Context: an optimization exercise on an open-source flow, tuned for small area and a short achievable clock period. The choices shown serve that exercise and are no tape-out recipe. RTL that was checked went through simulation tests only; none was proved equivalent to the original. Not every run is shown, and edits may drop behaviour that the tests do not exercise. For runs 1, 2 and 4 to 13, only the layout was checked, not whether the RTL still works.

## flow/design.v in outline (module list and top-level ports)
// module DCT: 1248 lines
module DCT(clk,rst_n,ena,done,
  data_in0,data_in1,data_in2,data_in3,data_in4,data_in5,data_in6,data_in7,
  data_out0,data_out1,data_out2,data_out3,data_out4,data_out5,data_out6,data_out7);
  // ...
==> flow/run.sh <==
#!/bin/bash
# synth_recipe.tcl (not shown) runs the flow's synth.tcl, then flattens the netlist and writes it again
# the make line also repeats each setting of config.mk as NAME=value (left out here)
make -C /OpenROAD-flow-scripts/flow DESIGN_CONFIG=/design/flow/config.mk WORK_HOME=/design/flow/orfs CLKGATE_MAP_FILE= SYNTH_SCRIPT=/design/flow/synth_recipe.tcl finish
==> flow/config.mk <==
export PLATFORM = sky130hd
export DESIGN_NAME = DCT
export DESIGN_NICKNAME = DCT
export VERILOG_FILES = /design/flow/design.v
export SDC_FILE = /design/flow/constraint.sdc
export NUM_CORES = 4
export LEC_CHECK = 0
export CAP_MARGIN = 20
export CORE_MARGIN = 2
export CORE_UTILIZATION = 40
export SLEW_MARGIN = 20
==> flow/constraint.sdc <==
create_clock -name core_clock -period 4.5 [get_ports {clk}]
set_input_delay 0.9000 -clock core_clock [delete_from_list [all_inputs] [get_ports {clk}]]
set_output_delay 0.9000 -clock core_clock [all_outputs]
set_load 0.01 [all_outputs]
==> run_1/detail.png <==
Region (59, 196) to (79, 216) µm. Cells in grey, sequential cells in the stronger grey; small squares are vias.
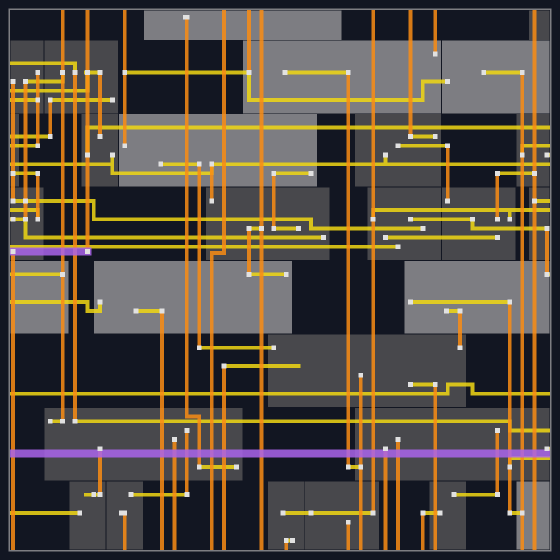
metal 1 -> yellow
metal 3 -> purple
metal 2 -> orange
most frequent = dfxtp_1 (5), inv_1 (4), fa_1 (3)
cells with their middle in the window = 22
sequential cells in the window = 5

==> run_1/metal_density.png <==
Drawn at 1.5 px/µm. The die is cut into 27 by 27 equal tiles; black is low, pale yellow is high, scaled to the fullest tile. Values are wire area over tile area, all layers added.
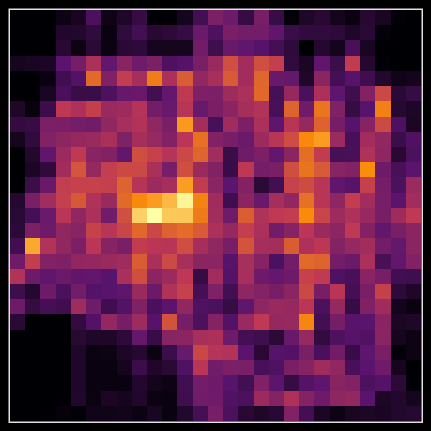
tiles over half the peak = 14%
nearly empty tiles = 8.6%
densest ninth of the die = centre
GR Util All Layers: 18.80%
DR vias: 18960
wire per inst: 17.12 µm
total length of routed wires: 68.92 mm

==> run_1/layer_met3.png <==
Drawn at 1.5 px/µm. Cells faint in the background.
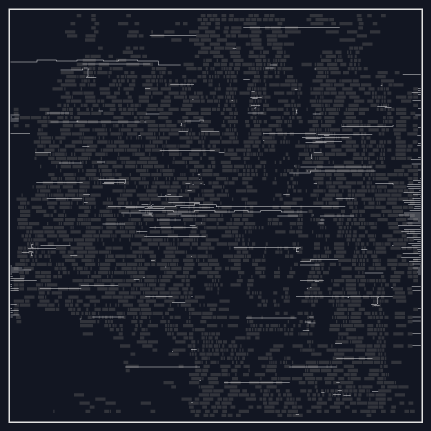
share of all routed wire = 3.9%
longest straight run = 85.8 µm
nets with wire on the layer = 185
wire length on this layer = 2690 µm

==> qor.yml, run 1 <==
critical_path.cell_chain: "inv_1 > ha_1 > nand2b_1 > a21oi_1 > o21bai_1 > a21oi_1 > nor2_1 > xor2_1 > ha_1 > or4_1 > a311oi_2 > nor2_1 > xnor2_2 > inv_1 > fa_1"
setup_violations: 0
die_y_um: 274.3
nFillCells: 6611
syn_avg_cell_area_um2: 10.53
place_area_mm2: 0.03248
io_buffers: 225
cts_num_sinks: 496
fmax_mhz: 239.3
final_area_mm2: 0.03446
rsz0062_at_grt: "false"
grt_max_degree: 17
mostFrequentLayoutCells: "617 x inv_1, 492 x dfxtp_1, 327 x fa_1"
fin_setup_tns_ps: 0
cts_buffer_depth: 3
drv_cap: 0
yosysWarnings: 1
viasPerCell: 4.710
hold_viol: 0
register_area_mm2: 0.009950
htreeDepth: 2
first_global_vias: 20400
fin_skew_ps: 31.46
period_share_pct: 92.86
drive_above_1_share_pct: 4.241
ys_seq_area_share_pct: 34.04
critical-path-top-delay-family: "adder cells"
postCtsSetupRepairBufs: 0
outcome: "finished clean"
final_max_slew_viol_count: 0
drc_errors: 0
layout_commonest_cell: "inv_1"
relSlewSlack_pct: 45.86
cts_buffers: 56
die_x_um: 274.3
tightest_slew_ps: 808.4
run 1: logic make-up after synthesis:
logic type | synth area share, %
flip-flops | 34.04
buffers and inverters | 8.998
AND/OR/NAND/NOR | 5.911
multiplexers | 0.1370
adder cells (fa/ha/maj) | 36.00
AO/OA/AOI/OAI | 9.306
XOR/XNOR | 5.599
other | 0.01283
run 1: synth_stat cells (all sizes together) (3+ instances only):
library cell    n  area [µm²]
o21ai          88       440.4
o2111ai         4       35.03
o31ai           7       52.55
o31a            7       61.31
a31o            6       52.55
nor3           31       155.2
nand4           6       37.54
a211oi          9       67.56
nor2b          34       220.2
xnor2         137        1207
a21oi         132       660.6
o211ai         11       82.58
or2             8       50.05
o41ai           7       61.31
a21o           41       307.8
buf            37       254.0
clkbuf         15       56.30
a2111oi         5       43.79
or4             5       41.29
a21boi          8       60.06
nor2          101       379.1
a41oi           5       43.79
nand3          15       80.08
a311oi          3       32.53
a31oi          18       112.6
nor4            5       31.28
and2           10       62.56
inv           618        2320
dfxtp         492        9849
dfrtp           4       100.1
mux2i           4       40.04
o21a           24       180.2
or3            10       62.56
nand2          72       270.3
and3           10       67.56
o21bai         31       232.7
nor3b           5       37.54
nand2b         28       175.2
nand3b          3       22.52
ha            317        3966
xor2           49       429.2
fa            327        6546
run 1: worst reg2reg max path: stages (launching register included):
cell	delay, ps
dfxtp_1	380
inv_1	100
ha_1	290
nand2b_1	140
a21oi_1	200
o21bai_1	90
a21oi_1	210
nor2_1	70
xor2_1	160
ha_1	430
or4_1	600
a311oi_2	310
nor2_1	120
xnor2_2	310
inv_1	140
fa_1	490
run 1: metal layers:
metal	vias up	global-route usage [%]	wire length, µm
met5	-	0	0
met4	0	4.748	1468
met3	105	2.724	2690
met2	363	35.20	36070
met1	9325	22.39	28690
li1	9166	-	-
run 1: through the flow:
stage,instances,hold WS (ps),util [%]
after CTS,4024,354.6,47.39
after global routing,4024,363.8,47.39
after global placement,3923,339.1,44.67
after detailed placement,3923,341.1,44.67
after floorplan,2777,331.2,-
final,4025,348.9,47.40
run 1: layout make-up:
type                       count  share of cell area, %
clock inverter                30                  1.129
antenna                        1               0.007261
clock buffer                  71                  4.611
inverter                     618                  6.731
timing repair buffer         239                  6.840
sequential                   496                  28.87
tap                          959                  3.482
multi-input combinational   1611                  48.33
==> run 2: too many edits to list; what changed since run 1 <==
flow/design.v: 1248 -> 1189 lines; modules unchanged: 0
  DCT: edited, 1248 -> 1172 lines
  dct_fa: new, 6 lines
  dct_ha: new, 6 lines
  dct_not: new, 5 lines
==> module dct_ha as of run 2 <==
module dct_ha(a, b, s, co);
input a, b;
output s, co;
assign s = a ^ b;
assign co = a & b;
endmodule
==> module dct_fa as of run 2 <==
module dct_fa(a, b, c, s, co);
input a, b, c;
output s, co;
assign s = a ^ b ^ c;
assign co = (a & b) | (a & c) | (b & c);
endmodule
==> module dct_not as of run 2 <==
module dct_not(a, y);
input a;
output y;
assign y = ~a;
endmodule
--- a/flow/config.mk
+++ b/flow/config.mk
@@ -10,2 +10,4 @@
 export CORE_UTILIZATION = 40
 export SLEW_MARGIN = 20
+export SYNTH_HIERARCHICAL = 1
+export SYNTH_MINIMUM_KEEP_SIZE = 0
==> run_2/clk_routes.png <==
Drawn at 1.5 px/µm.
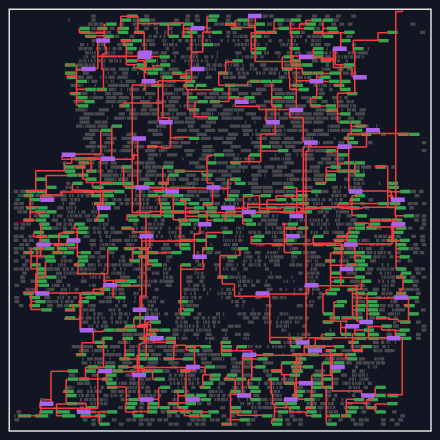
clock wires -> red  # length 7830 µm
flip-flops -> green  # count 590
clock drivers -> purple  # count 68
routed clock nets = 69

==> run_2/layer_met3.png <==
Drawn at 1.5 px/µm. Cells faint in the background.
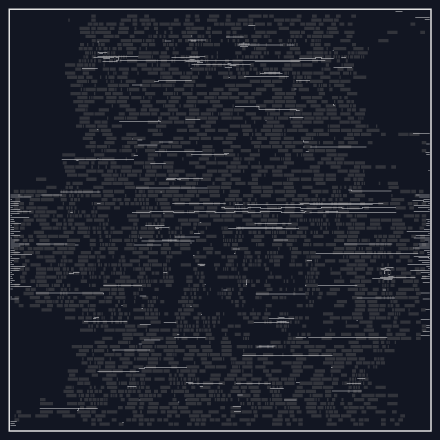
nets with wire on the layer = 215
share of all routed wire = 4.5%
wire length on this layer = 3140 µm
main direction = horizontal
longest straight run = 137 µm

==> run_2/metal_density.png <==
Drawn at 1.5 px/µm. The die is cut into 28 by 28 equal tiles; black is low, pale yellow is high, scaled to the fullest tile. Values are wire area over tile area, all layers added.
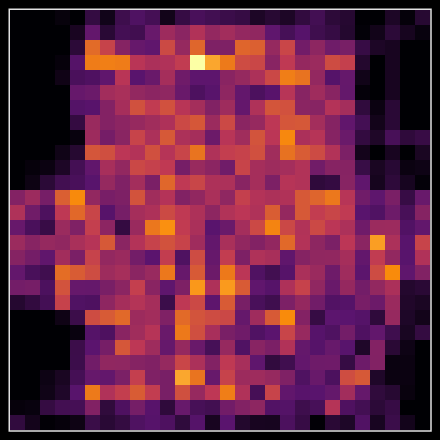
tiles over half the peak = 18%
mean over tiles = 0.14
densest ninth of the die = centre
nearly empty tiles = 12%
fullest tile = 0.46
wire per inst: 17.76 µm
total length of routed wires: 69.95 mm
GR Util All Layers: 18.25%

==> run 2 against run 1 <==
Against the previous run:
- cell area grew 4.3%
- critical endpoint is now rc_s[11]
- die area rose by 4.3%
- worst hold slack got worse by 27 ps
- critical path type unchanged
- utilization rose by 0.099 points
==> qor.yml, run 2 <==
fin_skew_ps: 20.02  # -11.43 ps
ys_ff_latch: 590
antennaDiodeCount: 0  # -1
yosys.area.top_type: "dfxtp_1"
use_met2_pct: 28.67  # -6.5 points
register_area_mm2: 0.01184  # +19%
period_share_pct: 77.09  # -16 points
grt_max_degree: 15  # -2
use_met1_pct: 25.73  # +3.3 points
synth_most_common_cell: "dfxtp_1"
fp-row-count: 101
setup_violations: 0  # unchanged
crit_type: "reg -> reg"
place_area_mm2: 0.03369  # +3.7%
synth_top_area_share_pct: 38.40  # +4.7 points
yosysUniqueCellTypes: 72
cts_hold_buf: 0
critPathArrivalTime_ps: 4010
syn_avg_cell_area_um2: 11.45  # +8.7%
grt_overflow: 0
tightest_slew_ps: 977.3  # +168.9 ps
dr_total_vias: 19140  # +0.95%
die_x_um: 280.1  # +2.1%
htreeDepth: 3  # +1
layout_commonest_cell: "dfxtp_1"
fmax_mhz: 288.3  # +20%
utilization_pct: 47.50  # +0.099 points
placed_cells: 3819  # -2.7%
grt.met3_usage_pct: 2.889  # +0.17 points
synth_area_leaders: "dfxtp_1 38%, fa_1 22%, ha_1 13%, inv_1 4.4%, xnor2_1 3.2%"
busiest_layer: "met2"
rsz0062_at_grt: "false"
ys_seq_area_share_pct: 38.81  # +4.8 points
clock_latency_ps: 610
viasPerCell: 4.859  # +3.2%
drc_errors: 0  # unchanged
cts_num_sinks: 590  # +19%
grt_pass1_wl_mm: 110.9
synth_top_flop_cell: "dfxtp_1"
hold_viol: 0  # unchanged
yosysWarnings: 7  # +6
synthTopCellsByCount: "585 x dfxtp_1, 360 x inv_1, 332 x fa_1, 315 x ha_1, 137 x a21oi_1"
postCtsSetupRepairBufs: 0  # unchanged
stdcell_count: 3939  # -2.1%
first_global_vias: 20200  # -0.99%
drv_cap: 0  # unchanged
fin_setup_tns_ps: 0  # unchanged
io_buffers: 225  # unchanged
final_max_slew_viol_count: 0  # unchanged
cp.required_ps: 5040
cts_buffer_depth: 3  # unchanged
mostFrequentLayoutCells: "585 x dfxtp_1, 360 x inv_1, 332 x fa_1"
initial_core_util_pct: 40.29
final_area_mm2: 0.03595  # +4.3%
die_y_um: 280.1  # +2.1%
drive_above_1_share_pct: 4.357  # +0.12 points
relSlewSlack_pct: 34.64  # -11 points
outcome: "finished clean"
cts_buffers: 68  # +21%
nFillCells: 6757  # +2.2%
## run 2: cell types whose count changed after synthesis, sizes merged, moves of 15 or more
cell   previous run  this run
nand2            72        48
nor2b            34        49
xor2             49        68
dfxtp           492       585
xnor2           137       113
inv             618       360
nor2            101       125
## run 2: layout make-up
cell class,instances,area share (%)
clock buffers,88,5.255
repair buffers,228,6.327
multi-input cells,1662,47.29
clock inverters,32,1.030
well taps,978,3.404
flip-flops and latches,590,32.92
inverters,361,3.769
## run 2: per-layer routing
metal / share of wire (%) / vias to the layer above
met2: 45 / 412
met5: 0 / -
li1: - / 9227
met3: 4.5 / 97
met4: 2.4 / 0
met1: 48 / 9403
## run 2: critical path: stages, from the launching register on
cell	delay, ps
dfxtp_1	330
ha_1	230
fa_1	410
a21oi_1	150
o21a_1	160
o31ai_1	110
nor2_1	140
xor2_1	400
ha_1	370
o21ai_0	180
nand2b_1	100
a21oi_1	160
a21oi_1	80
a2111oi_0	450
a21o_1	130
## run 2: kinds of logic after synthesis
| family | count (synthesis) | share of synthesized area, % |
|---|---|---|
| other cells | 1 | 0.01230 |
| simple gates | 368 | 5.888 |
| fa+ha+maj | 647 | 34.72 |
| flops | 590 | 38.81 |
| compound gates | 461 | 9.810 |
| mux | 3 | 0.09847 |
| xor+xnor | 181 | 5.198 |
| buf+inv | 413 | 5.461 |
## run 2: through the flow
step                      setup slack, ps  hold slack (ps)
after floorplan                      1494            309.6
after global placement               1190            313.5
after detailed placement             1110            312.1
after CTS                            1060            317.4
after global routing                765.4            327.5
final                                1031            322.1
==> run 3: too many edits to list; what changed since run 2 <==
flow/design.v: 1189 -> 1292 lines; modules unchanged: 0
  DCT: edited, 1172 -> 1292 lines
  removed: dct_fa, dct_ha, dct_not
--- a/flow/config.mk
+++ b/flow/config.mk
@@ -10,4 +10,2 @@
 export CORE_UTILIZATION = 40
 export SLEW_MARGIN = 20
-export SYNTH_HIERARCHICAL = 1
-export SYNTH_MINIMUM_KEEP_SIZE = 0
==> run_3/clk_routes.png <==
Drawn at 1.5 px/µm.
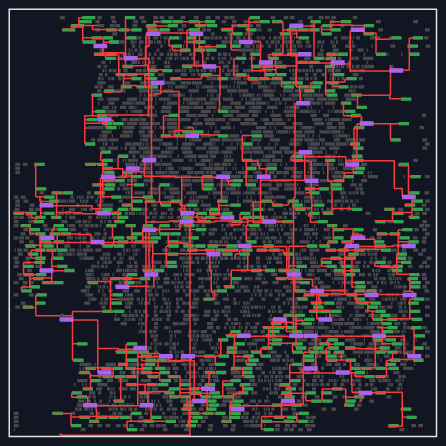
clock wires -> red  # length 7830 µm
flip-flops -> green  # count 582
clock drivers -> purple  # count 68
flops lie = widely spread
clk_skew: 16.80 ps

==> run_3/metal_density.png <==
Drawn at 1.5 px/µm. The die is cut into 28 by 28 equal tiles; black is low, pale yellow is high, scaled to the fullest tile. Values are wire area over tile area, all layers added.
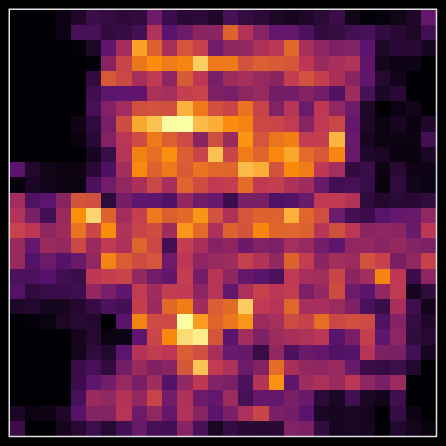
nearly empty tiles = 11%
fullest tile = 0.41
mean over tiles = 0.14
tiles over half the peak = 25%
GR Util All Layers: 17.71%
total length of routed wires: 69.70 mm
DR vias: 19540
wire per inst: 16.52 µm

==> run_3/layer_met3.png <==
Drawn at 1.5 px/µm. Cells faint in the background.
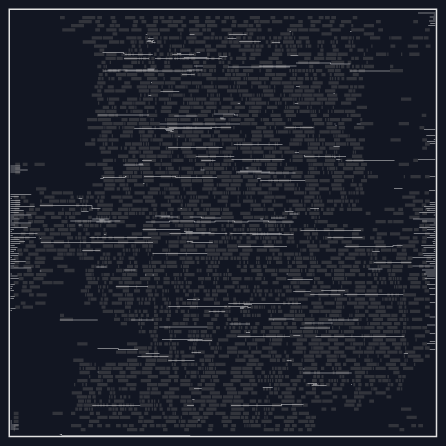
wire length on this layer = 3410 µm
longest straight run = 85.6 µm
share of all routed wire = 4.9%
nets with wire on the layer = 230
main direction = horizontal
GRT met3 Usage: 2.645%

==> run 3 against run 2 <==
Against the previous run:
- register-to-register slack better by 120 ps
- critical path depth shrank 1
- setup slack better by 120 ps
- fmax up 3.5%
- cell area rose by 2.3%
- via count increased by 2.1%
- global-route usage down 0.53 points
- sequential share of layout area is 1.2 points lower
- non-clock buffer count is 5 higher
- clock skew decreased by 3.2 ps
==> qor.yml, run 3 <==
outcome: "finished clean"
synth_top_area_share_pct: 36.88  # -1.5 points
synth_area_leaders: "dfxtp_1 37%, fa_1 21%, ha_1 12%, inv_1 7.1%, xnor2_1 3.7%"
cts_buffers: 68  # unchanged
grt_max_degree: 15  # unchanged
cts_num_sinks: 582  # -1.4%
postCtsSetupRepairBufs: 0  # unchanged
cts_hold_buf: 0  # unchanged
drive_above_1_share_pct: 4.372  # +0.016 points
place_area_mm2: 0.03455  # +2.6%
area_growth_pct: 17.47
fmax_mhz: 298.3  # +3.5%
synthTopCellsByCount: "591 x inv_1, 577 x dfxtp_1, 331 x fa_1, 312 x ha_1, 143 x a21oi_1"
relSlewSlack_pct: 45.48  # +11 points
drc_errors: 0  # unchanged
ys_seq_area_share_pct: 37.28  # -1.5 points
crit_type: "reg -> reg"
period_share_pct: 74.49  # -2.6 points
synth_top_flop_cell: "dfxtp_1"
io_buffers: 225  # unchanged
syn_avg_cell_area_um2: 10.82  # -5.5%
grt_pass1_wl_mm: 111.3  # +0.37%
hold_viol: 0  # unchanged
ys_ff_latch: 582  # -1.4%
worst_hold_slack_ps: 325.3  # +3.170 ps
critPathArrivalTime_ps: 3890  # -120 ps
fin_ws_ps: 1148  # +116.8 ps
grt_overflow: 0  # unchanged
initial_core_util_pct: 40.43  # +0.14 points
yosysUniqueCellTypes: 77  # +6.9%
cp.required_ps: 5040  # about the same
post-place-ws_ps: 1189  # +79.25 ps
rsz0062_at_grt: "false"
drv_cap: 0  # unchanged
yosysWarnings: 1  # -6
final_area_mm2: 0.03679  # +2.3%
drtIter0Drc: 1205
htreeDepth: 3  # unchanged
die_y_um: 283.8  # +1.3%
synth_most_common_cell: "inv_1"
setup_violations: 0  # unchanged
viasPerCell: 4.631  # -4.7%
endpoint_kind: "flop"
gp_congestion: 0.8888
die_x_um: 283.8  # +1.3%
fin_setup_tns_ps: 0  # unchanged
antenna_left: 0
min_delay_path_depth: 0
final_max_slew_viol_count: 0  # unchanged
fp-row-count: 102  # +0.99%
synth_edf_count: 0
utilization_pct: 47.49  # about the same
tightest_slew_ps: 816.7  # -160.6 ps
mostFrequentLayoutCells: "591 x inv_1, 577 x dfxtp_1, 331 x fa_1"
first_global_vias: 20080  # -0.59%
cts_tree: "built"
yosys.area.top_type: "dfxtp_1"
cts_buffer_depth: 3  # unchanged
layout_commonest_cell: "inv_1"
synth-async-reset-ratio_pct: 0.8591
clock_latency_ps: 620  # about the same
root_buffer: "clkbuf_16"
hpwl_mm: 56.38
core_area_mm2: 0.07747
r2r_slack_ps: 1150
## run 3: cell count changes after synthesis, moves of 10 or more
cell,before,now
a21o_1,39,63
nor2b_1,49,34
or3_1,12,2
xnor2_1,113,131
inv_1,360,591
clkbuf_1,16,32
o21ai_0,97,74
xor2_1,68,50
nand3_1,28,18
nand2_1,48,38
## run 3: stage by stage
stage          std cells
2_1_floorplan       2896
3_3_place_gp        4097
3_5_place_dp        4097
4_1_cts             4219
5_1_grt             4219
6_report            4220
## run 3: metal layers
layer / part of all wire [%] / track usage (%)
met1: 49 / 25.86
met2: 44 / 27.29
met3: 4.9 / 2.645
met4: 1.9 / 4.815
met5: 0 / 0
## run 3: final cells by class
class | instances | area, µm²
Clock inverter | 36 | 391.6
Inverter | 591 | 2218
Multi-Input combinational cell | 1651 | 17040
Tap cell | 1040 | 1301
Sequential cell | 582 | 11680
Clock buffer | 86 | 1849
Fill cell | 7172 | 40680
Timing Repair Buffer | 233 | 2312
Antenna cell | 1 | 2.502
## run 3: critical path, stage by stage, from the launching register on
cell and delay (ps):
dfxtp_1 320, ha_1 220, fa_1 410, nand2b_1 90, a21oi_1 80, o21ai_0 240, nand3_1 130, xnor2_1 320
ha_1 390, or2_2 330, o31ai_1 330, a21oi_1 120, o21bai_1 160, xnor2_1 140
## run 3: kinds of logic after synthesis
logic type,synth area share (%)
DFF,37.28
xor gates and xnor gates,5.062
adders and majority gates,33.62
muxes,0.2277
and+or+nand+nor,5.301
other,0.01197
buffers and inverters,8.325
AOI/OAI and AO/OA,10.17
--- run 4: outline of the changes from run 3 ---
flow/design.v: 1292 -> 3432 lines; modules unchanged: 0
  DCT: edited, 1292 -> 3415 lines
  dct_fa: new, 6 lines
  dct_ha: new, 6 lines
  dct_not: new, 5 lines
==> module dct_fa as of run 4 <==
module dct_fa(a, b, c, s, co);
input a, b, c;
output s, co;
assign s = a ^ b ^ c;
assign co = (a & b) | (a & c) | (b & c);
endmodule
==> module dct_ha as of run 4 <==
module dct_ha(a, b, s, co);
input a, b;
output s, co;
assign s = a ^ b;
assign co = a & b;
endmodule
==> module dct_not as of run 4 <==
module dct_not(a, y);
input a;
output y;
assign y = ~a;
endmodule
--- a/flow/config.mk
+++ b/flow/config.mk
@@ -10,2 +10,4 @@
 export CORE_UTILIZATION = 40
 export SLEW_MARGIN = 20
+export SYNTH_HIERARCHICAL = 1
+export SYNTH_MINIMUM_KEEP_SIZE = 0
==> run 4 against run 3 <==
Against the previous run:
- clock skew grew 1.4 ps
- synthesized cell count decreased by 23%
- first-iteration DRC count fell by 50%
- die area is 14% lower
- setup slack lost 660 ps
- sequential cell count is 138 lower
- via count down 19%
- routed wire length shrank 18%
- critical endpoint is now ryb4[10]
==> qor.yml, run 4 <==
first_global_vias: 17650  # -12%
drtIter0Drc: 605  # -50%
tightest_slew_ps: 1048  # +231.7 ps
synth_area_leaders: "dfxtp_1 33%, fa_1 28%, ha_1 21%, inv_1 4.3%, xnor2_1 3.1%"
cts_tree: "built"
synth_most_common_cell: "ha_1"
synthTopCellsByCount: "446 x ha_1, 441 x dfxtp_1, 370 x fa_1, 310 x inv_1, 117 x nor2_1"
ys_ff_latch: 444  # -24%
grt_usage_pct: 17.36  # -0.36 points
fin_skew_ps: 18.17  # +1.371 ps
area_growth_pct: 17.73
outcome: "finished clean"
critPathArrivalTime_ps: 4490  # +600 ps
synth-async-reset-ratio_pct: 0.6757  # -0.18 points
cts_num_sinks: 444  # -24%
critical-path-max-stage-delay_ps: 580  # +170 ps
fin_setup_tns_ps: 0  # unchanged
dr_total_vias: 15740  # -19%
endpoint_kind: "flop"
rsz0062_at_grt: "false"
cp.required_ps: 4980  # -60 ps
place_area_mm2: 0.02984  # -14%
synth_edf_count: 0  # unchanged
postCtsSetupRepairBufs: 0  # unchanged
min_delay_path_depth: 0  # unchanged
top_layer: "met5"
relSlewSlack_pct: 29.60  # -16 points
root_buffer: "clkbuf_16"
ys_seq_area_share_pct: 33.06  # -4.2 points
io_buffers: 225  # unchanged
hpwl_mm: 47.34  # -16%
cts_buffers: 51  # -25%
syn_avg_cell_area_um2: 12.15  # +12%
final_area_mm2: 0.03171  # -14%
crit_type: "reg -> reg"
wl_met2_mm: 27.04  # -13%
grt_pass1_wl_mm: 93.80  # -16%
synth_top_flop_cell: "dfxtp_1"
gp_congestion: 0.8582  # -3.4%
clock_latency_ps: 610  # about the same
cts_buffer_depth: 3  # unchanged
met1_length_mm: 25.69  # -25%
period_share_pct: 89.16  # +15 points
final_max_slew_viol_count: 0  # unchanged
yosysWarnings: 7  # +6
layout_commonest_cell: "ha_1"
die_x_um: 263.5  # -7.2%
setup_violations: 0  # unchanged
yosys.area.top_type: "dfxtp_1"
r2r_slack_ps: 490  # -660 ps
die_y_um: 263.5  # -7.2%
nFillCells: 5916  # -18%
met3_wirelength_mm: 3.368  # -1.3%
synth_top_area_share_pct: 32.78  # -4.1 points
first_pass_iters: 4
cts_hold_buf: 0  # unchanged
post_drt_wl_per_cell_um: 17.11  # +3.6%
fmax_mhz: 249.2  # -16%
grt_max_degree: 15  # unchanged
critical_path.cell_chain: "ha_1 > ha_1 > o211ai_1 > nand2_1 > a21oi_1 > inv_1 > ha_1 > nor2_1 > xnor2_1 > fa_1 > fa_1 > fa_1"
drc_errors: 0  # unchanged
viasPerCell: 4.688  # +1.2%
antenna_left: 0  # unchanged
hold_viol: 0  # unchanged
crit_slowest_cell: "fa_1"
yosysUniqueCellTypes: 41  # -47%
fp-row-count: 95  # -6.9%
## run 4: metrics by stage
step	hold slack (ps)	instances	setup slack, ps
6_report	346.7	3357	487.9
5_1_grt	369.1	3352	208.6
4_1_cts	350.1	3351	486.6
3_5_place_dp	336.5	3256	473.9
3_3_place_gp	338.0	3256	550.6
2_1_floorplan	331.2	2218	999.8
## run 4: cells by family after synthesis
kind of cell / synth area share [%]
adder cells (fa/ha/maj): 48.23
flip-flops: 33.06
buffers and inverters: 6.272
AND/OR/NAND/NOR: 4.586
AO/OA/AOI/OAI: 4.386
XOR/XNOR: 3.252
multiplexers: 0.2044
other: 0.01392
## run 4: area by class of cell
class | count | area (µm²) | share of cell area [%]
Antenna cell | 6 | 15.01 | 0.04735
Tap cell | 873 | 1092 | 3.445
Timing Repair Buffer | 235 | 2327 | 7.340
Clock buffer | 73 | 1489 | 4.696
Multi-Input combinational cell | 1394 | 16350 | 51.56
Clock inverter | 22 | 366.6 | 1.156
Sequential cell | 444 | 8904 | 28.08
Inverter | 310 | 1164 | 3.670
## run 4: layer usage
layer / up-vias / GRT usage [%]
li1: 7531 / -
met3: 93 / 4.378
met4: 16 / 4.232
met5: - / 0
met2: 290 / 28.23
met1: 7807 / 23.19
## run 4: critical path, delay by kind of cell (launching register included)
kind                     cells  cell delay (ps)
buffers and inverters        1               90
flip-flops                   1              320
adder cells (fa/ha/maj)      6             2210
AND/OR/NAND/NOR              2              280
XOR/XNOR                     1              470
AO/OA/AOI/OAI                2              530
==> run_4/layer_met3.png <==
Drawn at 1.5 px/µm. Cells faint in the background.
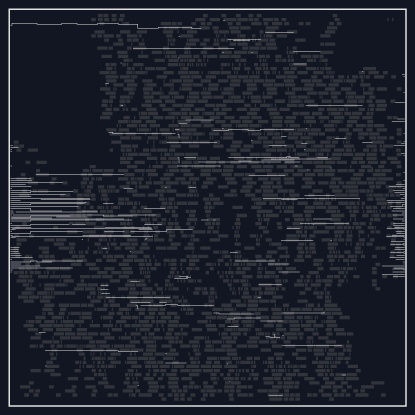
nets with wire on the layer = 158
longest straight run = 93.8 µm
main direction = horizontal

==> run_4/clk_routes.png <==
Drawn at 1.5 px/µm.
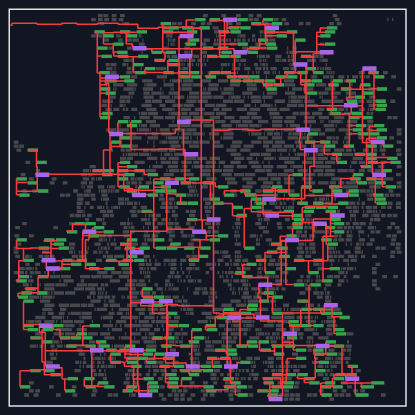
flip-flops -> green  # count 444
clock drivers -> purple  # count 51
clock wires -> red  # length 6060 µm
flops lie = widely spread
routed clock nets = 52

==> run_4/detail.png <==
Region (56, 188) to (76, 208) µm. Cells in grey, sequential cells in the stronger grey; small squares are vias.
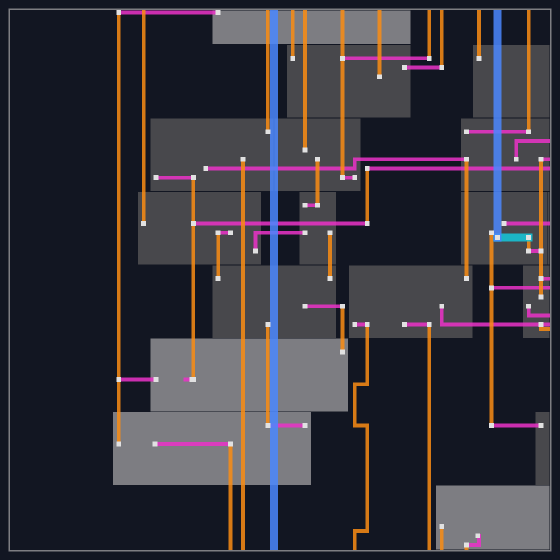
metal 4 -> blue
metal 1 -> magenta
metal 3 -> cyan
metal 2 -> orange
sequential cells in the window = 3
most frequent = ha_1 (6), dfxtp_1 (3)
cells with their middle in the window = 13

==> inputs of run 5 (changes only) <==
--- a/flow/design.v
+++ b/flow/design.v
@@ -5,11 +5,11 @@
 input signed [8:0] data_in0,data_in1,data_in2,data_in3,data_in4,data_in5,data_in6,data_in7;
 output signed [18:0] data_out0,data_out1,data_out2,data_out3,data_out4,data_out5,data_out6,data_out7;
 output done;
-reg [2:0] vld;
+reg [1:0] vld;
 always @(posedge clk or negedge rst_n)
   if (!rst_n) vld <= 0;
-  else vld <= {vld[1:0], ena};
-assign done = vld[2];
+  else vld <= {vld[0:0], ena};
+assign done = vld[1];
 wire [8:0] x0 = data_in0, x1 = data_in1, x2 = data_in2, x3 = data_in3;
 wire [8:0] x4 = data_in4, x5 = data_in5, x6 = data_in6, x7 = data_in7;
 wire s1, c2;
@@ -3354,14 +3354,6 @@
 wire y6_q3021 = s2940 ^ y6_q2978;
 wire y6_q3022 = s2942 ^ y6_q3005;
 wire y6_q3023 = ~rya6[14] ^ y6_q2987;
-reg [15:0] ry0;
-reg [15:0] ry1;
-reg [14:0] ry2;
-reg [15:0] ry3;
-reg [15:0] ry4;
-reg [15:0] ry5;
-reg [14:0] ry6;
-reg [15:0] ry7;
 always @(posedge clk) begin
   ra_p0 <= {p0_q71, p0_q70, p0_q69, p0_q68, p0_q67, p0_q66, p0_q65, p0_q64, p0_q63, s1};
   ra_p1 <= {p1_q142, p1_q141, p1_q140, p1_q139, p1_q138, p1_q137, p1_q136, p1_q135, p1_q134, s72};
@@ -3387,30 +3379,22 @@
   ryb2 <= {m03_q849, c1945, s1944, s1942, s1939, s1937, s1935, s1933, s1931, s1929, s1926, s1923, s1921, s852};
   rya6 <= {c2015, s2014, s2011, c2007, c2004, c2002, c2000, c1998, c1996, c1994, c1992, c1990, c1988, m12_q929, s764};
   ryb6 <= {c2012, c2010, s2009, s2006, s2003, s2001, s1999, s1997, s1995, s1993, s1991, s1989, s1987, s852};
-  ry0 <= {y0_q2647, y0_q2662, y0_q2661, y0_q2660, y0_q2659, y0_q2658, y0_q2657, y0_q2656, y0_q2655, y0_q2654, y0_q2653, y0_q2652, y0_q2651, y0_q2650, y0_q2649, s2539};
-  ry1 <= {y1_q2124, y1_q2139, y1_q2138, y1_q2137, y1_q2136, y1_q2135, y1_q2134, y1_q2133, y1_q2132, y1_q2131, y1_q2130, y1_q2129, y1_q2128, y1_q2127, y1_q2126, s2016};
-  ry2 <= {y2_q2881, y2_q2913, y2_q2912, y2_q2911, y2_q2910, y2_q2909, y2_q2908, y2_q2907, y2_q2906, y2_q2905, y2_q2904, y2_q2903, y2_q2902, y2_q2901, s2808};
-  ry3 <= {y3_q2278, y3_q2277, y3_q2276, y3_q2275, y3_q2274, y3_q2273, y3_q2272, y3_q2271, y3_q2270, y3_q2269, y3_q2268, y3_q2267, y3_q2266, y3_q2265, y3_q2264, s2140};
-  ry4 <= {y4_q2805, y4_q2804, y4_q2803, y4_q2802, y4_q2801, y4_q2800, y4_q2799, y4_q2798, y4_q2797, y4_q2796, y4_q2795, y4_q2794, y4_q2793, y4_q2792, y4_q2791, s2665};
-  ry5 <= {y5_q2403, y5_q2402, y5_q2401, y5_q2400, y5_q2399, y5_q2398, y5_q2397, y5_q2396, y5_q2395, y5_q2394, y5_q2393, y5_q2392, y5_q2391, y5_q2390, y5_q2389, s2279};
-  ry6 <= {y6_q3023, y6_q3022, y6_q3021, y6_q3020, y6_q3019, y6_q3018, y6_q3017, y6_q3016, y6_q3015, y6_q3014, y6_q3013, y6_q3012, y6_q3011, y6_q3010, s2916};
-  ry7 <= {y7_q2538, y7_q2537, y7_q2536, y7_q2535, y7_q2534, y7_q2533, y7_q2532, y7_q2531, y7_q2530, y7_q2529, y7_q2528, y7_q2527, y7_q2526, y7_q2525, y7_q2524, s2404};
 end
-wire [15:0] yo0 = {~ry0[15], ry0[14], ry0[13], ry0[12], ry0[11], ry0[10], ry0[9], ry0[8], ry0[7], ry0[6], ry0[5], ry0[4], ry0[3], ry0[2], ry0[1], ry0[0]};
+wire [15:0] yo0 = {~y0_q2647, y0_q2662, y0_q2661, y0_q2660, y0_q2659, y0_q2658, y0_q2657, y0_q2656, y0_q2655, y0_q2654, y0_q2653, y0_q2652, y0_q2651, y0_q2650, y0_q2649, s2539};
 assign data_out0 = {{3{yo0[15]}}, yo0};
-wire [15:0] yo1 = {~ry1[15], ry1[14], ry1[13], ry1[12], ry1[11], ry1[10], ry1[9], ry1[8], ry1[7], ry1[6], ry1[5], ry1[4], ry1[3], ry1[2], ry1[1], ry1[0]};
+wire [15:0] yo1 = {~y1_q2124, y1_q2139, y1_q2138, y1_q2137, y1_q2136, y1_q2135, y1_q2134, y1_q2133, y1_q2132, y1_q2131, y1_q2130, y1_q2129, y1_q2128, y1_q2127, y1_q2126, s2016};
 assign data_out1 = {{3{yo1[15]}}, yo1};
-wire [15:0] yo2 = {~ry2[14], ry2[13], ry2[12], ry2[11], ry2[10], ry2[9], ry2[8], ry2[7], ry2[6], ry2[5], ry2[4], ry2[3], ry2[2], ry2[1], ry2[0], 1'b0};
+wire [15:0] yo2 = {~y2_q2881, y2_q2913, y2_q2912, y2_q2911, y2_q2910, y2_q2909, y2_q2908, y2_q2907, y2_q2906, y2_q2905, y2_q2904, y2_q2903, y2_q2902, y2_q2901, s2808, 1'b0};
 assign data_out2 = {{3{yo2[15]}}, yo2};
-wire [15:0] yo3 = {ry3[15], ry3[14], ry3[13], ry3[12], ry3[11], ry3[10], ry3[9], ry3[8], ry3[7], ry3[6], ry3[5], ry3[4], ry3[3], ry3[2], ry3[1], ry3[0]};
+wire [15:0] yo3 = {y3_q2278, y3_q2277, y3_q2276, y3_q2275, y3_q2274, y3_q2273, y3_q2272, y3_q2271, y3_q2270, y3_q2269, y3_q2268, y3_q2267, y3_q2266, y3_q2265, y3_q2264, s2140};
 assign data_out3 = {{3{yo3[15]}}, yo3};
-wire [15:0] yo4 = {ry4[15], ry4[14], ry4[13], ry4[12], ry4[11], ry4[10], ry4[9], ry4[8], ry4[7], ry4[6], ry4[5], ry4[4], ry4[3], ry4[2], ry4[1], ry4[0]};
+wire [15:0] yo4 = {y4_q2805, y4_q2804, y4_q2803, y4_q2802, y4_q2801, y4_q2800, y4_q2799, y4_q2798, y4_q2797, y4_q2796, y4_q2795, y4_q2794, y4_q2793, y4_q2792, y4_q2791, s2665};
 assign data_out4 = {{3{yo4[15]}}, yo4};
-wire [15:0] yo5 = {ry5[15], ry5[14], ry5[13], ry5[12], ry5[11], ry5[10], ry5[9], ry5[8], ry5[7], ry5[6], ry5[5], ry5[4], ry5[3], ry5[2], ry5[1], ry5[0]};
+wire [15:0] yo5 = {y5_q2403, y5_q2402, y5_q2401, y5_q2400, y5_q2399, y5_q2398, y5_q2397, y5_q2396, y5_q2395, y5_q2394, y5_q2393, y5_q2392, y5_q2391, y5_q2390, y5_q2389, s2279};
 assign data_out5 = {{3{yo5[15]}}, yo5};
-wire [15:0] yo6 = {ry6[14], ry6[13], ry6[12], ry6[11], ry6[10], ry6[9], ry6[8], ry6[7], ry6[6], ry6[5], ry6[4], ry6[3], ry6[2], ry6[1], ry6[0], 1'b0};
+wire [15:0] yo6 = {y6_q3023, y6_q3022, y6_q3021, y6_q3020, y6_q3019, y6_q3018, y6_q3017, y6_q3016, y6_q3015, y6_q3014, y6_q3013, y6_q3012, y6_q3011, y6_q3010, s2916, 1'b0};
 assign data_out6 = {{3{yo6[15]}}, yo6};
-wire [15:0] yo7 = {ry7[15], ry7[14], ry7[13], ry7[12], ry7[11], ry7[10], ry7[9], ry7[8], ry7[7], ry7[6], ry7[5], ry7[4], ry7[3], ry7[2], ry7[1], ry7[0]};
+wire [15:0] yo7 = {y7_q2538, y7_q2537, y7_q2536, y7_q2535, y7_q2534, y7_q2533, y7_q2532, y7_q2531, y7_q2530, y7_q2529, y7_q2528, y7_q2527, y7_q2526, y7_q2525, y7_q2524, s2404};
 assign data_out7 = {{3{yo7[15]}}, yo7};
 endmodule
 module dct_fa(a, b, c, s, co);
==> run_5/metal_density.png <==
Drawn at 1.5 px/µm. The die is cut into 25 by 25 equal tiles; black is low, pale yellow is high, scaled to the fullest tile. Values are wire area over tile area, all layers added.
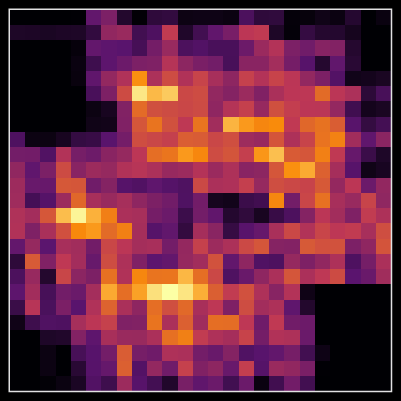
mean over tiles = 0.14
emptiest ninth of the die = north-west
fullest tile = 0.41
tiles over half the peak = 23%
nearly empty tiles = 14%
total length of routed wires: 55.62 mm
wire per inst: 17.53 µm
GR Util All Layers: 18.28%
DR vias: 14920

==> run_5/clocks.png <==
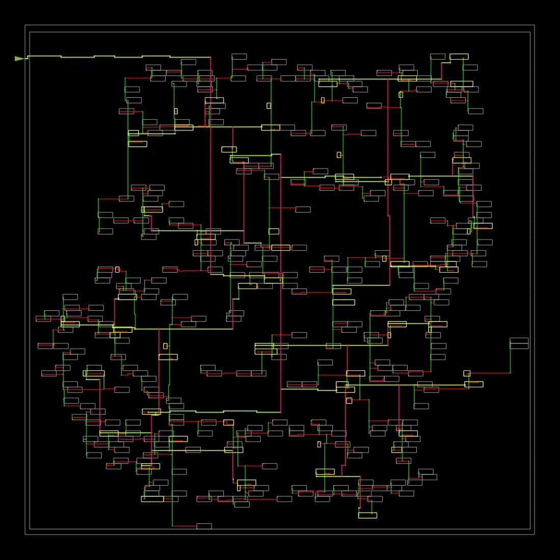
clock sinks: 317
clk_buf instances: 56

==> run 5 against run 4 <==
Against the previous run:
- fmax shrank 7.0%
- largest cell class unchanged
- non-clock buffer count grew 9
- critical path type is now reg -> out
- critical path depth shrank 1
- synthesized cell count shrank 2.3%
- via count shrank 5.2%
- cell count shrank 5.5%
- count of clock-buffer cells in the layout shrank 17
- worst hold slack gained 13 ps
==> qor.yml, run 5 <==
fmax_mhz: 231.7  # -7.0%
htreeDepth: 2
drive_above_1_share_pct: 5.913
hold_viol: 0  # unchanged
viasPerCell: 4.703  # +0.33%
io_buffers: 225  # unchanged
core_area_mm2: 0.06171
ys_ff_latch: 317  # -29%
crit_type: "reg -> out"
initial_core_util_pct: 40.43
syn_avg_cell_area_um2: 11.52  # -5.2%
worst_hold_slack_ps: 359.3  # +12.55 ps
synth_area_leaders: "fa_1 30%, dfxtp_1 25%, ha_1 22%, inv_1 4.6%, buf_4 4.5%"
rr_worst_depth: 14
tightest_slew_ps: 1073  # +25.04 ps
outcome: "finished clean"
multi_input_area_mm2: 0.01643  # +0.47%
fin_skew_ps: 21.08  # +2.908 ps
rsz0062_at_grt: "true"
yosys.area.top_type: "fa_1"
layout_commonest_cell: "ha_1"
die_y_um: 253.8  # -3.7%
grt_overflow: 0
area_growth_pct: 15.07
clock_latency_ps: 570  # -40 ps
cp.required_ps: 3600  # -1380 ps
synth_top_flop_cell: "dfxtp_1"
ys_seq_area_share_pct: 25.47  # -7.6 points
yosysUniqueCellTypes: 38  # -7.3%
synth-async-reset-ratio_pct: 0.6309  # -0.045 points
grt_pass1_wl_mm: 89.74  # -4.3%
register_area_mm2: 0.006356  # -29%
grt_max_degree: 13  # -2
setup_violations: 0  # unchanged
root_buffer: "clkbuf_16"
syn_area_mm2: 0.02495
final_net_count: 3195
cts_buffers: 40  # -22%
dieArea_mm2: 0.06440
place_area_mm2: 0.02724  # -8.7%
die_x_um: 253.8  # -3.7%
gp_congestion: 0.8202  # -4.4%
cts_buffer_depth: 3  # unchanged
synthTopCellsByCount: "446 x ha_1, 370 x fa_1, 315 x dfxtp_1, 307 x inv_1, 149 x buf_4"
antenna_found_initial: 6
yosysWarnings: 7  # unchanged
final_area_mm2: 0.02871  # -9.4%
period_share_pct: 95.90  # +6.7 points
nFillCells: 5719  # -3.3%
synth_edf_count: 0  # unchanged
r2r_slack_ps: 500  # about the same
hpwl_mm: 46.02  # -2.8%
min_path_type: "reg -> reg"
min_delay_path_depth: 0  # unchanged
synth_top_area_share_pct: 29.68  # -3.1 points
mostFrequentLayoutCells: "446 x ha_1, 370 x fa_1, 315 x dfxtp_1"
synth_most_common_cell: "ha_1"
drc_errors: 0  # unchanged
first_pass_iters: 5  # +1
critPathMaxFanout: 2
critPathArrivalTime_ps: 3420  # -1070 ps
cts_tree: "built"
fp-row-count: 91  # -4.2%
critPathLaunchType: "flop"
period_needed_ps: 4316
clkTransAtPathRegs_ps: 60
antenna_left: 0  # unchanged
relSlewSlack_pct: 27.92  # -1.7 points
io_pins: 228
utilization_pct: 46.53
synth_cells: 2166
final_max_slew_viol_count: 0  # unchanged
endpoint_kind: "output pin"
first_global_vias: 16660  # -5.6%
drv_cap: 0
drtIter0Drc: 561  # -7.3%
==> run_5/clk_routes.png <==
Drawn at 1.5 px/µm.
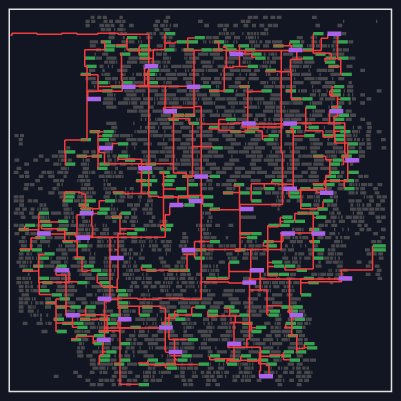
flip-flops -> green  # count 317
clock wires -> red  # length 4950 µm
clock drivers -> purple  # count 40
routed clock nets = 41

-- run 5: cell count changes in the layout (fill, tap and decap cells not counted), sizes merged, moves of 3 or more --
cell and change:
dlymetal6s2s +5, diode -4, clkbuf -17, dlygate4sd2 +16, clkdlybuf4s50 -21, buf +9
dfxtp -126, inv -3, bufinv -4
-- run 5: cell families after synthesis --
kind of cell	share of synthesized area, %
compound gates	4.668
fa+ha+maj	52.05
mux	0.2206
flops	25.47
simple gates	4.964
other cells	0.01503
xor+xnor	3.510
buf+inv	9.101
-- run 5: cell type report --
| cell class | instances | area share [%] |
|---|---|---|
| multi-input combinational | 1394 | 57.21 |
| antenna | 2 | 0.01743 |
| clock inverter | 16 | 0.7539 |
| tap | 837 | 3.647 |
| sequential | 317 | 22.14 |
| inverter | 307 | 4.013 |
| clock buffer | 56 | 3.905 |
| timing repair buffer | 244 | 8.314 |
-- run 5: per-stage QoR --
stage | cells | setup WS [ps] | TNS (ps)
3_5_place_dp | 3094 | 268.0 | 0
3_3_place_gp | 3094 | 263.4 | 0
5_1_grt | 3173 | -35.17 | -128.7
2_1_floorplan | 2167 | 999.8 | 0
6_report | 3173 | 184.4 | 0
4_1_cts | 3170 | 28.38 | 0
-- run 5: routing by layer --
layer	global-route usage, %	up-vias	share of wire, %
li1	-	7106	-
met2	29.88	303	47
met1	24.97	7427	46
met4	4.454	4	2.1
met3	3.564	83	5.4
met5	0	-	0.043
-- run 5: repair_timing --
action	CTS	global route
gates resized for setup	28	12
setup endpoints to repair	24	19
pin swaps	8	8
hold buffers	0	0
setup buffers	4	1
-- run 5: worst max-delay path, cell delays in order (launching register included) --
cell and delay [ps]:
dfxtp_1 300, ha_1 290, ha_1 190, o211ai_1 300, a21oi_2 130, o31ai_2 220, o211ai_1 210, buf_4 190
ha_1 160, nor2_1 130, xnor2_1 150, clkdlybuf4s50_1 570
==> run_5/layer_met3.png <==
Drawn at 1.5 px/µm. Cells faint in the background.
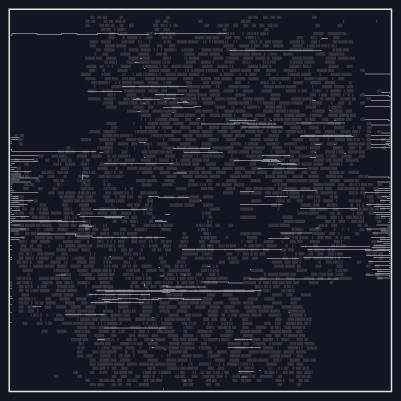

==> inputs of run 6 (changes only) <==
--- a/flow/config.mk
+++ b/flow/config.mk
@@ -8,6 +8,7 @@
 export CAP_MARGIN = 20
 export CORE_MARGIN = 2
 export CORE_UTILIZATION = 40
+export SETUP_SLACK_MARGIN = 1.0
 export SLEW_MARGIN = 20
 export SYNTH_HIERARCHICAL = 1
 export SYNTH_MINIMUM_KEEP_SIZE = 0
==> run_6/layer_met3.png <==
Drawn at 1.5 px/µm. Cells faint in the background.
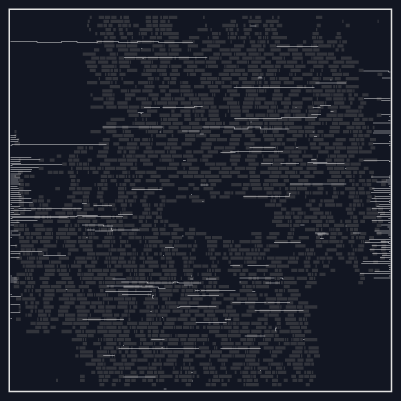
nets with wire on the layer = 185
longest straight run = 62.8 µm
share of all routed wire = 4.5%

==> run_6/clocks.png <==
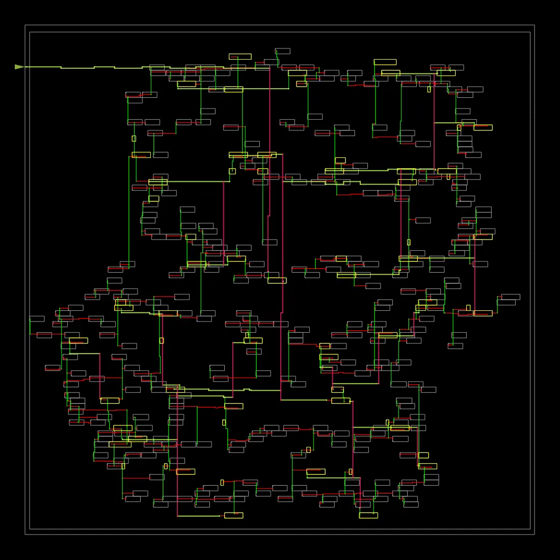
later-pin clock latency in the skew report: 570 ps
clk_skew: 28.76 ps
clk_buf instances: 60
FFs & Latches: 317

==> run_6/detail.png <==
Region (53, 180) to (73, 200) µm. Cells in grey, sequential cells in the stronger grey; small squares are vias.
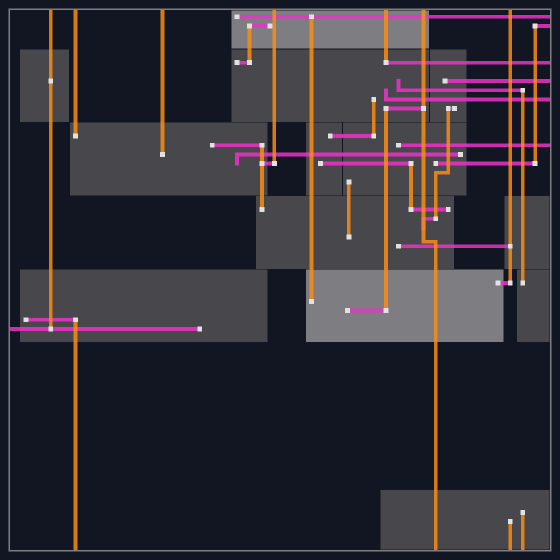
metal 1 -> magenta
metal 2 -> orange
sequential cells in the window = 2
cells with their middle in the window = 11
most frequent = fa_1 (3), inv_1 (2), dfxtp_1 (2)

==> run 6 against run 5 <==
Against the previous run:
- area after synthesis is the same
- setup slack improved by 180 ps
- cell count up 2.6%
- first-iteration DRC count is 8.9% lower
- clock skew grew 7.7 ps
- critical path type unchanged
- largest cell class unchanged
==> qor.yml, run 6 <==
outcome: "finished clean"
period_share_pct: 91.94  # -4.0 points
die_y_um: 253.8  # unchanged
final_max_slew_viol_count: 0  # unchanged
ys_ff_latch: 317  # unchanged
finalWirelength_mm: 58.04  # +4.3%
htreeDepth: 2  # unchanged
die_x_um: 253.8  # unchanged
synth-async-reset-ratio_pct: 0.6309  # unchanged
rsz0062_at_grt: "true"
final_net_count: 3281  # +2.7%
yosysWarnings: 7  # unchanged
grt_overflow: 0  # unchanged
cp.required_ps: 3600  # about the same
crit_slowest_cell: "dfxtp_2"
hold_viol: 0  # unchanged
core_area_mm2: 0.06171  # unchanged
placed_cells: 3092  # -0.065%
cts_tree: "built"
hpwl_mm: 45.70  # -0.68%
area_growth_pct: 25.34
critPathMaxFanout: 2  # unchanged
rr_worst_depth: 13  # -1
synth_top_area_share_pct: 29.68  # unchanged
stdcell_count: 3257  # +2.6%
initial_core_util_pct: 40.43  # unchanged
drv_cap: 0  # unchanged
min_delay_path_depth: 0  # unchanged
synth_area_leaders: "fa_1 30%, dfxtp_1 25%, ha_1 22%, inv_1 4.6%, buf_4 4.5%"
syn_avg_cell_area_um2: 11.52  # unchanged
setup_violations: 0  # unchanged
critical-path-max-stage-delay_ps: 320  # -250 ps
synthTopCellsByCount: "446 x ha_1, 370 x fa_1, 315 x dfxtp_1, 307 x inv_1, 149 x buf_4"
gp_congestion: 0.8440  # +2.9%
synth_most_common_cell: "ha_1"
min_path_type: "reg -> reg"
layout_commonest_cell: "ha_1"
grt_pass1_wl_mm: 92.04  # +2.6%
cts_buffer_depth: 3  # unchanged
dr_total_vias: 15350  # +2.8%
viasPerCell: 4.712  # +0.19%
dieArea_mm2: 0.06440  # unchanged
drtIter0Drc: 511  # -8.9%
root_buffer: "clkbuf_16"
post_drt_wl_per_cell_um: 17.82  # +1.6%
relSlewSlack_pct: 41.33  # +13 points
synth_edf_count: 0  # unchanged
critPathLaunchType: "flop"
fin_setup_tns_ps: 0  # unchanged
ys_seq_area_share_pct: 25.47  # unchanged
critical_path.cell_chain: "ha_4 > ha_4 > o211ai_1 > a21oi_2 > o31ai_2 > o211ai_1 > o31a_1 > ha_2 > nor2_2 > xor2_1 > buf_4 > buf_6"
first_pass_iters: 5  # unchanged
io_pins: 228  # unchanged
grt_usage_pct: 18.73  # +0.45 points
cts_num_sinks: 317  # unchanged
yosys.area.top_type: "fa_1"
r2r_slack_ps: 1070  # +570 ps
period_needed_ps: 4137  # -178.2 ps
yosysUniqueCellTypes: 38  # unchanged
synth_top_flop_cell: "dfxtp_1"
drc_errors: 0  # unchanged
cts_buffers: 39  # -2.5%
synth_cells: 2166  # unchanged
syn_area_mm2: 0.02495  # unchanged
endpoint_kind: "output pin"
clkTransAtPathRegs_ps: 60  # about the same
first_global_vias: 16970  # +1.9%
tightest_slew_ps: 878.8  # -194.7 ps
mostFrequentLayoutCells: "370 x ha_1, 368 x fa_1, 300 x inv_1"
fp-row-count: 91  # unchanged
nFillCells: 5433  # -5.0%
drive_above_1_share_pct: 23.65  # +18 points
cts_hold_buf: 0  # unchanged
antenna_left: 0  # unchanged
grt_max_degree: 12  # -1
critPathArrivalTime_ps: 3240  # -180 ps
antenna_found_initial: 4  # -2
crit_type: "reg -> out"
io_buffers: 225  # unchanged
fmax_mhz: 241.7  # +4.3%
run 6: cell counts after synthesis:
No cell type changed its count.
run 6: cell type report:
| cell class | count | area (µm²) | area share [%] |
|---|---|---|---|
| clock buffer | 60 | 1176 | 3.760 |
| multi-input combinational | 1394 | 18350 | 58.67 |
| tap | 837 | 1047 | 3.348 |
| timing repair buffer | 331 | 3018 | 9.649 |
| sequential | 317 | 6387 | 20.42 |
| inverter | 307 | 1155 | 3.692 |
| antenna | 1 | 2.502 | 0.008001 |
| clock inverter | 10 | 140.1 | 0.4481 |
run 6: per-stage QoR:
step | hold slack, ps | util, % | cell area, µm² | setup WS (ps)
6_report | 361.9 | 50.68 | 31280 | 362.6
4_1_cts | 363.9 | 48.58 | 29980 | 312.3
3_3_place_gp | 343.1 | 44.13 | 27230 | 264.2
3_5_place_dp | 337.3 | 44.13 | 27230 | 221.6
5_1_grt | 375.3 | 50.68 | 31280 | 180.1
2_1_floorplan | 331.2 | - | 24960 | 1003
run 6: repair_timing:
item | 4_1_cts | 5_1_grt
endpoints found under the setup margin | 173 | 162
pin swaps | 147 | 170
resized for setup | 694 | 231
setup buffers | 53 | 41
run 6: layer usage:
layer / vias to the layer above / routed length (µm) / global-route usage, %
met4: 4 / 1288 / 4.571
li1: 7289 / - / -
met2: 297 / 27230 / 30.58
met3: 79 / 2583 / 3.257
met1: 7678 / 26910 / 25.86
met5: - / 23 / 0
run 6: kinds of logic (layout without fill, tap and decap cells):
family / count (synthesis) / in the layout / share of synthesized area, %
xor gates and xnor gates: 100 / 100 / 3.510
muxes: 5 / 5 / 0.2206
AOI/OAI and AO/OA: 186 / 186 / 4.668
buffers and inverters: 456 / 708 / 9.101
adders and majority gates: 816 / 816 / 52.05
DFF: 317 / 317 / 25.47
other: 1 / 3 / 0.01503
and+or+nand+nor: 285 / 285 / 4.964
run 6: worst max-delay path: cells and delay by family, from the launching register on:
family,cells,cell delay [ps]
compound gates,5,1240
xor+xnor,1,210
fa+ha+maj,3,570
buf+inv,2,250
flops,1,320
simple gates,1,90
==> run_6/metal_density.png <==
Drawn at 1.5 px/µm. The die is cut into 25 by 25 equal tiles; black is low, pale yellow is high, scaled to the fullest tile. Values are wire area over tile area, all layers added.
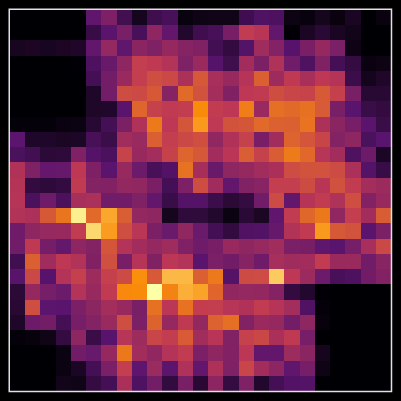

==> run 7: too many edits to list; what changed since run 6 <==
flow/design.v: 3416 -> 3137 lines; modules unchanged: 3
  DCT: edited, 3399 -> 3120 lines
==> flow/flow/run.sh (new file) <==
#!/bin/bash
# The standard layout, with plain buf_1 cells as the input/output port buffers
# (the standard flow picks a larger delay-buffer cell for them).
set -euo pipefail
export BUFFER_PORTS_ARGS="-buffer_cell sky130_fd_sc_hd__buf_1"
bash standard.sh > standard.log 2>&1
==> flow/standard.sh (new file) <==
#!/bin/bash
# synth_recipe.tcl (not shown) runs the flow's synth.tcl, then flattens the netlist and writes it again
# the make line also repeats each setting of config.mk as NAME=value (left out here)
make -C /OpenROAD-flow-scripts/flow DESIGN_CONFIG=/design/flow/config.mk WORK_HOME=/design/flow/orfs CLKGATE_MAP_FILE= SYNTH_SCRIPT=/design/flow/synth_recipe.tcl "${@:-finish}"
--- a/flow/config.mk
+++ b/flow/config.mk
@@ -9,5 +9,5 @@
 export CORE_MARGIN = 2
 export CORE_UTILIZATION = 40
-export SETUP_SLACK_MARGIN = 1.0
+export SETUP_SLACK_MARGIN = 1.5
 export SLEW_MARGIN = 20
 export SYNTH_HIERARCHICAL = 1
removed: flow/run.sh
==> run_7/metal_density.png <==
Drawn at 1.5 px/µm. The die is cut into 26 by 26 equal tiles; black is low, pale yellow is high, scaled to the fullest tile. Values are wire area over tile area, all layers added.
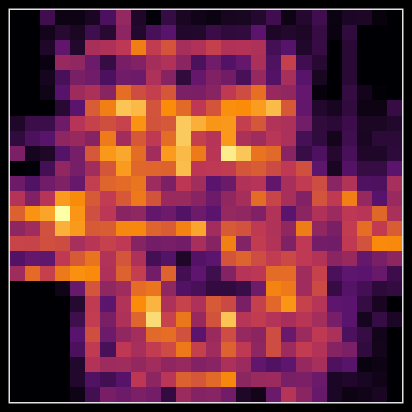
fullest tile = 0.37
mean over tiles = 0.13
tiles over half the peak = 28%
emptiest ninth of the die = north-east
nearly empty tiles = 11%
wire per inst: 17.64 µm
DR vias: 14400
total length of routed wires: 55.96 mm

==> run_7/detail.png <==
Region (55, 186) to (75, 206) µm. Cells in grey, sequential cells in the stronger grey; small squares are vias.
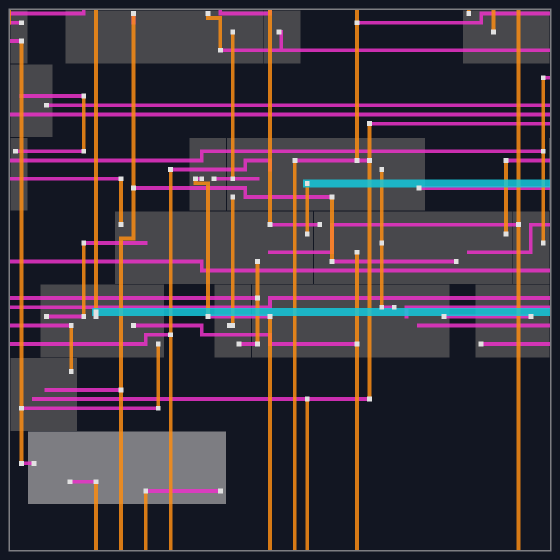
metal 3 -> cyan
metal 1 -> magenta
metal 2 -> orange
cells with their middle in the window = 11
most frequent = fa_1 (5), inv_1 (3), ha_1 (2)
sequential cells in the window = 1

==> run 7 against run 6 <==
Against the previous run:
- non-clock buffer count fell by 95
- worst hold slack got worse by 250 ps
- critical path depth fell by 1
- first-iteration DRC count rose by 25%
- sequential share of layout area rose by 9.6 points
- register-to-register slack improved by 550 ps
- global-route usage fell by 1.4 points
- via count fell by 6.2%
- sequential cell count rose by 121
- cell area fell by 6.0%
==> qor.yml, run 7 <==
synth_area_leaders: "dfxtp_1 33%, fa_1 32%, ha_1 16%, inv_1 4.9%, buf_4 4.0%"
final_area_mm2: 0.02939  # -6.0%
layout_commonest_cell: "fa_1"
synth_cells: 2113  # -2.4%
drv_cap: 0  # unchanged
final_max_slew_viol_count: 0  # unchanged
period_needed_ps: 3089  # -1049 ps
first_pass_iters: 5  # unchanged
cts_buffer_depth: 3  # unchanged
gp_congestion: 0.8329  # -1.3%
critPathLaunchType: "input port"
cts_tree: "built"
area_growth_pct: 11.03
period_share_pct: 68.64  # -23 points
dieArea_mm2: 0.06826  # +6.0%
place_area_mm2: 0.02738  # +0.55%
rsz0062_at_grt: "true"
antenna_left: 0  # unchanged
stdcell_count: 3173  # -2.6%
core_area_mm2: 0.06563  # +6.3%
drc_errors: 0  # unchanged
grt_max_degree: 15  # +3
outcome: "finished clean"
yosysUniqueCellTypes: 42  # +11%
syn_avg_cell_area_um2: 12.53  # +8.8%
critPathMaxFanout: 3  # +1
fp-row-count: 94  # +3.3%
utilization_pct: 44.79  # -5.9 points
endpoint_kind: "flop"
drtIter0Drc: 638  # +25%
synth_top_area_share_pct: 32.90  # +3.2 points
synth-async-reset-ratio_pct: 0.6849  # +0.054 points
hpwl_mm: 45.73  # about the same
clock_latency_ps: 610  # +40 ps
first_global_vias: 16230  # -4.4%
clkTransAtPathRegs_ps: 60  # about the same
grt_usage_pct: 17.32  # -1.4 points
mostFrequentLayoutCells: "420 x fa_1, 401 x dfxtp_1, 342 x inv_1"
synth_top_flop_cell: "dfxtp_1"
root_buffer: "clkbuf_16"
multi_input_area_mm2: 0.01547  # -16%
synthTopCellsByCount: "435 x dfxtp_1, 420 x fa_1, 345 x ha_1, 343 x inv_1, 140 x buf_4"
nFillCells: 6050  # +11%
r2r_slack_ps: 1620  # +550 ps
fmax_mhz: 323.7  # +34%
==> run_7/layer_met3.png <==
Drawn at 1.5 px/µm. Cells faint in the background.
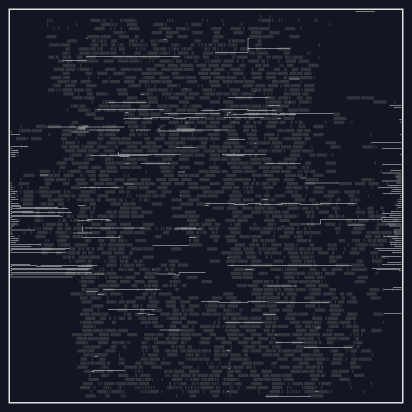
share of all routed wire = 5.5%
wire length on this layer = 3060 µm
GRT met3 Usage: 3.852%

## run 7: worst max-delay path, cell delays in order
cell     delay [ps]
buf_8           100
fa_1            560
fa_1            420
ha_1            300
a21o_1          160
a21o_1          230
a21o_1          210
o41a_1          330
ha_2            180
nor2_2           90
xnor2_1         120
## run 7: per-stage QoR
stage | setup WS [ps] | hold WS (ps)
5_1_grt | 1365 | 89.98
3_3_place_gp | 687.9 | 315.2
2_1_floorplan | 1069 | 309.6
3_5_place_dp | 683.2 | 314.3
4_1_cts | 1424 | 80.20
6_report | 1411 | 107.7
## run 7: area by class of cell
cell class	count	share of cell area (%)
Tap cell	864	3.678
Timing Repair Buffer	236	3.261
Clock buffer	70	4.891
Sequential cell	438	30.03
Antenna cell	5	0.04257
Inverter	343	4.393
Multi-Input combinational cell	1193	52.62
Clock inverter	24	1.090
## run 7: timing repair
item | in CTS | in global routing
setup endpoints to repair | 45 | 27
setup buffers | 3 | 6
cloned | 0 | 0
hold endpoints to repair | 0 | 0
hold buffers | 0 | 0
pin swaps | 6 | 11
gates resized for setup | 41 | 32
## run 7: logic make-up (layout without fill, tap and decap cells)
| kind of cell | Yosys count | count (layout) | share of synthesized area (%) |
|---|---|---|---|
| other | 1 | 7 | 0.01417 |
| and+or+nand+nor | 199 | 199 | 3.408 |
| DFF | 438 | 438 | 33.18 |
| xor gates and xnor gates | 79 | 79 | 2.614 |
| buffers and inverters | 483 | 673 | 8.834 |
| adders and majority gates | 765 | 765 | 48.07 |
| AOI/OAI and AO/OA | 148 | 148 | 3.885 |
## run 7: per-layer routing
metal | routed length, µm | global-route usage (%) | part of all wire [%]
met5 | 44 | 0 | 0.079
met4 | 1104 | 4.167 | 2.0
met3 | 3063 | 3.852 | 5.5
met2 | 26280 | 28.16 | 47
met1 | 25470 | 23.59 | 46
==> inputs of run 8 (changes only) <==
--- a/flow/config.mk
+++ b/flow/config.mk
@@ -5,6 +5,7 @@
 export SDC_FILE = /design/flow/constraint.sdc
 export NUM_CORES = 4
 export LEC_CHECK = 0
+export ABC_CLOCK_PERIOD_IN_PS = 2500
 export CAP_MARGIN = 20
 export CORE_MARGIN = 2
 export CORE_UTILIZATION = 40
==> run_8/clk_routes.png <==
Drawn at 1.5 px/µm.
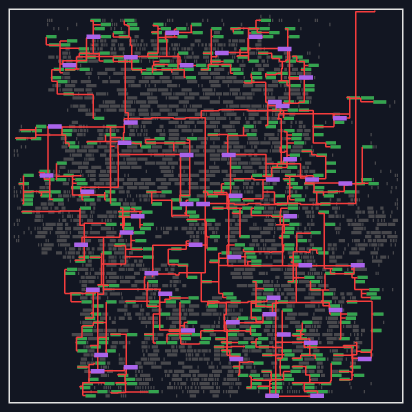
clock wires -> red  # length 6210 µm
flip-flops -> green  # count 438
clock drivers -> purple  # count 51
routed clock nets = 52
flops lie = widely spread
later-pin clock latency in the skew report: 610 ps
clk_skew: 31.80 ps

==> run_8/clocks.png <==
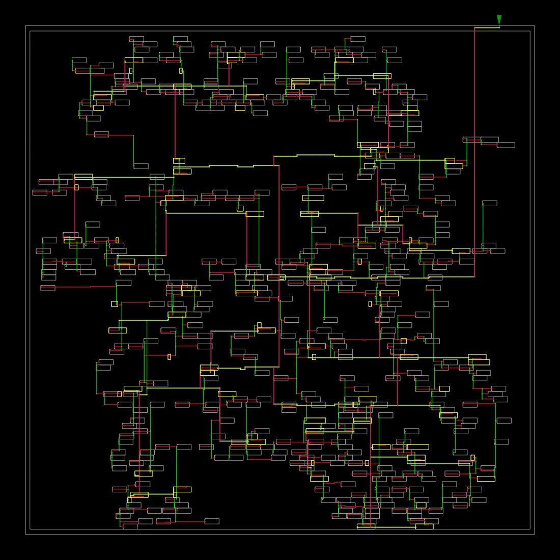
clock sinks: 438
FFs & Latches: 438
CTS buffer count: 51

==> run 8 against run 7 <==
Against the previous run:
- still clean on timing, DRC and antenna
- cell area unchanged
- via count unchanged
- fmax unchanged
- count of clock-buffer cells in the layout unchanged
- area after synthesis unchanged
- critical endpoint unchanged
- highest routed layer unchanged
==> qor.yml, run 8 <==
final_net_count: 3103
synth_top_flop_cell: "dfxtp_1"
synth_most_common_cell: "dfxtp_1"
crit_slowest_cell: "fa_1"
gp_congestion: 0.8329  # unchanged
r2r_slack_ps: 1620  # about the same
final_max_slew_viol_count: 0  # unchanged
critPathMaxFanout: 3  # unchanged
io_pins: 228
cts_buffer_depth: 3  # unchanged
die_y_um: 261.3
outcome: "finished clean"
core_area_mm2: 0.06563  # unchanged
fin_ws_ps: 1411  # unchanged
dieArea_mm2: 0.06826  # unchanged
period_share_pct: 68.64  # unchanged
endpoint_kind: "flop"
viasPerCell: 4.539
layout_commonest_cell: "fa_1"
cp.required_ps: 5020
utilization_pct: 44.79  # unchanged
antenna_found_initial: 8
antenna_left: 0  # unchanged
area_growth_pct: 11.03  # unchanged
yosysUniqueCellTypes: 42  # unchanged
rr_worst_depth: 6
fp-row-count: 94  # unchanged
clkTransAtPathRegs_ps: 60  # about the same
hpwl_mm: 45.73  # unchanged
drtIter0Drc: 638  # unchanged
drc_errors: 0  # unchanged
cp_common_cell: "a21o_1"
io_buffers: 225
critPathArrivalTime_ps: 3610
synthTopCellsByCount: "435 x dfxtp_1, 420 x fa_1, 345 x ha_1, 343 x inv_1, 140 x buf_4"
post-place-ws_ps: 683.2  # unchanged
critPathLaunchType: "input port"
synth_cells: 2113  # unchanged
cts_hold_buf: 0  # unchanged
synth_area_leaders: "dfxtp_1 33%, fa_1 32%, ha_1 16%, inv_1 4.9%, buf_4 4.0%"
period_needed_ps: 3089  # unchanged
grt_overflow: 0
rsz0062_at_grt: "true"
fmax_mhz: 323.7  # unchanged
tightest_slew_ps: 752.7
drv_cap: 0  # unchanged
first_global_vias: 16230  # unchanged
syn_avg_cell_area_um2: 12.53  # unchanged
critical-path-max-stage-delay_ps: 560  # about the same
grt_max_degree: 15  # unchanged
synth_top_area_share_pct: 32.90  # unchanged
first_pass_iters: 5  # unchanged
worst_hold_slack_ps: 107.7  # unchanged
synth-async-reset-ratio_pct: 0.6849  # unchanged
fin_setup_tns_ps: 0
finalWirelength_mm: 55.96  # unchanged
cts_tree: "built"
post_drt_wl_per_cell_um: 17.64  # unchanged
min_path_type: "in -> async"
die_x_um: 261.3
dr_total_vias: 14400  # unchanged
critical_path.cell_chain: "buf_8 > fa_1 > fa_1 > ha_1 > a21o_1 > a21o_1 > a21o_1 > o41a_1 > ha_2 > nor2_2 > xnor2_1"
root_buffer: "clkbuf_16"
grt_usage_pct: 17.32  # unchanged
mostFrequentLayoutCells: "420 x fa_1, 401 x dfxtp_1, 342 x inv_1"
-- run 8: metrics by stage --
stage               instances  cell area (µm²)
finish                   3173            29390
global route             3170            29390
CTS                      3162            29230
detailed placement       3065            27380
global placement         3065            27380
floorplan                2114            26490
-- run 8: critical path: cells and delay by family --
kind / cells / cell delay (ps)
fa+ha+maj: 4 / 1460
compound gates: 4 / 930
simple gates: 1 / 90
xor+xnor: 1 / 120
buf+inv: 1 / 100
-- run 8: timing repair --
item / in CTS / in global routing
buffers inserted: 3 / 6
gates resized for setup: 41 / 32
pin swaps: 6 / 11
endpoints found under the setup margin: 45 / 27
-- run 8: per-layer routing --
metal	wire [µm]	global-route usage, %	vias to the layer above
met5	44	0	-
met4	1104	4.167	8
met1	25470	23.59	7204
li1	-	-	6834
met3	3063	3.852	81
met2	26280	28.16	276
-- run 8: final cells by class --
class / count / area [µm²]
multi-input cells: 1193 / 15470
flip-flops and latches: 438 / 8826
fillers: 6050 / 36230
diodes: 5 / 12.51
repair buffers: 236 / 958.4
inverters: 343 / 1291
clock buffers: 70 / 1438
clock inverters: 24 / 320.3
well taps: 864 / 1081
-- run 8: kinds of logic after synthesis --
| logic type | Yosys count | share of synthesized area (%) |
|---|---|---|
| AO/OA/AOI/OAI | 148 | 3.885 |
| flip-flops | 438 | 33.18 |
| adder cells (fa/ha/maj) | 765 | 48.07 |
| other | 1 | 0.01417 |
| XOR/XNOR | 79 | 2.614 |
| AND/OR/NAND/NOR | 199 | 3.408 |
| buffers and inverters | 483 | 8.834 |
--- run 9: outline of the changes from run 8 ---
flow/design.v: 3137 -> 3678 lines; modules unchanged: 3
  DCT: edited, 3120 -> 3651 lines
  dct_ao: new, 5 lines
  dct_and: new, 5 lines
==> module dct_ao as of run 9 <==
module dct_ao(a, b, c, y);
input a, b, c;
output y;
assign y = a | (b & c);
endmodule
==> module dct_and as of run 9 <==
module dct_and(a, b, y);
input a, b;
output y;
assign y = a & b;
endmodule
--- a/flow/config.mk
+++ b/flow/config.mk
@@ -6,5 +6,4 @@
 export NUM_CORES = 4
 export LEC_CHECK = 0
-export ABC_CLOCK_PERIOD_IN_PS = 2500
 export CAP_MARGIN = 20
 export CORE_MARGIN = 2
==> run_9/layer_met3.png <==
Drawn at 1.5 px/µm. Cells faint in the background.
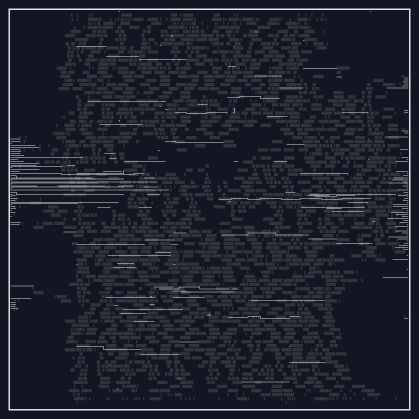
main direction = horizontal
share of all routed wire = 5.4%
nets with wire on the layer = 138
wire length on this layer = 3050 µm
longest straight run = 106 µm

==> run_9/clocks.png <==
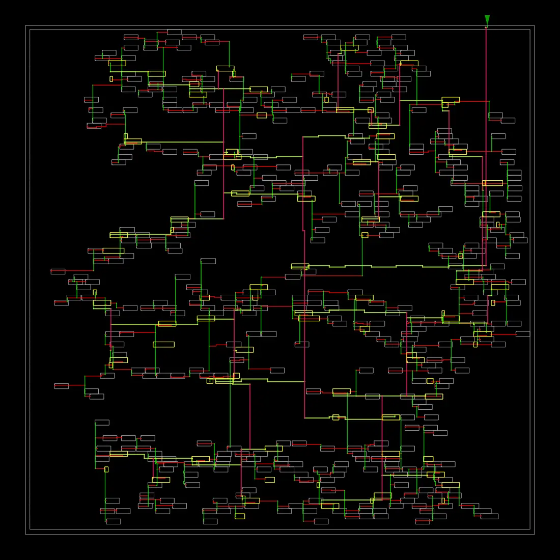
clk_buf instances: 69
clk_skew: 10.11 ps

==> run 9 against run 8 <==
Against the previous run:
- synthesized cell count up 5.2%
- register-to-register slack got worse by 20 ps
- via count grew 4.7%
- critical path type unchanged
- setup slack improved by 170 ps
- still clean on timing, DRC and antenna
==> qor.yml, run 9 <==
cts_tree: "built"
critPathLaunchType: "input port"
clkTransAtPathRegs_ps: 60  # about the same
synthSimpleGateAreaFrac_pct: 3.547  # +0.14 points
synth_most_common_cell: "dfxtp_1"
io_buffers: 225  # unchanged
critPathMaxFanout: 5  # +2
cp_common_cell: "a21o_1"
fin_setup_tns_ps: 0  # unchanged
nFillCells: 6297  # +4.1%
synth_top_area_share_pct: 31.73  # -1.2 points
synth_cells: 2223  # +5.2%
place_area_mm2: 0.02852  # +4.1%
post_drt_wl_per_cell_um: 17.15  # -2.7%
synth.area.mux_share_pct: 0  # unchanged
mostFrequentLayoutCells: "420 x fa_1, 405 x dfxtp_1, 331 x inv_1"
synthTopCellsByCount: "435 x dfxtp_1, 420 x fa_1, 336 x inv_1, 310 x a21o_1, 246 x ha_1"
grt_overflow: 0  # unchanged
antenna_found_initial: 14  # +6
critical-path-top-delay-family: "adder cells"
critical-path-max-stage-delay_ps: 550  # about the same
drv_cap: 0  # unchanged
crit_slowest_cell: "fa_1"
rsz0062_at_grt: "false"
first_pass_iters: 4  # -1
synth-compound-area-share_pct: 8.480  # +4.6 points
synth_adder_area_share_pct: 41.85  # -6.2 points
hpwl_mm: 46.82  # +2.4%
die_x_um: 265.9  # +1.8%
grt_usage_pct: 16.75  # -0.56 points
viasPerCell: 4.580  # +0.90%
r2r_slack_ps: 1600  # -20 ps
final_max_slew_viol_count: 0  # unchanged
final_area_mm2: 0.03026  # +3.0%
critPathArrivalTime_ps: 3390  # -220 ps
endpoint_kind: "flop"
core_area_mm2: 0.06823  # +4.0%
drc_errors: 0  # unchanged
dieArea_mm2: 0.07072  # +3.6%
final_net_count: 3111  # +0.26%
critical_path.cell_chain: "buf_1 > fa_1 > fa_1 > ha_4 > and2_1 > a21o_1 > a21o_1 > a21o_1 > xor2_1"
clock_latency_ps: 590  # -20 ps
period_share_pct: 64.85  # -3.8 points
rr_worst_depth: 4  # -2
synth-xor-area-share_pct: 5.680  # +3.1 points
worstPathBufferInverterCount: 1  # unchanged
min_path_type: "in -> async"
relSlewSlack_pct: 50.35
fmax_mhz: 342.7  # +5.9%
io_pins: 228  # unchanged
antenna_left: 0  # unchanged
die_y_um: 265.9  # +1.8%
yosysUniqueCellTypes: 12  # -71%
period_needed_ps: 2918  # -170.8 ps
finalWirelength_mm: 56.49  # +0.95%
synth-async-reset-ratio_pct: 0.6849  # unchanged
outcome: "finished clean"
dr_total_vias: 15080  # +4.7%
cp.depth: 9  # -2
synth_top_flop_cell: "dfxtp_1"
gp_congestion: 0.8167  # -1.9%
grt_max_degree: 14  # -1
synth_area_leaders: "dfxtp_1 32%, fa_1 31%, ha_1 11%, a21o_1 8.5%, xor2_1 5.6%"
cts_num_sinks: 438  # unchanged
cts_hold_buf: 0  # unchanged
area_growth_pct: 10.26
cp.required_ps: 4970  # -50 ps
syn_area_mm2: 0.02745
syn_avg_cell_area_um2: 12.35  # -1.5%
cts_buffer_depth: 3  # unchanged
layout_commonest_cell: "fa_1"
cts_buffers: 51  # unchanged
drtIter0Drc: 580  # -9.1%
root_buffer: "clkbuf_16"
fp-row-count: 96  # +2.1%
tightest_slew_ps: 743.7  # -8.986 ps
==> run_9/detail.png <==
Region (56, 189) to (76, 209) µm. Cells in grey, sequential cells in the stronger grey; small squares are vias.
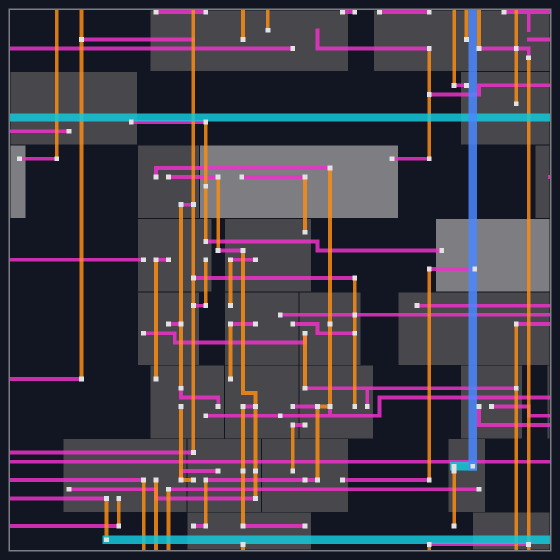
metal 1 -> magenta
metal 3 -> cyan
metal 2 -> orange
metal 4 -> blue
most frequent = a21o_1 (6), and2_1 (4), ha_1 (3)
sequential cells in the window = 2
cells with their middle in the window = 22

run 9: repair_timing:
action	CTS	global route
resized for setup	20	19
buffers inserted	0	2
setup endpoints to repair	30	21
gates cloned	0	0
run 9: kinds of logic (layout without fill, tap and decap cells):
family | after synthesis | after routing
compound gates | 310 | 310
xor+xnor | 178 | 178
fa+ha+maj | 666 | 666
buf+inv | 476 | 659
flops | 438 | 438
other cells | 1 | 6
simple gates | 154 | 154
run 9: layer usage:
metal	GRT usage (%)	up-vias	wire length, µm
met3	3.965	85	3053
met4	4.115	20	1162
met2	27.22	245	26940
li1	-	7122	-
met5	0	-	129
met1	22.60	7610	25210
run 9: layout make-up:
cell class	count	area (µm²)	share of cell area (%)
clock buffer	69	1445	4.776
multi-input combinational	1310	16480	54.46
timing repair buffer	233	914.6	3.023
clock inverter	21	219.0	0.7236
tap	882	1104	3.647
antenna	4	10.01	0.03308
sequential	438	8823	29.16
inverter	336	1265	4.180
run 9: stage by stage:
| stage | utilization (%) | hold slack, ps | cells | worst slack (ps) |
|---|---|---|---|---|
| final | 44.35 | 102.8 | 3293 | 1582 |
| after global routing | 44.35 | 88.53 | 3292 | 1508 |
| after CTS | 44.27 | 64.67 | 3287 | 1508 |
| after detailed placement | 41.80 | 314.3 | 3197 | 905.0 |
| after global placement | 41.80 | 315.4 | 3197 | 960.3 |
| after floorplan | - | 309.6 | 2224 | 1328 |
==> run 10: too many edits to list; what changed since run 9 <==
flow/design.v: 3678 -> 3494 lines; modules unchanged: 5
  DCT: edited, 3651 -> 3467 lines
==> run_10/clk_routes.png <==
Drawn at 1.5 px/µm.
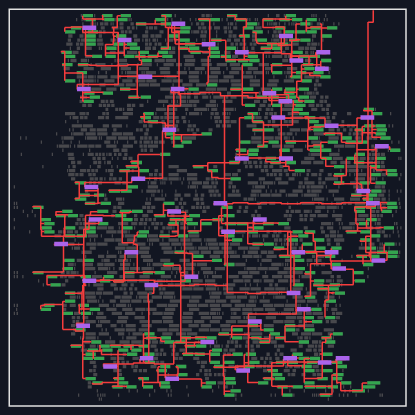
clock drivers -> purple  # count 51
flip-flops -> green  # count 438
clock wires -> red  # length 5940 µm
flops lie = widely spread
routed clock nets = 52

==> run_10/detail.png <==
Region (56, 188) to (76, 208) µm. Cells in grey, sequential cells in the stronger grey; small squares are vias.
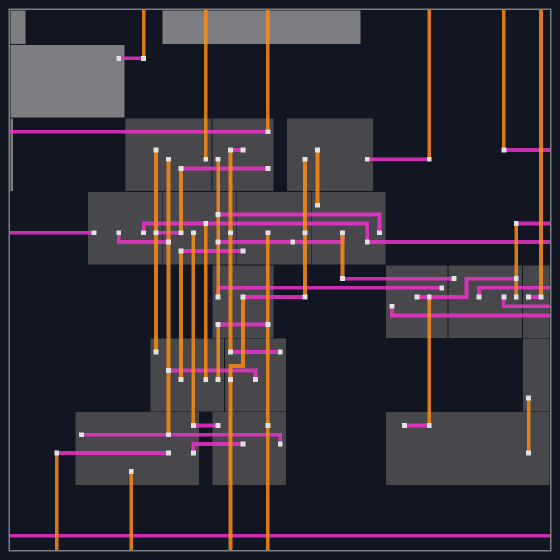
metal 1 -> magenta
metal 2 -> orange
cells with their middle in the window = 17
sequential cells in the window = 1
most frequent = a21o_1 (7), and2_1 (4), xor2_1 (2)

==> run 10 against run 9 <==
Against the previous run:
- still clean
- setup slack got worse by 20 ps
- sequential share of layout area increased by 0.54 points
- fmax decreased by 0.69%
- via count down 4.2%
- cell count is 2.4% lower
- clock skew increased by 4.7 ps
- first-iteration DRC count decreased by 32%
- critical endpoint unchanged
- highest routed layer unchanged
==> qor.yml, run 10 <==
outcome: "finished clean"
synth_top_area_share_pct: 32.33  # +0.60 points
synth-async-reset-ratio_pct: 0.6849  # unchanged
grt_max_degree: 14  # unchanged
antenna_found_initial: 18  # +4
drv_cap: 0  # unchanged
yosys.area.top_type: "dfxtp_1"
cts_tree: "built"
stdcell_count: 3214  # -2.4%
grt_usage_pct: 16.39  # -0.36 points
synthTopCellsByCount: "435 x dfxtp_1, 420 x fa_1, 336 x inv_1, 273 x a21o_1, 246 x ha_1"
rsz0062_at_grt: "false"
ys_seq_area_share_pct: 32.61
io_pins: 228  # unchanged
final_net_count: 3035  # -2.4%
endpoint_kind: "flop"
core_area_mm2: 0.06692  # -1.9%
crit_type: "in -> reg"
setup_violations: 0
antenna_left: 0  # unchanged
critPathLaunchType: "input port"
fin_setup_tns_ps: 0  # unchanged
synth_most_common_cell: "dfxtp_1"
yosysWarnings: 7
tightest_slew_ps: 743.7  # +0.02599 ps
io_buffers: 225  # unchanged
cts_hold_buf: 0  # unchanged
drtIter0Drc: 392  # -32%
die_y_um: 263.5  # -0.92%
layout_commonest_cell: "fa_1"
final_area_mm2: 0.02970  # -1.9%
final_max_slew_viol_count: 0  # unchanged
cts_num_sinks: 438  # unchanged
critPathArrivalTime_ps: 3410  # +20 ps
hold_viol: 0
rr_worst_depth: 6  # +2
cts_buffer_depth: 3  # unchanged
grt_pass1_wl_mm: 88.03
initial_core_util_pct: 40.25
post_drt_wl_per_cell_um: 16.85  # -1.8%
dieArea_mm2: 0.06943  # -1.8%
synth_top_flop_cell: "dfxtp_1"
utilization_pct: 44.38  # about the same
ys_ff_latch: 438
fmax_mhz: 340.3  # -0.69%
clkTransAtPathRegs_ps: 60  # about the same
drive_above_1_share_pct: 5.701
die_x_um: 263.5  # -0.92%
r2r_slack_ps: 1580  # -20 ps
yosysUniqueCellTypes: 12  # unchanged
first_pass_iters: 5  # +1
cp.required_ps: 4970  # about the same
fp-row-count: 95  # -1.0%
gp_congestion: 0.8240  # +0.89%
syn_area_mm2: 0.02694  # -1.9%
hpwl_mm: 45.10  # -3.7%
period_share_pct: 65.29  # +0.45 points
min_path_type: "in -> async"
synth_edf_count: 0
clock_latency_ps: 590  # about the same
period_needed_ps: 2938  # +20.16 ps
placed_cells: 3112  # -2.7%
synth_area_leaders: "dfxtp_1 32%, fa_1 31%, ha_1 11%, a21o_1 7.6%, xor2_1 5.8%"
critPathMaxFanout: 5  # unchanged
viasPerCell: 4.494  # -1.9%
multi_input_area_mm2: 0.01597  # -3.1%
area_growth_pct: 10.26  # about the same
register_area_mm2: 0.008820  # about the same
htreeDepth: 2
cts_buffers: 51  # unchanged
synth_cells: 2149  # -3.3%
root_buffer: "clkbuf_16"
first_global_vias: 16390
fin_skew_ps: 14.81  # +4.702 ps
syn_avg_cell_area_um2: 12.53  # +1.5%
place_area_mm2: 0.02798  # -1.9%
grt_overflow: 0  # unchanged
nFillCells: 6164  # -2.1%
mostFrequentLayoutCells: "420 x fa_1, 406 x dfxtp_1, 330 x inv_1"
drc_errors: 0  # unchanged
relSlewSlack_pct: 50.35  # about the same
==> run_10/layer_met3.png <==
Drawn at 1.5 px/µm. Cells faint in the background.
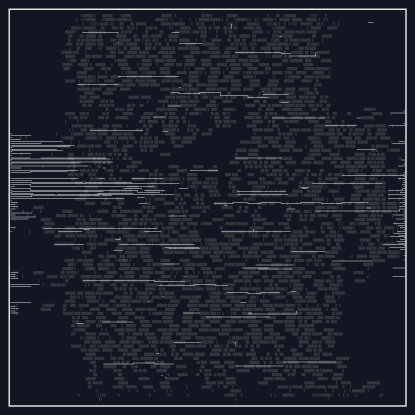
main direction = horizontal
share of all routed wire = 6.4%
GRT met3 Usage: 4.686%
DR vias: 14440
total length of routed wires: 54.14 mm

==> run 10: cell types whose count changed after synthesis <==
| cell | before | now |
|---|---|---|
| a21o_1 | 310 | 273 |
| and2_1 | 150 | 113 |
==> run 10: metrics by stage <==
| step | worst slack [ps] | hold WS [ps] |
|---|---|---|
| finish | 1562 | 101.3 |
| global route | 1500 | 89.57 |
| CTS | 1465 | 66.87 |
| detailed placement | 983.5 | 313.5 |
| global placement | 1010 | 313.3 |
| floorplan | 1328 | 309.6 |
==> run 10: timing repair <==
item / in CTS / in global routing
buffers inserted: 0 / 2
endpoints found under the setup margin: 33 / 20
resized for setup: 23 / 8
cloned: 0 / 0
pin swaps: 0 / 0
==> run 10: kinds of logic (layout without fill, tap and decap cells) <==
family                   Yosys count  in the layout  share of synthesized area, %
AO/OA/AOI/OAI                    273            273                         7.609
other                              1             10                       0.01392
adder cells (fa/ha/maj)          666            666                         42.64
buffers and inverters            476            659                         8.584
XOR/XNOR                         178            178                         5.788
flip-flops                       438            438                         32.61
AND/OR/NAND/NOR                  117            117                         2.755
==> run 10: worst max-delay path, cell delays in order <==
cell    delay [ps]
buf_1          260
fa_1           500
fa_1           540
ha_4           220
a21o_1         170
a21o_1         240
a21o_1         250
a21o_1         180
xor2_1         150
==> run 10: per-layer routing <==
layer | global-route usage (%) | wire, µm
met1 | 21.28 | 23760
met2 | 27.12 | 25930
met3 | 4.686 | 3440
met4 | 3.737 | 905
met5 | 0 | 106
==> run 10: area by class of cell <==
cell class | instances | area share [%]
Multi-Input combinational cell | 1236 | 53.77
Clock inverter | 16 | 0.5519
Inverter | 336 | 4.259
Clock buffer | 76 | 4.984
Sequential cell | 438 | 29.70
Timing Repair Buffer | 231 | 2.995
Antenna cell | 8 | 0.06741
Tap cell | 873 | 3.678
==> inputs of run 11 (changes only) <==
--- a/flow/config.mk
+++ b/flow/config.mk
@@ -8,7 +8,9 @@
 export CAP_MARGIN = 20
 export CORE_MARGIN = 2
 export CORE_UTILIZATION = 40
-export SETUP_SLACK_MARGIN = 1.5
+export CTS_CLUSTER_DIAMETER = 70
+export CTS_CLUSTER_SIZE = 30
+export SETUP_SLACK_MARGIN = 1.75
 export SLEW_MARGIN = 20
 export SYNTH_HIERARCHICAL = 1
 export SYNTH_MINIMUM_KEEP_SIZE = 0
==> run_11/metal_density.png <==
Drawn at 1.5 px/µm. The die is cut into 26 by 26 equal tiles; black is low, pale yellow is high, scaled to the fullest tile. Values are wire area over tile area, all layers added.
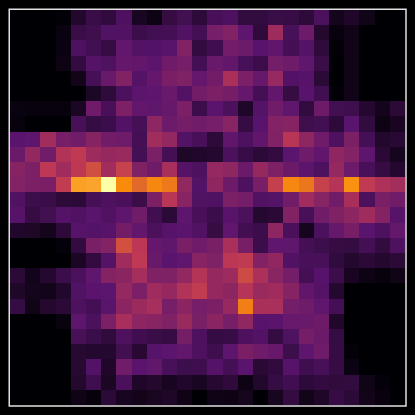
fullest tile = 0.62
nearly empty tiles = 16%
tiles over half the peak = 3.6%
mean over tiles = 0.13

==> run_11/detail.png <==
Region (56, 188) to (76, 208) µm. Cells in grey, sequential cells in the stronger grey; small squares are vias.
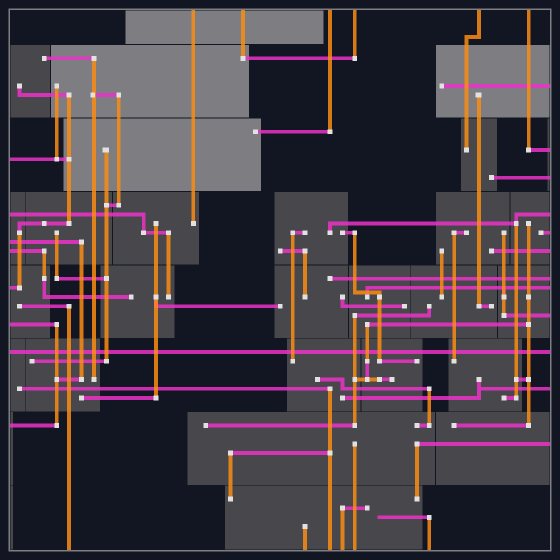
metal 1 -> magenta
metal 2 -> orange
cells with their middle in the window = 20
most frequent = a21o_1 (7), and2_1 (4)
sequential cells in the window = 3

==> run 11 against run 10 <==
Against the previous run:
- still clean on timing, DRC and antenna
- setup slack improved by 160 ps
- cell area rose by 1.1%
- area after synthesis did not move
- clock skew rose by 11 ps
- utilization rose by 0.48 points
- fmax rose by 5.9%
- critical path depth did not move
==> qor.yml, run 11 <==
outcome: "finished clean"
synth_most_common_cell: "dfxtp_1"
fmax_mhz: 360.5  # +5.9%
layout_commonest_cell: "fa_1"
grt_usage_pct: 16.53  # +0.14 points
period_share_pct: 61.64  # -3.7 points
min_path_type: "in -> async"
crit_type: "in -> reg"
ys_ff_latch: 438  # unchanged
tightest_slew_ps: 545.3  # -198.4 ps
critPathArrivalTime_ps: 3220  # -190 ps
hpwl_mm: 44.91  # -0.43%
relSlewSlack_pct: 63.60  # +13 points
yosysWarnings: 7  # unchanged
root_buffer: "clkbuf_16"
cp.required_ps: 4940  # -30 ps
cts_hold_buf: 0  # unchanged
dieArea_mm2: 0.06943  # unchanged
critical-path-top-delay-family: "adder cells"
post_drt_wl_per_cell_um: 17.01  # +1.0%
synth_edf_count: 0  # unchanged
register_area_mm2: 0.008896  # +0.87%
fp-row-count: 95  # unchanged
drc_errors: 0  # unchanged
grt_max_degree: 29  # +15
grt_overflow: 0  # unchanged
ys_seq_area_share_pct: 32.61  # unchanged
synth_cells: 2149  # unchanged
drv_cap: 0  # unchanged
synth_area_leaders: "dfxtp_1 32%, fa_1 31%, ha_1 11%, a21o_1 7.6%, xor2_1 5.8%"
crit_slowest_cell: "fa_1"
hold_viol: 0  # unchanged
fin_ws_ps: 1726  # +164.5 ps
period_needed_ps: 2774  # -164.6 ps
io_pins: 228  # unchanged
post-place-ws_ps: 942.0  # -41.50 ps
critical_path.cell_chain: "buf_8 > fa_1 > fa_1 > ha_4 > a21o_1 > a21o_1 > a21o_1 > a21o_1 > xor2_1"
syn_avg_cell_area_um2: 12.53  # unchanged
synth_top_flop_cell: "dfxtp_1"
drtIter0Drc: 537  # +37%
critPathMaxFanout: 3  # -2
cp.depth: 9  # unchanged
endpoint_kind: "flop"
final_max_slew_viol_count: 0  # unchanged
core_area_mm2: 0.06692  # unchanged
die_y_um: 263.5  # unchanged
synth_top_area_share_pct: 32.33  # unchanged
critical-path-max-stage-delay_ps: 570  # +30 ps
yosysUniqueCellTypes: 12  # unchanged
htreeDepth: 2  # unchanged
rsz0062_at_grt: "true"
nFillCells: 6056  # -1.8%
synth-async-reset-ratio_pct: 0.6849  # unchanged
yosys.area.top_type: "dfxtp_1"
first_global_vias: 16430  # +0.26%
mostFrequentLayoutCells: "415 x fa_1, 397 x dfxtp_1, 324 x inv_1"
io_buffers: 225  # unchanged
worstPathBufferInverterCount: 1  # unchanged
viasPerCell: 4.497  # about the same
critPathLaunchType: "input port"
cts_tree: "built"
setup_violations: 0  # unchanged
fin_setup_tns_ps: 0  # unchanged
r2r_slack_ps: 1780  # +200 ps
fin_skew_ps: 25.89  # +11.08 ps
grt_pass1_wl_mm: 88.81  # +0.88%
antenna_left: 0  # unchanged
cts_buffer_depth: 3  # unchanged
clkTransAtPathRegs_ps: 80  # +20 ps
antenna_found_initial: 22  # +4
finalWirelength_mm: 54.89  # +1.4%
final_net_count: 3061  # +0.86%
cts_num_sinks: 438  # unchanged
syn_area_mm2: 0.02694  # unchanged
initial_core_util_pct: 40.25  # unchanged
synthTopCellsByCount: "435 x dfxtp_1, 420 x fa_1, 336 x inv_1, 273 x a21o_1, 246 x ha_1"
multi_input_area_mm2: 0.01616  # +1.2%
==> run_11/clocks.png <==
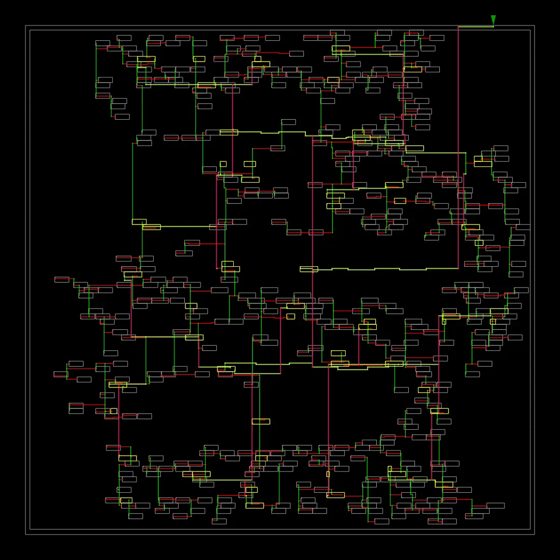
CTS buffer count: 34
later-pin clock latency in the skew report: 570 ps

[run 11: cell counts after synthesis]
Identical to the previous run, type by type.
[run 11: stage by stage]
step	hold WS (ps)	utilization, %	cell area (µm²)	std cells
floorplan	309.6	-	27080	2150
global placement	314.3	41.84	28000	3112
detailed placement	312.1	41.84	28000	3112
CTS	97.32	44.20	29580	3184
global route	109.1	44.85	30020	3223
finish	122.9	44.86	30020	3226
[run 11: logic make-up (layout without fill, tap and decap cells)]
| group | Yosys count | in the layout | synth area share, % |
|---|---|---|---|
| buf+inv | 476 | 671 | 8.584 |
| flops | 438 | 438 | 32.61 |
| fa+ha+maj | 666 | 666 | 42.64 |
| simple gates | 117 | 117 | 2.755 |
| compound gates | 273 | 273 | 7.609 |
| other cells | 1 | 10 | 0.01392 |
| xor+xnor | 178 | 178 | 5.788 |
[run 11: routing by layer]
layer | vias up | track usage [%] | share of wire (%)
met2 | 222 | 27.36 | 48
li1 | 6902 | - | -
met3 | 84 | 4.714 | 6.0
met5 | - | 0 | 0.37
met1 | 7267 | 21.48 | 44
met4 | 32 | 3.722 | 1.9
[run 11: worst reg2reg max path: stages (launching register included)]
cell        delay [ps]
dfxtp_2            330
buf_6              110
clkinvlp_4         140
fa_1               480
fa_1               510
inv_1               50
fa_1               550
fa_1               420
[run 11: area by class of cell]
class | count | share of cell area [%]
clock inverter | 24 | 1.109
clock buffer | 37 | 2.975
antenna | 8 | 0.06668
sequential | 438 | 29.63
tap | 873 | 3.638
multi-input combinational | 1236 | 53.84
inverter | 336 | 4.301
timing repair buffer | 274 | 4.442
[run 11: what timing repair did]
item / CTS / global route
gates resized for setup: 96 / 61
pin swaps: 15 / 34
endpoints found under the setup margin: 76 / 42
buffers inserted: 11 / 34
## Run 12: large edit since run 11, in outline
flow/design.v: 3494 -> 3614 lines; modules unchanged: 5
  DCT: edited, 3467 -> 3587 lines
==> run_12/metal_density.png <==
Drawn at 1.5 px/µm. The die is cut into 25 by 25 equal tiles; black is low, pale yellow is high, scaled to the fullest tile. Values are wire area over tile area, all layers added.
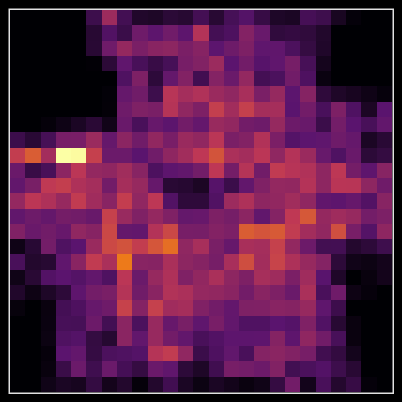
mean over tiles = 0.13
tiles over half the peak = 6.1%
emptiest ninth of the die = north-west
fullest tile = 0.51
nearly empty tiles = 15%

==> run_12/detail.png <==
Region (54, 181) to (74, 201) µm. Cells in grey, sequential cells in the stronger grey; small squares are vias.
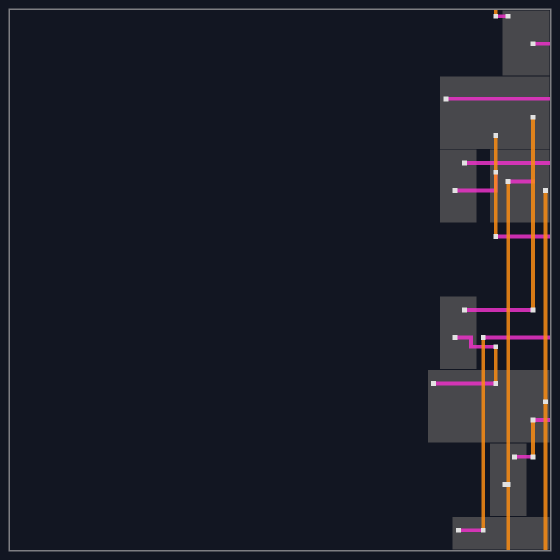
metal 1 -> magenta
metal 2 -> orange
sequential cells in the window = 0
cells with their middle in the window = 6
most frequent = inv_1 (3)

==> run_12/layer_met3.png <==
Drawn at 1.5 px/µm. Cells faint in the background.
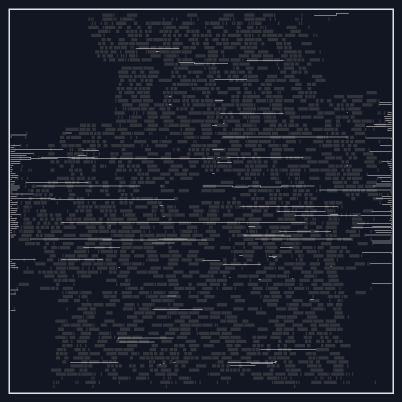
nets with wire on the layer = 151
share of all routed wire = 4.8%
wire length on this layer = 2520 µm
GRT met3 Usage: 2.431%
total length of routed wires: 53.15 mm
DR vias: 14330

==> run 12 against run 11 <==
Against the previous run:
- still clean on timing, DRC and antenna
- utilization up 0.28 points
- sequential cell count is 66 lower
- worst hold slack worse by 61 ps
- fmax shrank 0.65%
==> qor.yml, run 12 <==
grt_overflow: 0  # unchanged
critical-path-top-delay-family: "adder cells"
layout_commonest_cell: "fa_1"
fin_setup_tns_ps: 0  # unchanged
cts_num_sinks: 372  # -15%
antenna_left: 0  # unchanged
dieArea_mm2: 0.06502  # -6.4%
htreeDepth: 1  # -1
crit_type: "reg -> reg"
hpwl_mm: 44.31  # -1.3%
setup_violations: 0  # unchanged
io_pins: 228  # unchanged
cts_buffers: 30  # -12%
worstPathBufferInverterCount: 1  # unchanged
synth_top_area_share_pct: 29.32  # -3.0 points
critPathArrivalTime_ps: 3260  # +40 ps
outcome: "finished clean"
post-place-ws_ps: 1291  # +349.4 ps
fin_skew_ps: 48.30  # +22.41 ps
first_global_vias: 15710  # -4.4%
viasPerCell: 4.562  # +1.4%
synth_most_common_cell: "dfxtp_1"
synth_edf_count: 0  # unchanged
grt_pass1_wl_mm: 84.48  # -4.9%
final_net_count: 2981  # -2.6%
grt_max_degree: 27  # -6.9%
period_needed_ps: 2792  # +18.15 ps
hold_viol: 0  # unchanged
syn_area_mm2: 0.02520  # -6.5%
core_area_mm2: 0.06262  # -6.4%
final_max_slew_viol_count: 0  # unchanged
clock_latency_ps: 630  # +60 ps
crit_slowest_cell: "fa_1"
fin_ws_ps: 1708  # -18.15 ps
min_path_type: "in -> async"
fmax_mhz: 358.2  # -0.65%
period_share_pct: 62.04  # +0.40 points
mostFrequentLayoutCells: "354 x fa_1, 321 x a21o_1, 306 x dfxtp_1"
cp.depth: 9  # unchanged
post_drt_wl_per_cell_um: 16.92  # -0.54%
syn_avg_cell_area_um2: 12.09  # -3.5%
yosysWarnings: 7  # unchanged
critPathLaunchType: "flop"
synthTopCellsByCount: "369 x dfxtp_1, 355 x fa_1, 324 x a21o_1, 292 x inv_1, 281 x ha_1"
drv_cap: 0  # unchanged
endpoint_kind: "flop"
yosys.area.top_type: "dfxtp_1"
synth_top_flop_cell: "dfxtp_1"
drtIter0Drc: 453  # -16%
r2r_slack_ps: 1710  # -70 ps
antenna_found_initial: 7  # -68%
root_buffer: "clkbuf_16"
die_y_um: 255.0  # -3.2%
ys_ff_latch: 372  # -15%
fp-row-count: 92  # -3.2%
clkTransAtPathRegs_ps: 90  # about the same
initial_core_util_pct: 40.24  # about the same
synth-async-reset-ratio_pct: 0.8065  # +0.12 points
cts_tree: "built"
ys_seq_area_share_pct: 29.61  # -3.0 points
==> run 12: cell count changes after synthesis <==
cell,before,now
xor2_1,177,190
xnor2_2,0,2
xnor2_1,1,23
or2_4,4,7
a21o_1,273,324
and2_1,113,126
ha_1,246,281
dfxtp_1,435,369
fa_1,420,355
buf_4,140,111
inv_1,336,292
==> run 12: per-layer routing <==
layer	routed length (µm)	vias up	share of wire, %	global-route usage [%]
li1	-	6890	-	-
met1	24650	7148	46	23.75
met2	25010	221	47	27.53
met3	2522	62	4.7	2.431
met4	917	8	1.7	3.709
met5	54	-	0.10	0
==> run 12: logic make-up (layout without fill, tap and decap cells) <==
kind of cell / count (synthesis) / after routing / synth area share (%)
adders and majority gates: 636 / 636 / 42.16
DFF: 372 / 372 / 29.61
and+or+nand+nor: 133 / 133 / 3.372
xor gates and xnor gates: 215 / 215 / 7.533
AOI/OAI and AO/OA: 324 / 324 / 9.653
other: 1 / 4 / 0.01488
buffers and inverters: 403 / 611 / 7.657
==> run 12: layout make-up <==
type | count | area, µm²
fillers | 5873 | 34350
multi-input cells | 1310 | 16150
flip-flops and latches | 372 | 7666
repair buffers | 264 | 1165
inverters | 292 | 1111
well taps | 846 | 1059
clock buffers | 32 | 768.2
clock inverters | 23 | 352.8
diodes | 2 | 5.005
==> run 12: timing repair <==
| item | 4_1_cts | 5_1_grt |
|---|---|---|
| pin swaps | 18 | 21 |
| setup buffers | 21 | 18 |
| setup endpoints to repair | 80 | 47 |
| resized for setup | 105 | 46 |
==> run 12: through the flow <==
stage	util, %	cells	hold WS (ps)	area (µm²)
after floorplan	-	2085	309.6	25240
after global placement	42.01	3045	315.6	26310
after detailed placement	42.01	3045	313.6	26310
after CTS	44.58	3121	20.14	27920
after global routing	45.14	3139	44.28	28270
final	45.15	3141	62.11	28270
==> run 12: worst reg2reg max path: cells and delay by family, from the launching register on <==
family	cells	cell delay, ps
adders and majority gates	3	1260
AOI/OAI and AO/OA	4	780
DFF	1	350
xor gates and xnor gates	1	160
buffers and inverters	1	120
## Run 13: large edit since run 12, in outline
flow/design.v: 3614 -> 4543 lines; modules unchanged: 5
  DCT: edited, 3587 -> 4506 lines
  dct_xor: new, 5 lines
  dct_maj: new, 5 lines
==> module dct_maj as of run 13 <==
module dct_maj(a, b, c, y);
input a, b, c;
output y;
assign y = (a & b) | (a & c) | (b & c);
endmodule
==> module dct_xor as of run 13 <==
module dct_xor(a, b, y);
input a, b;
output y;
assign y = a ^ b;
endmodule
==> run_13/metal_density.png <==
Drawn at 1.5 px/µm. The die is cut into 27 by 27 equal tiles; black is low, pale yellow is high, scaled to the fullest tile. Values are wire area over tile area, all layers added.
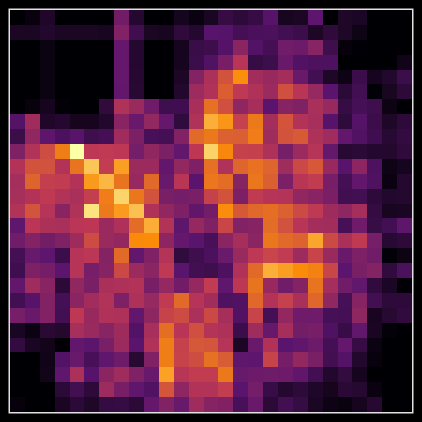
fullest tile = 0.45
emptiest ninth of the die = north-west
mean over tiles = 0.14
tiles over half the peak = 18%

==> run_13/layer_met3.png <==
Drawn at 1.5 px/µm. Cells faint in the background.
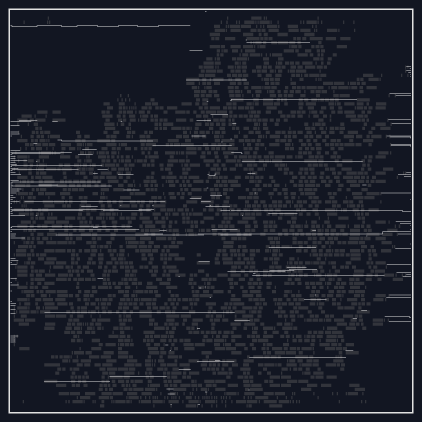
longest straight run = 127 µm
main direction = horizontal
share of all routed wire = 4.8%
wire length on this layer = 2910 µm

==> run 13 against run 12 <==
Against the previous run:
- first-iteration DRC count is 20% higher
- synthesized cell count grew 30%
- highest routed layer unchanged
- sequential cell count did not move
- sequential share of layout area down 2.5 points
- utilization shrank 0.85 points
- still clean on timing, DRC and antenna
- die area is 10% higher
- via count is 24% higher
==> qor.yml, run 13 <==
fmax_mhz: 375.1  # +4.7%
ys_ff_latch: 372  # unchanged
endpoint_kind: "flop"
synth_most_common_cell: "xor2_1"
synth_cells: 2702
hpwl_mm: 48.98  # +11%
grt_overflow: 0  # unchanged
critPathMaxFanout: 7
yosysUniqueCellTypes: 14
outcome: "finished clean"
cts_buffer_depth: 3
cts_num_sinks: 372  # unchanged
synthTopCellsByCount: "824 x xor2_1, 369 x dfxtp_1, 317 x maj3_2, 316 x a21o_1, 292 x inv_1"
grt_max_degree: 24  # -11%
dr_total_vias: 17780  # +24%
area_growth_pct: 9.412
fp-row-count: 96  # +4.3%
clock_latency_ps: 620  # about the same
final_max_slew_viol_count: 0  # unchanged
grt_usage_pct: 17.08
cts_buffers: 31  # +3.3%
synth_top_area_share_pct: 26.51  # -2.8 points
die_y_um: 267.9  # +5.1%
rr_worst_depth: 10
grt_pass1_wl_mm: 96.93  # +15%
cp.required_ps: 5010
die_x_um: 267.9
hold_viol: 0  # unchanged
fin_skew_ps: 17.51  # -30.79 ps
fin_setup_tns_ps: 0  # unchanged
period_needed_ps: 2666  # -125.6 ps
drtIter0Drc: 542  # +20%
syn_avg_cell_area_um2: 10.31  # -15%
dieArea_mm2: 0.07179  # +10%
htreeDepth: 1  # unchanged
final_net_count: 3275  # +9.9%
viasPerCell: 4.629  # +1.5%
core_area_mm2: 0.06883  # +9.9%
synth_top_flop_cell: "dfxtp_1"
crit_type: "reg -> reg"
nFillCells: 6570  # +12%
setup_violations: 0  # unchanged
yosysWarnings: 7  # unchanged
finalWirelength_mm: 61.20  # +15%
synth-async-reset-ratio_pct: 0.8065  # unchanged
initial_core_util_pct: 40.49  # +0.25 points
tightest_slew_ps: 852.8
cts_tree: "built"
first_global_vias: 18450  # +17%
rsz0062_at_grt: "true"
r2r_slack_ps: 1830  # +130 ps
synth_area_leaders: "dfxtp_1 27%, xor2_1 26%, maj3_2 13%, ha_1 13%, a21o_1 8.5%"
syn_area_mm2: 0.02786  # +11%
critPathArrivalTime_ps: 3170  # -90 ps
relSlewSlack_pct: 43.07
gp_congestion: 0.8395
clkTransAtPathRegs_ps: 90  # about the same
drv_cap: 0  # unchanged
period_share_pct: 59.25  # -2.8 points
root_buffer: "clkbuf_16"
first_pass_iters: 5
drc_errors: 0
drive_above_1_share_pct: 15.74
io_buffers: 225
antenna_found_initial: 14  # +7
min_path_type: "in -> async"
mostFrequentLayoutCells: "820 x xor2_1, 330 x dfxtp_1, 317 x maj3_2"
placed_cells: 3773  # +24%
post_drt_wl_per_cell_um: 15.94  # -5.8%
io_pins: 228  # unchanged
worst_hold_slack_ps: 66.58  # +4.474 ps
ys_seq_area_share_pct: 26.78  # -2.8 points
synth_edf_count: 0  # unchanged
critPathLaunchType: "flop"
yosys.area.top_type: "dfxtp_1"
stdcell_count: 3840  # +22%
layout_commonest_cell: "xor2_1"
antenna_left: 0  # unchanged
==> run_13/detail.png <==
Region (57, 191) to (77, 211) µm. Cells in grey, sequential cells in the stronger grey; small squares are vias.
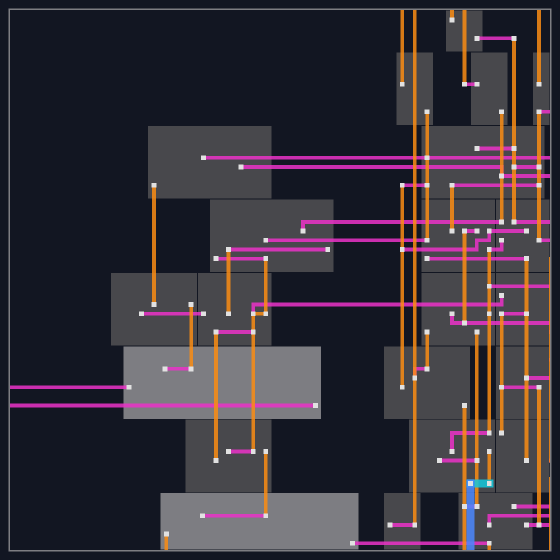
metal 3 -> cyan
metal 2 -> orange
metal 4 -> blue
metal 1 -> magenta
sequential cells in the window = 2
cells with their middle in the window = 21
most frequent = a21o_1 (6), xor2_1 (4), buf_1 (4)

[run 13: cell types whose count changed after synthesis]
cell    change
xor2_1    +634
fa_1      -317
maj3_2    +317
a21o_1      -8
and2_1      -8
[run 13: layer usage]
| metal | vias up | track usage (%) | wire length [µm] |
|---|---|---|---|
| li1 | 9112 | - | - |
| met1 | 8350 | 20.27 | 25900 |
| met2 | 207 | 31.65 | 30950 |
| met3 | 89 | 2.886 | 2912 |
| met4 | 18 | 4.409 | 1330 |
| met5 | - | 0 | 102 |
[run 13: area by class of cell]
cell class,count,area [µm²],area share (%)
antenna,5,12.51,0.04104
clock buffer,34,807.0,2.647
clock inverter,22,294.0,0.9645
inverter,292,1096,3.595
multi-input combinational,1928,18520,60.74
sequential,372,7516,24.65
tap,931,1165,3.821
timing repair buffer,256,1077,3.534
[run 13: cell families (layout without fill, tap and decap cells)]
group,Yosys count,count (layout),share of synthesized area (%)
AOI/OAI and AO/OA,316,316,8.514
xor gates and xnor gates,849,849,26.74
and+or+nand+nor,125,125,2.869
other,1,7,0.01346
adders and majority gates,636,636,28.16
DFF,372,372,26.78
buffers and inverters,403,604,6.924
[run 13: what timing repair did]
item,4_1_cts,5_1_grt
gates resized for setup,5,42
pin swaps,0,6
setup endpoints to repair,8,53
hold buffers,0,0
buffers inserted,0,6
[run 13: stage by stage]
step           utilization, %  setup WS, ps  area, µm²
4_1_cts                 44.08          1760      30340
3_5_place_dp            42.47          1705      29230
2_1_floorplan               -          1992      27870
5_1_grt                 44.28          1718      30480
6_report                44.30          1834      30490
3_3_place_gp            42.47          1739      29230
[run 13: critical path, stage by stage, from the launching register on]
cell and delay, ps:
dfxtp_2 440, xor2_1 190, xor2_1 240, xor2_1 210, xor2_1 260, ha_1 310, and2_1 180, a21o_1 170
a21o_1 210, a21o_1 190, xor2_1 150

## Gallery

Clock wiring as the flow saved it.
picture 1
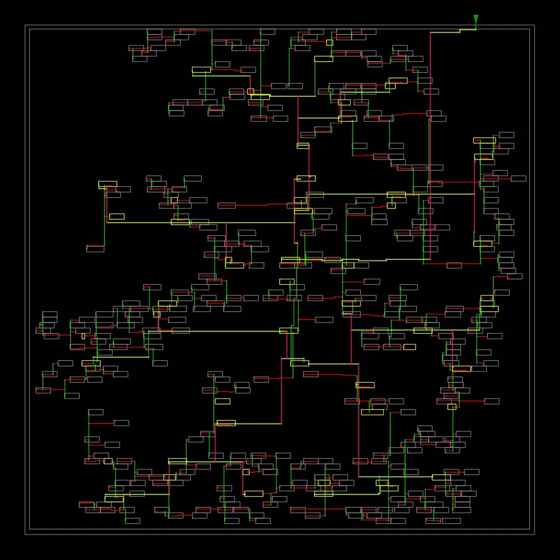
picture 2
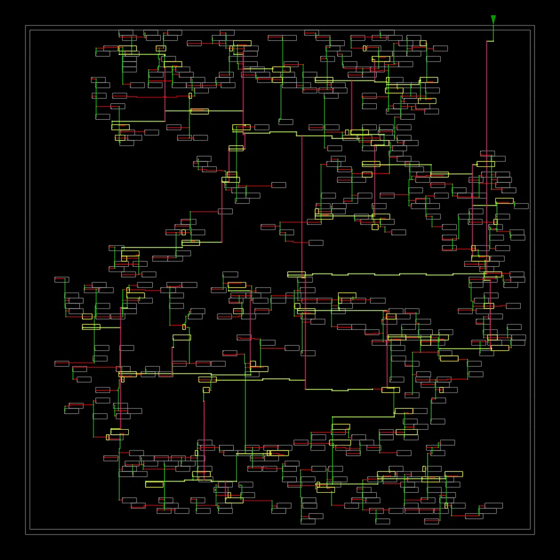
picture 3
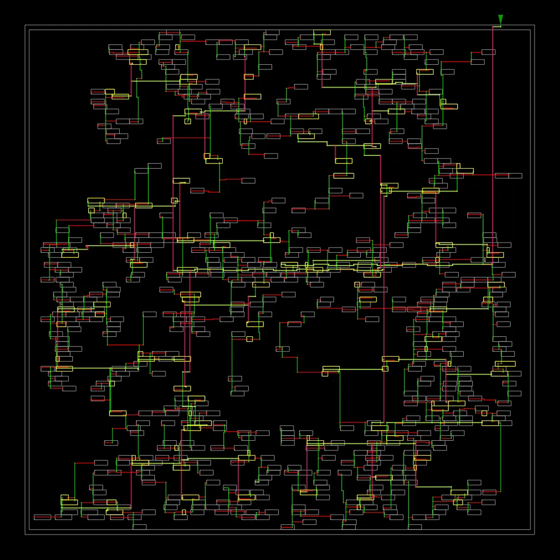
picture 4
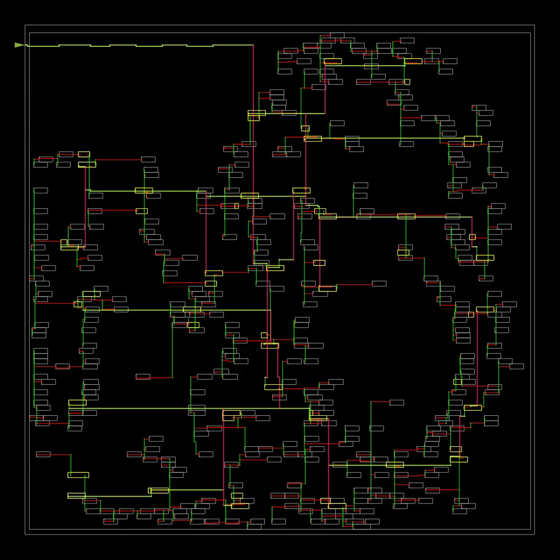
picture 5
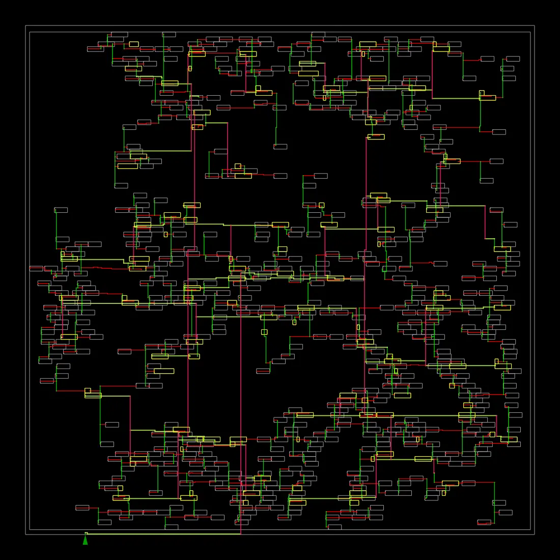
picture 6
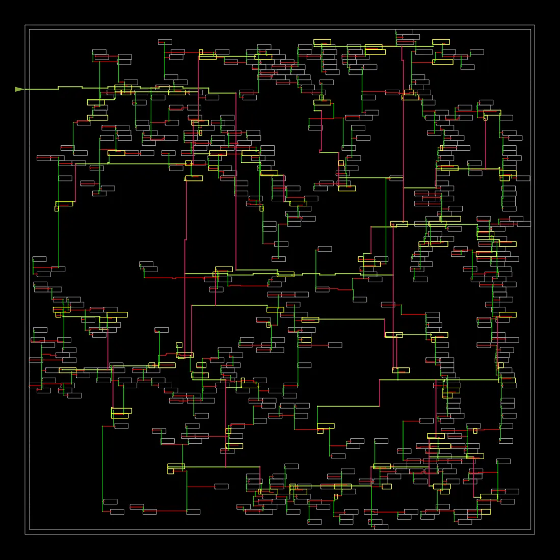
| from | picture |
|---|---|
| run 3 | picture 5 |
| run 1 | picture 6 |
| run 2 | picture 3 |
| run 10 | picture 2 |
| run 13 | picture 4 |
| run 12 | picture 1 |

==> what the ideal ports hide <==
No port has a modelled driver above. Below, the same layouts with a new extraction and two added sets of constraints. Step 1 (the two cells are an assumption about what drives the block):
set clk [get_ports {clk}]
set_driving_cell -lib_cell sky130_fd_sc_hd__clkbuf_16 $clk
set_driving_cell -lib_cell sky130_fd_sc_hd__buf_2 [delete_from_list [all_inputs] $clk]
Step 2 adds t to the input delays and takes it off the output delays; t is the mean of the earliest and latest rising clock arrival at the registers after step 1. Input paths then give back, and output paths get back, about the clock's delay inside the block. Three values: ideal, step 1, step 2; two values: the first two.
run	shift t [ns]	setup WS [ns]	latest minus earliest clock arrival (ns)	worst data-port slew with drivers (ns)	cell pins on the clock port's net
run 1	0.667	0.321 / 0.321 / 0.321	0.035 / 0.035	0.07	1
run 2	0.659	1.031 / 1.031 / 1.031	0.022 / 0.022	0.04	1
run 3	0.669	1.148 / 1.148 / 1.148	0.019 / 0.020	0.07	1
run 4	0.659	0.488 / 0.488 / 0.488	0.019 / 0.019	0.13	1
run 5	0.619	0.184 / 0.128 / 0.500	0.021 / 0.022	0.13	1
run 6	0.609	0.363 / 0.306 / 0.763	0.031 / 0.031	0.10	1
run 7	0.660	1.411 / 1.430 / 0.770	0.035 / 0.034	0.09	1
run 8	0.660	1.411 / 1.430 / 0.770	0.035 / 0.034	0.09	1
run 9	0.647	1.582 / 1.562 / 0.915	0.012 / 0.012	0.11	1
run 10	0.643	1.562 / 1.550 / 0.908	0.016 / 0.015	0.13	1
run 11	0.618	1.726 / 1.705 / 1.087	0.026 / 0.026	0.14	1
run 12	0.657	1.708 / 1.708 / 1.654	0.051 / 0.052	0.09	1
run 13	0.667	1.834 / 1.834 / 1.728	0.025 / 0.025	0.14	1
After both steps setup and hold are still met in every run listed. The setup slack of run 9, which loses most, moves by -0.020 ns with the drivers and by -0.667 ns with both steps.
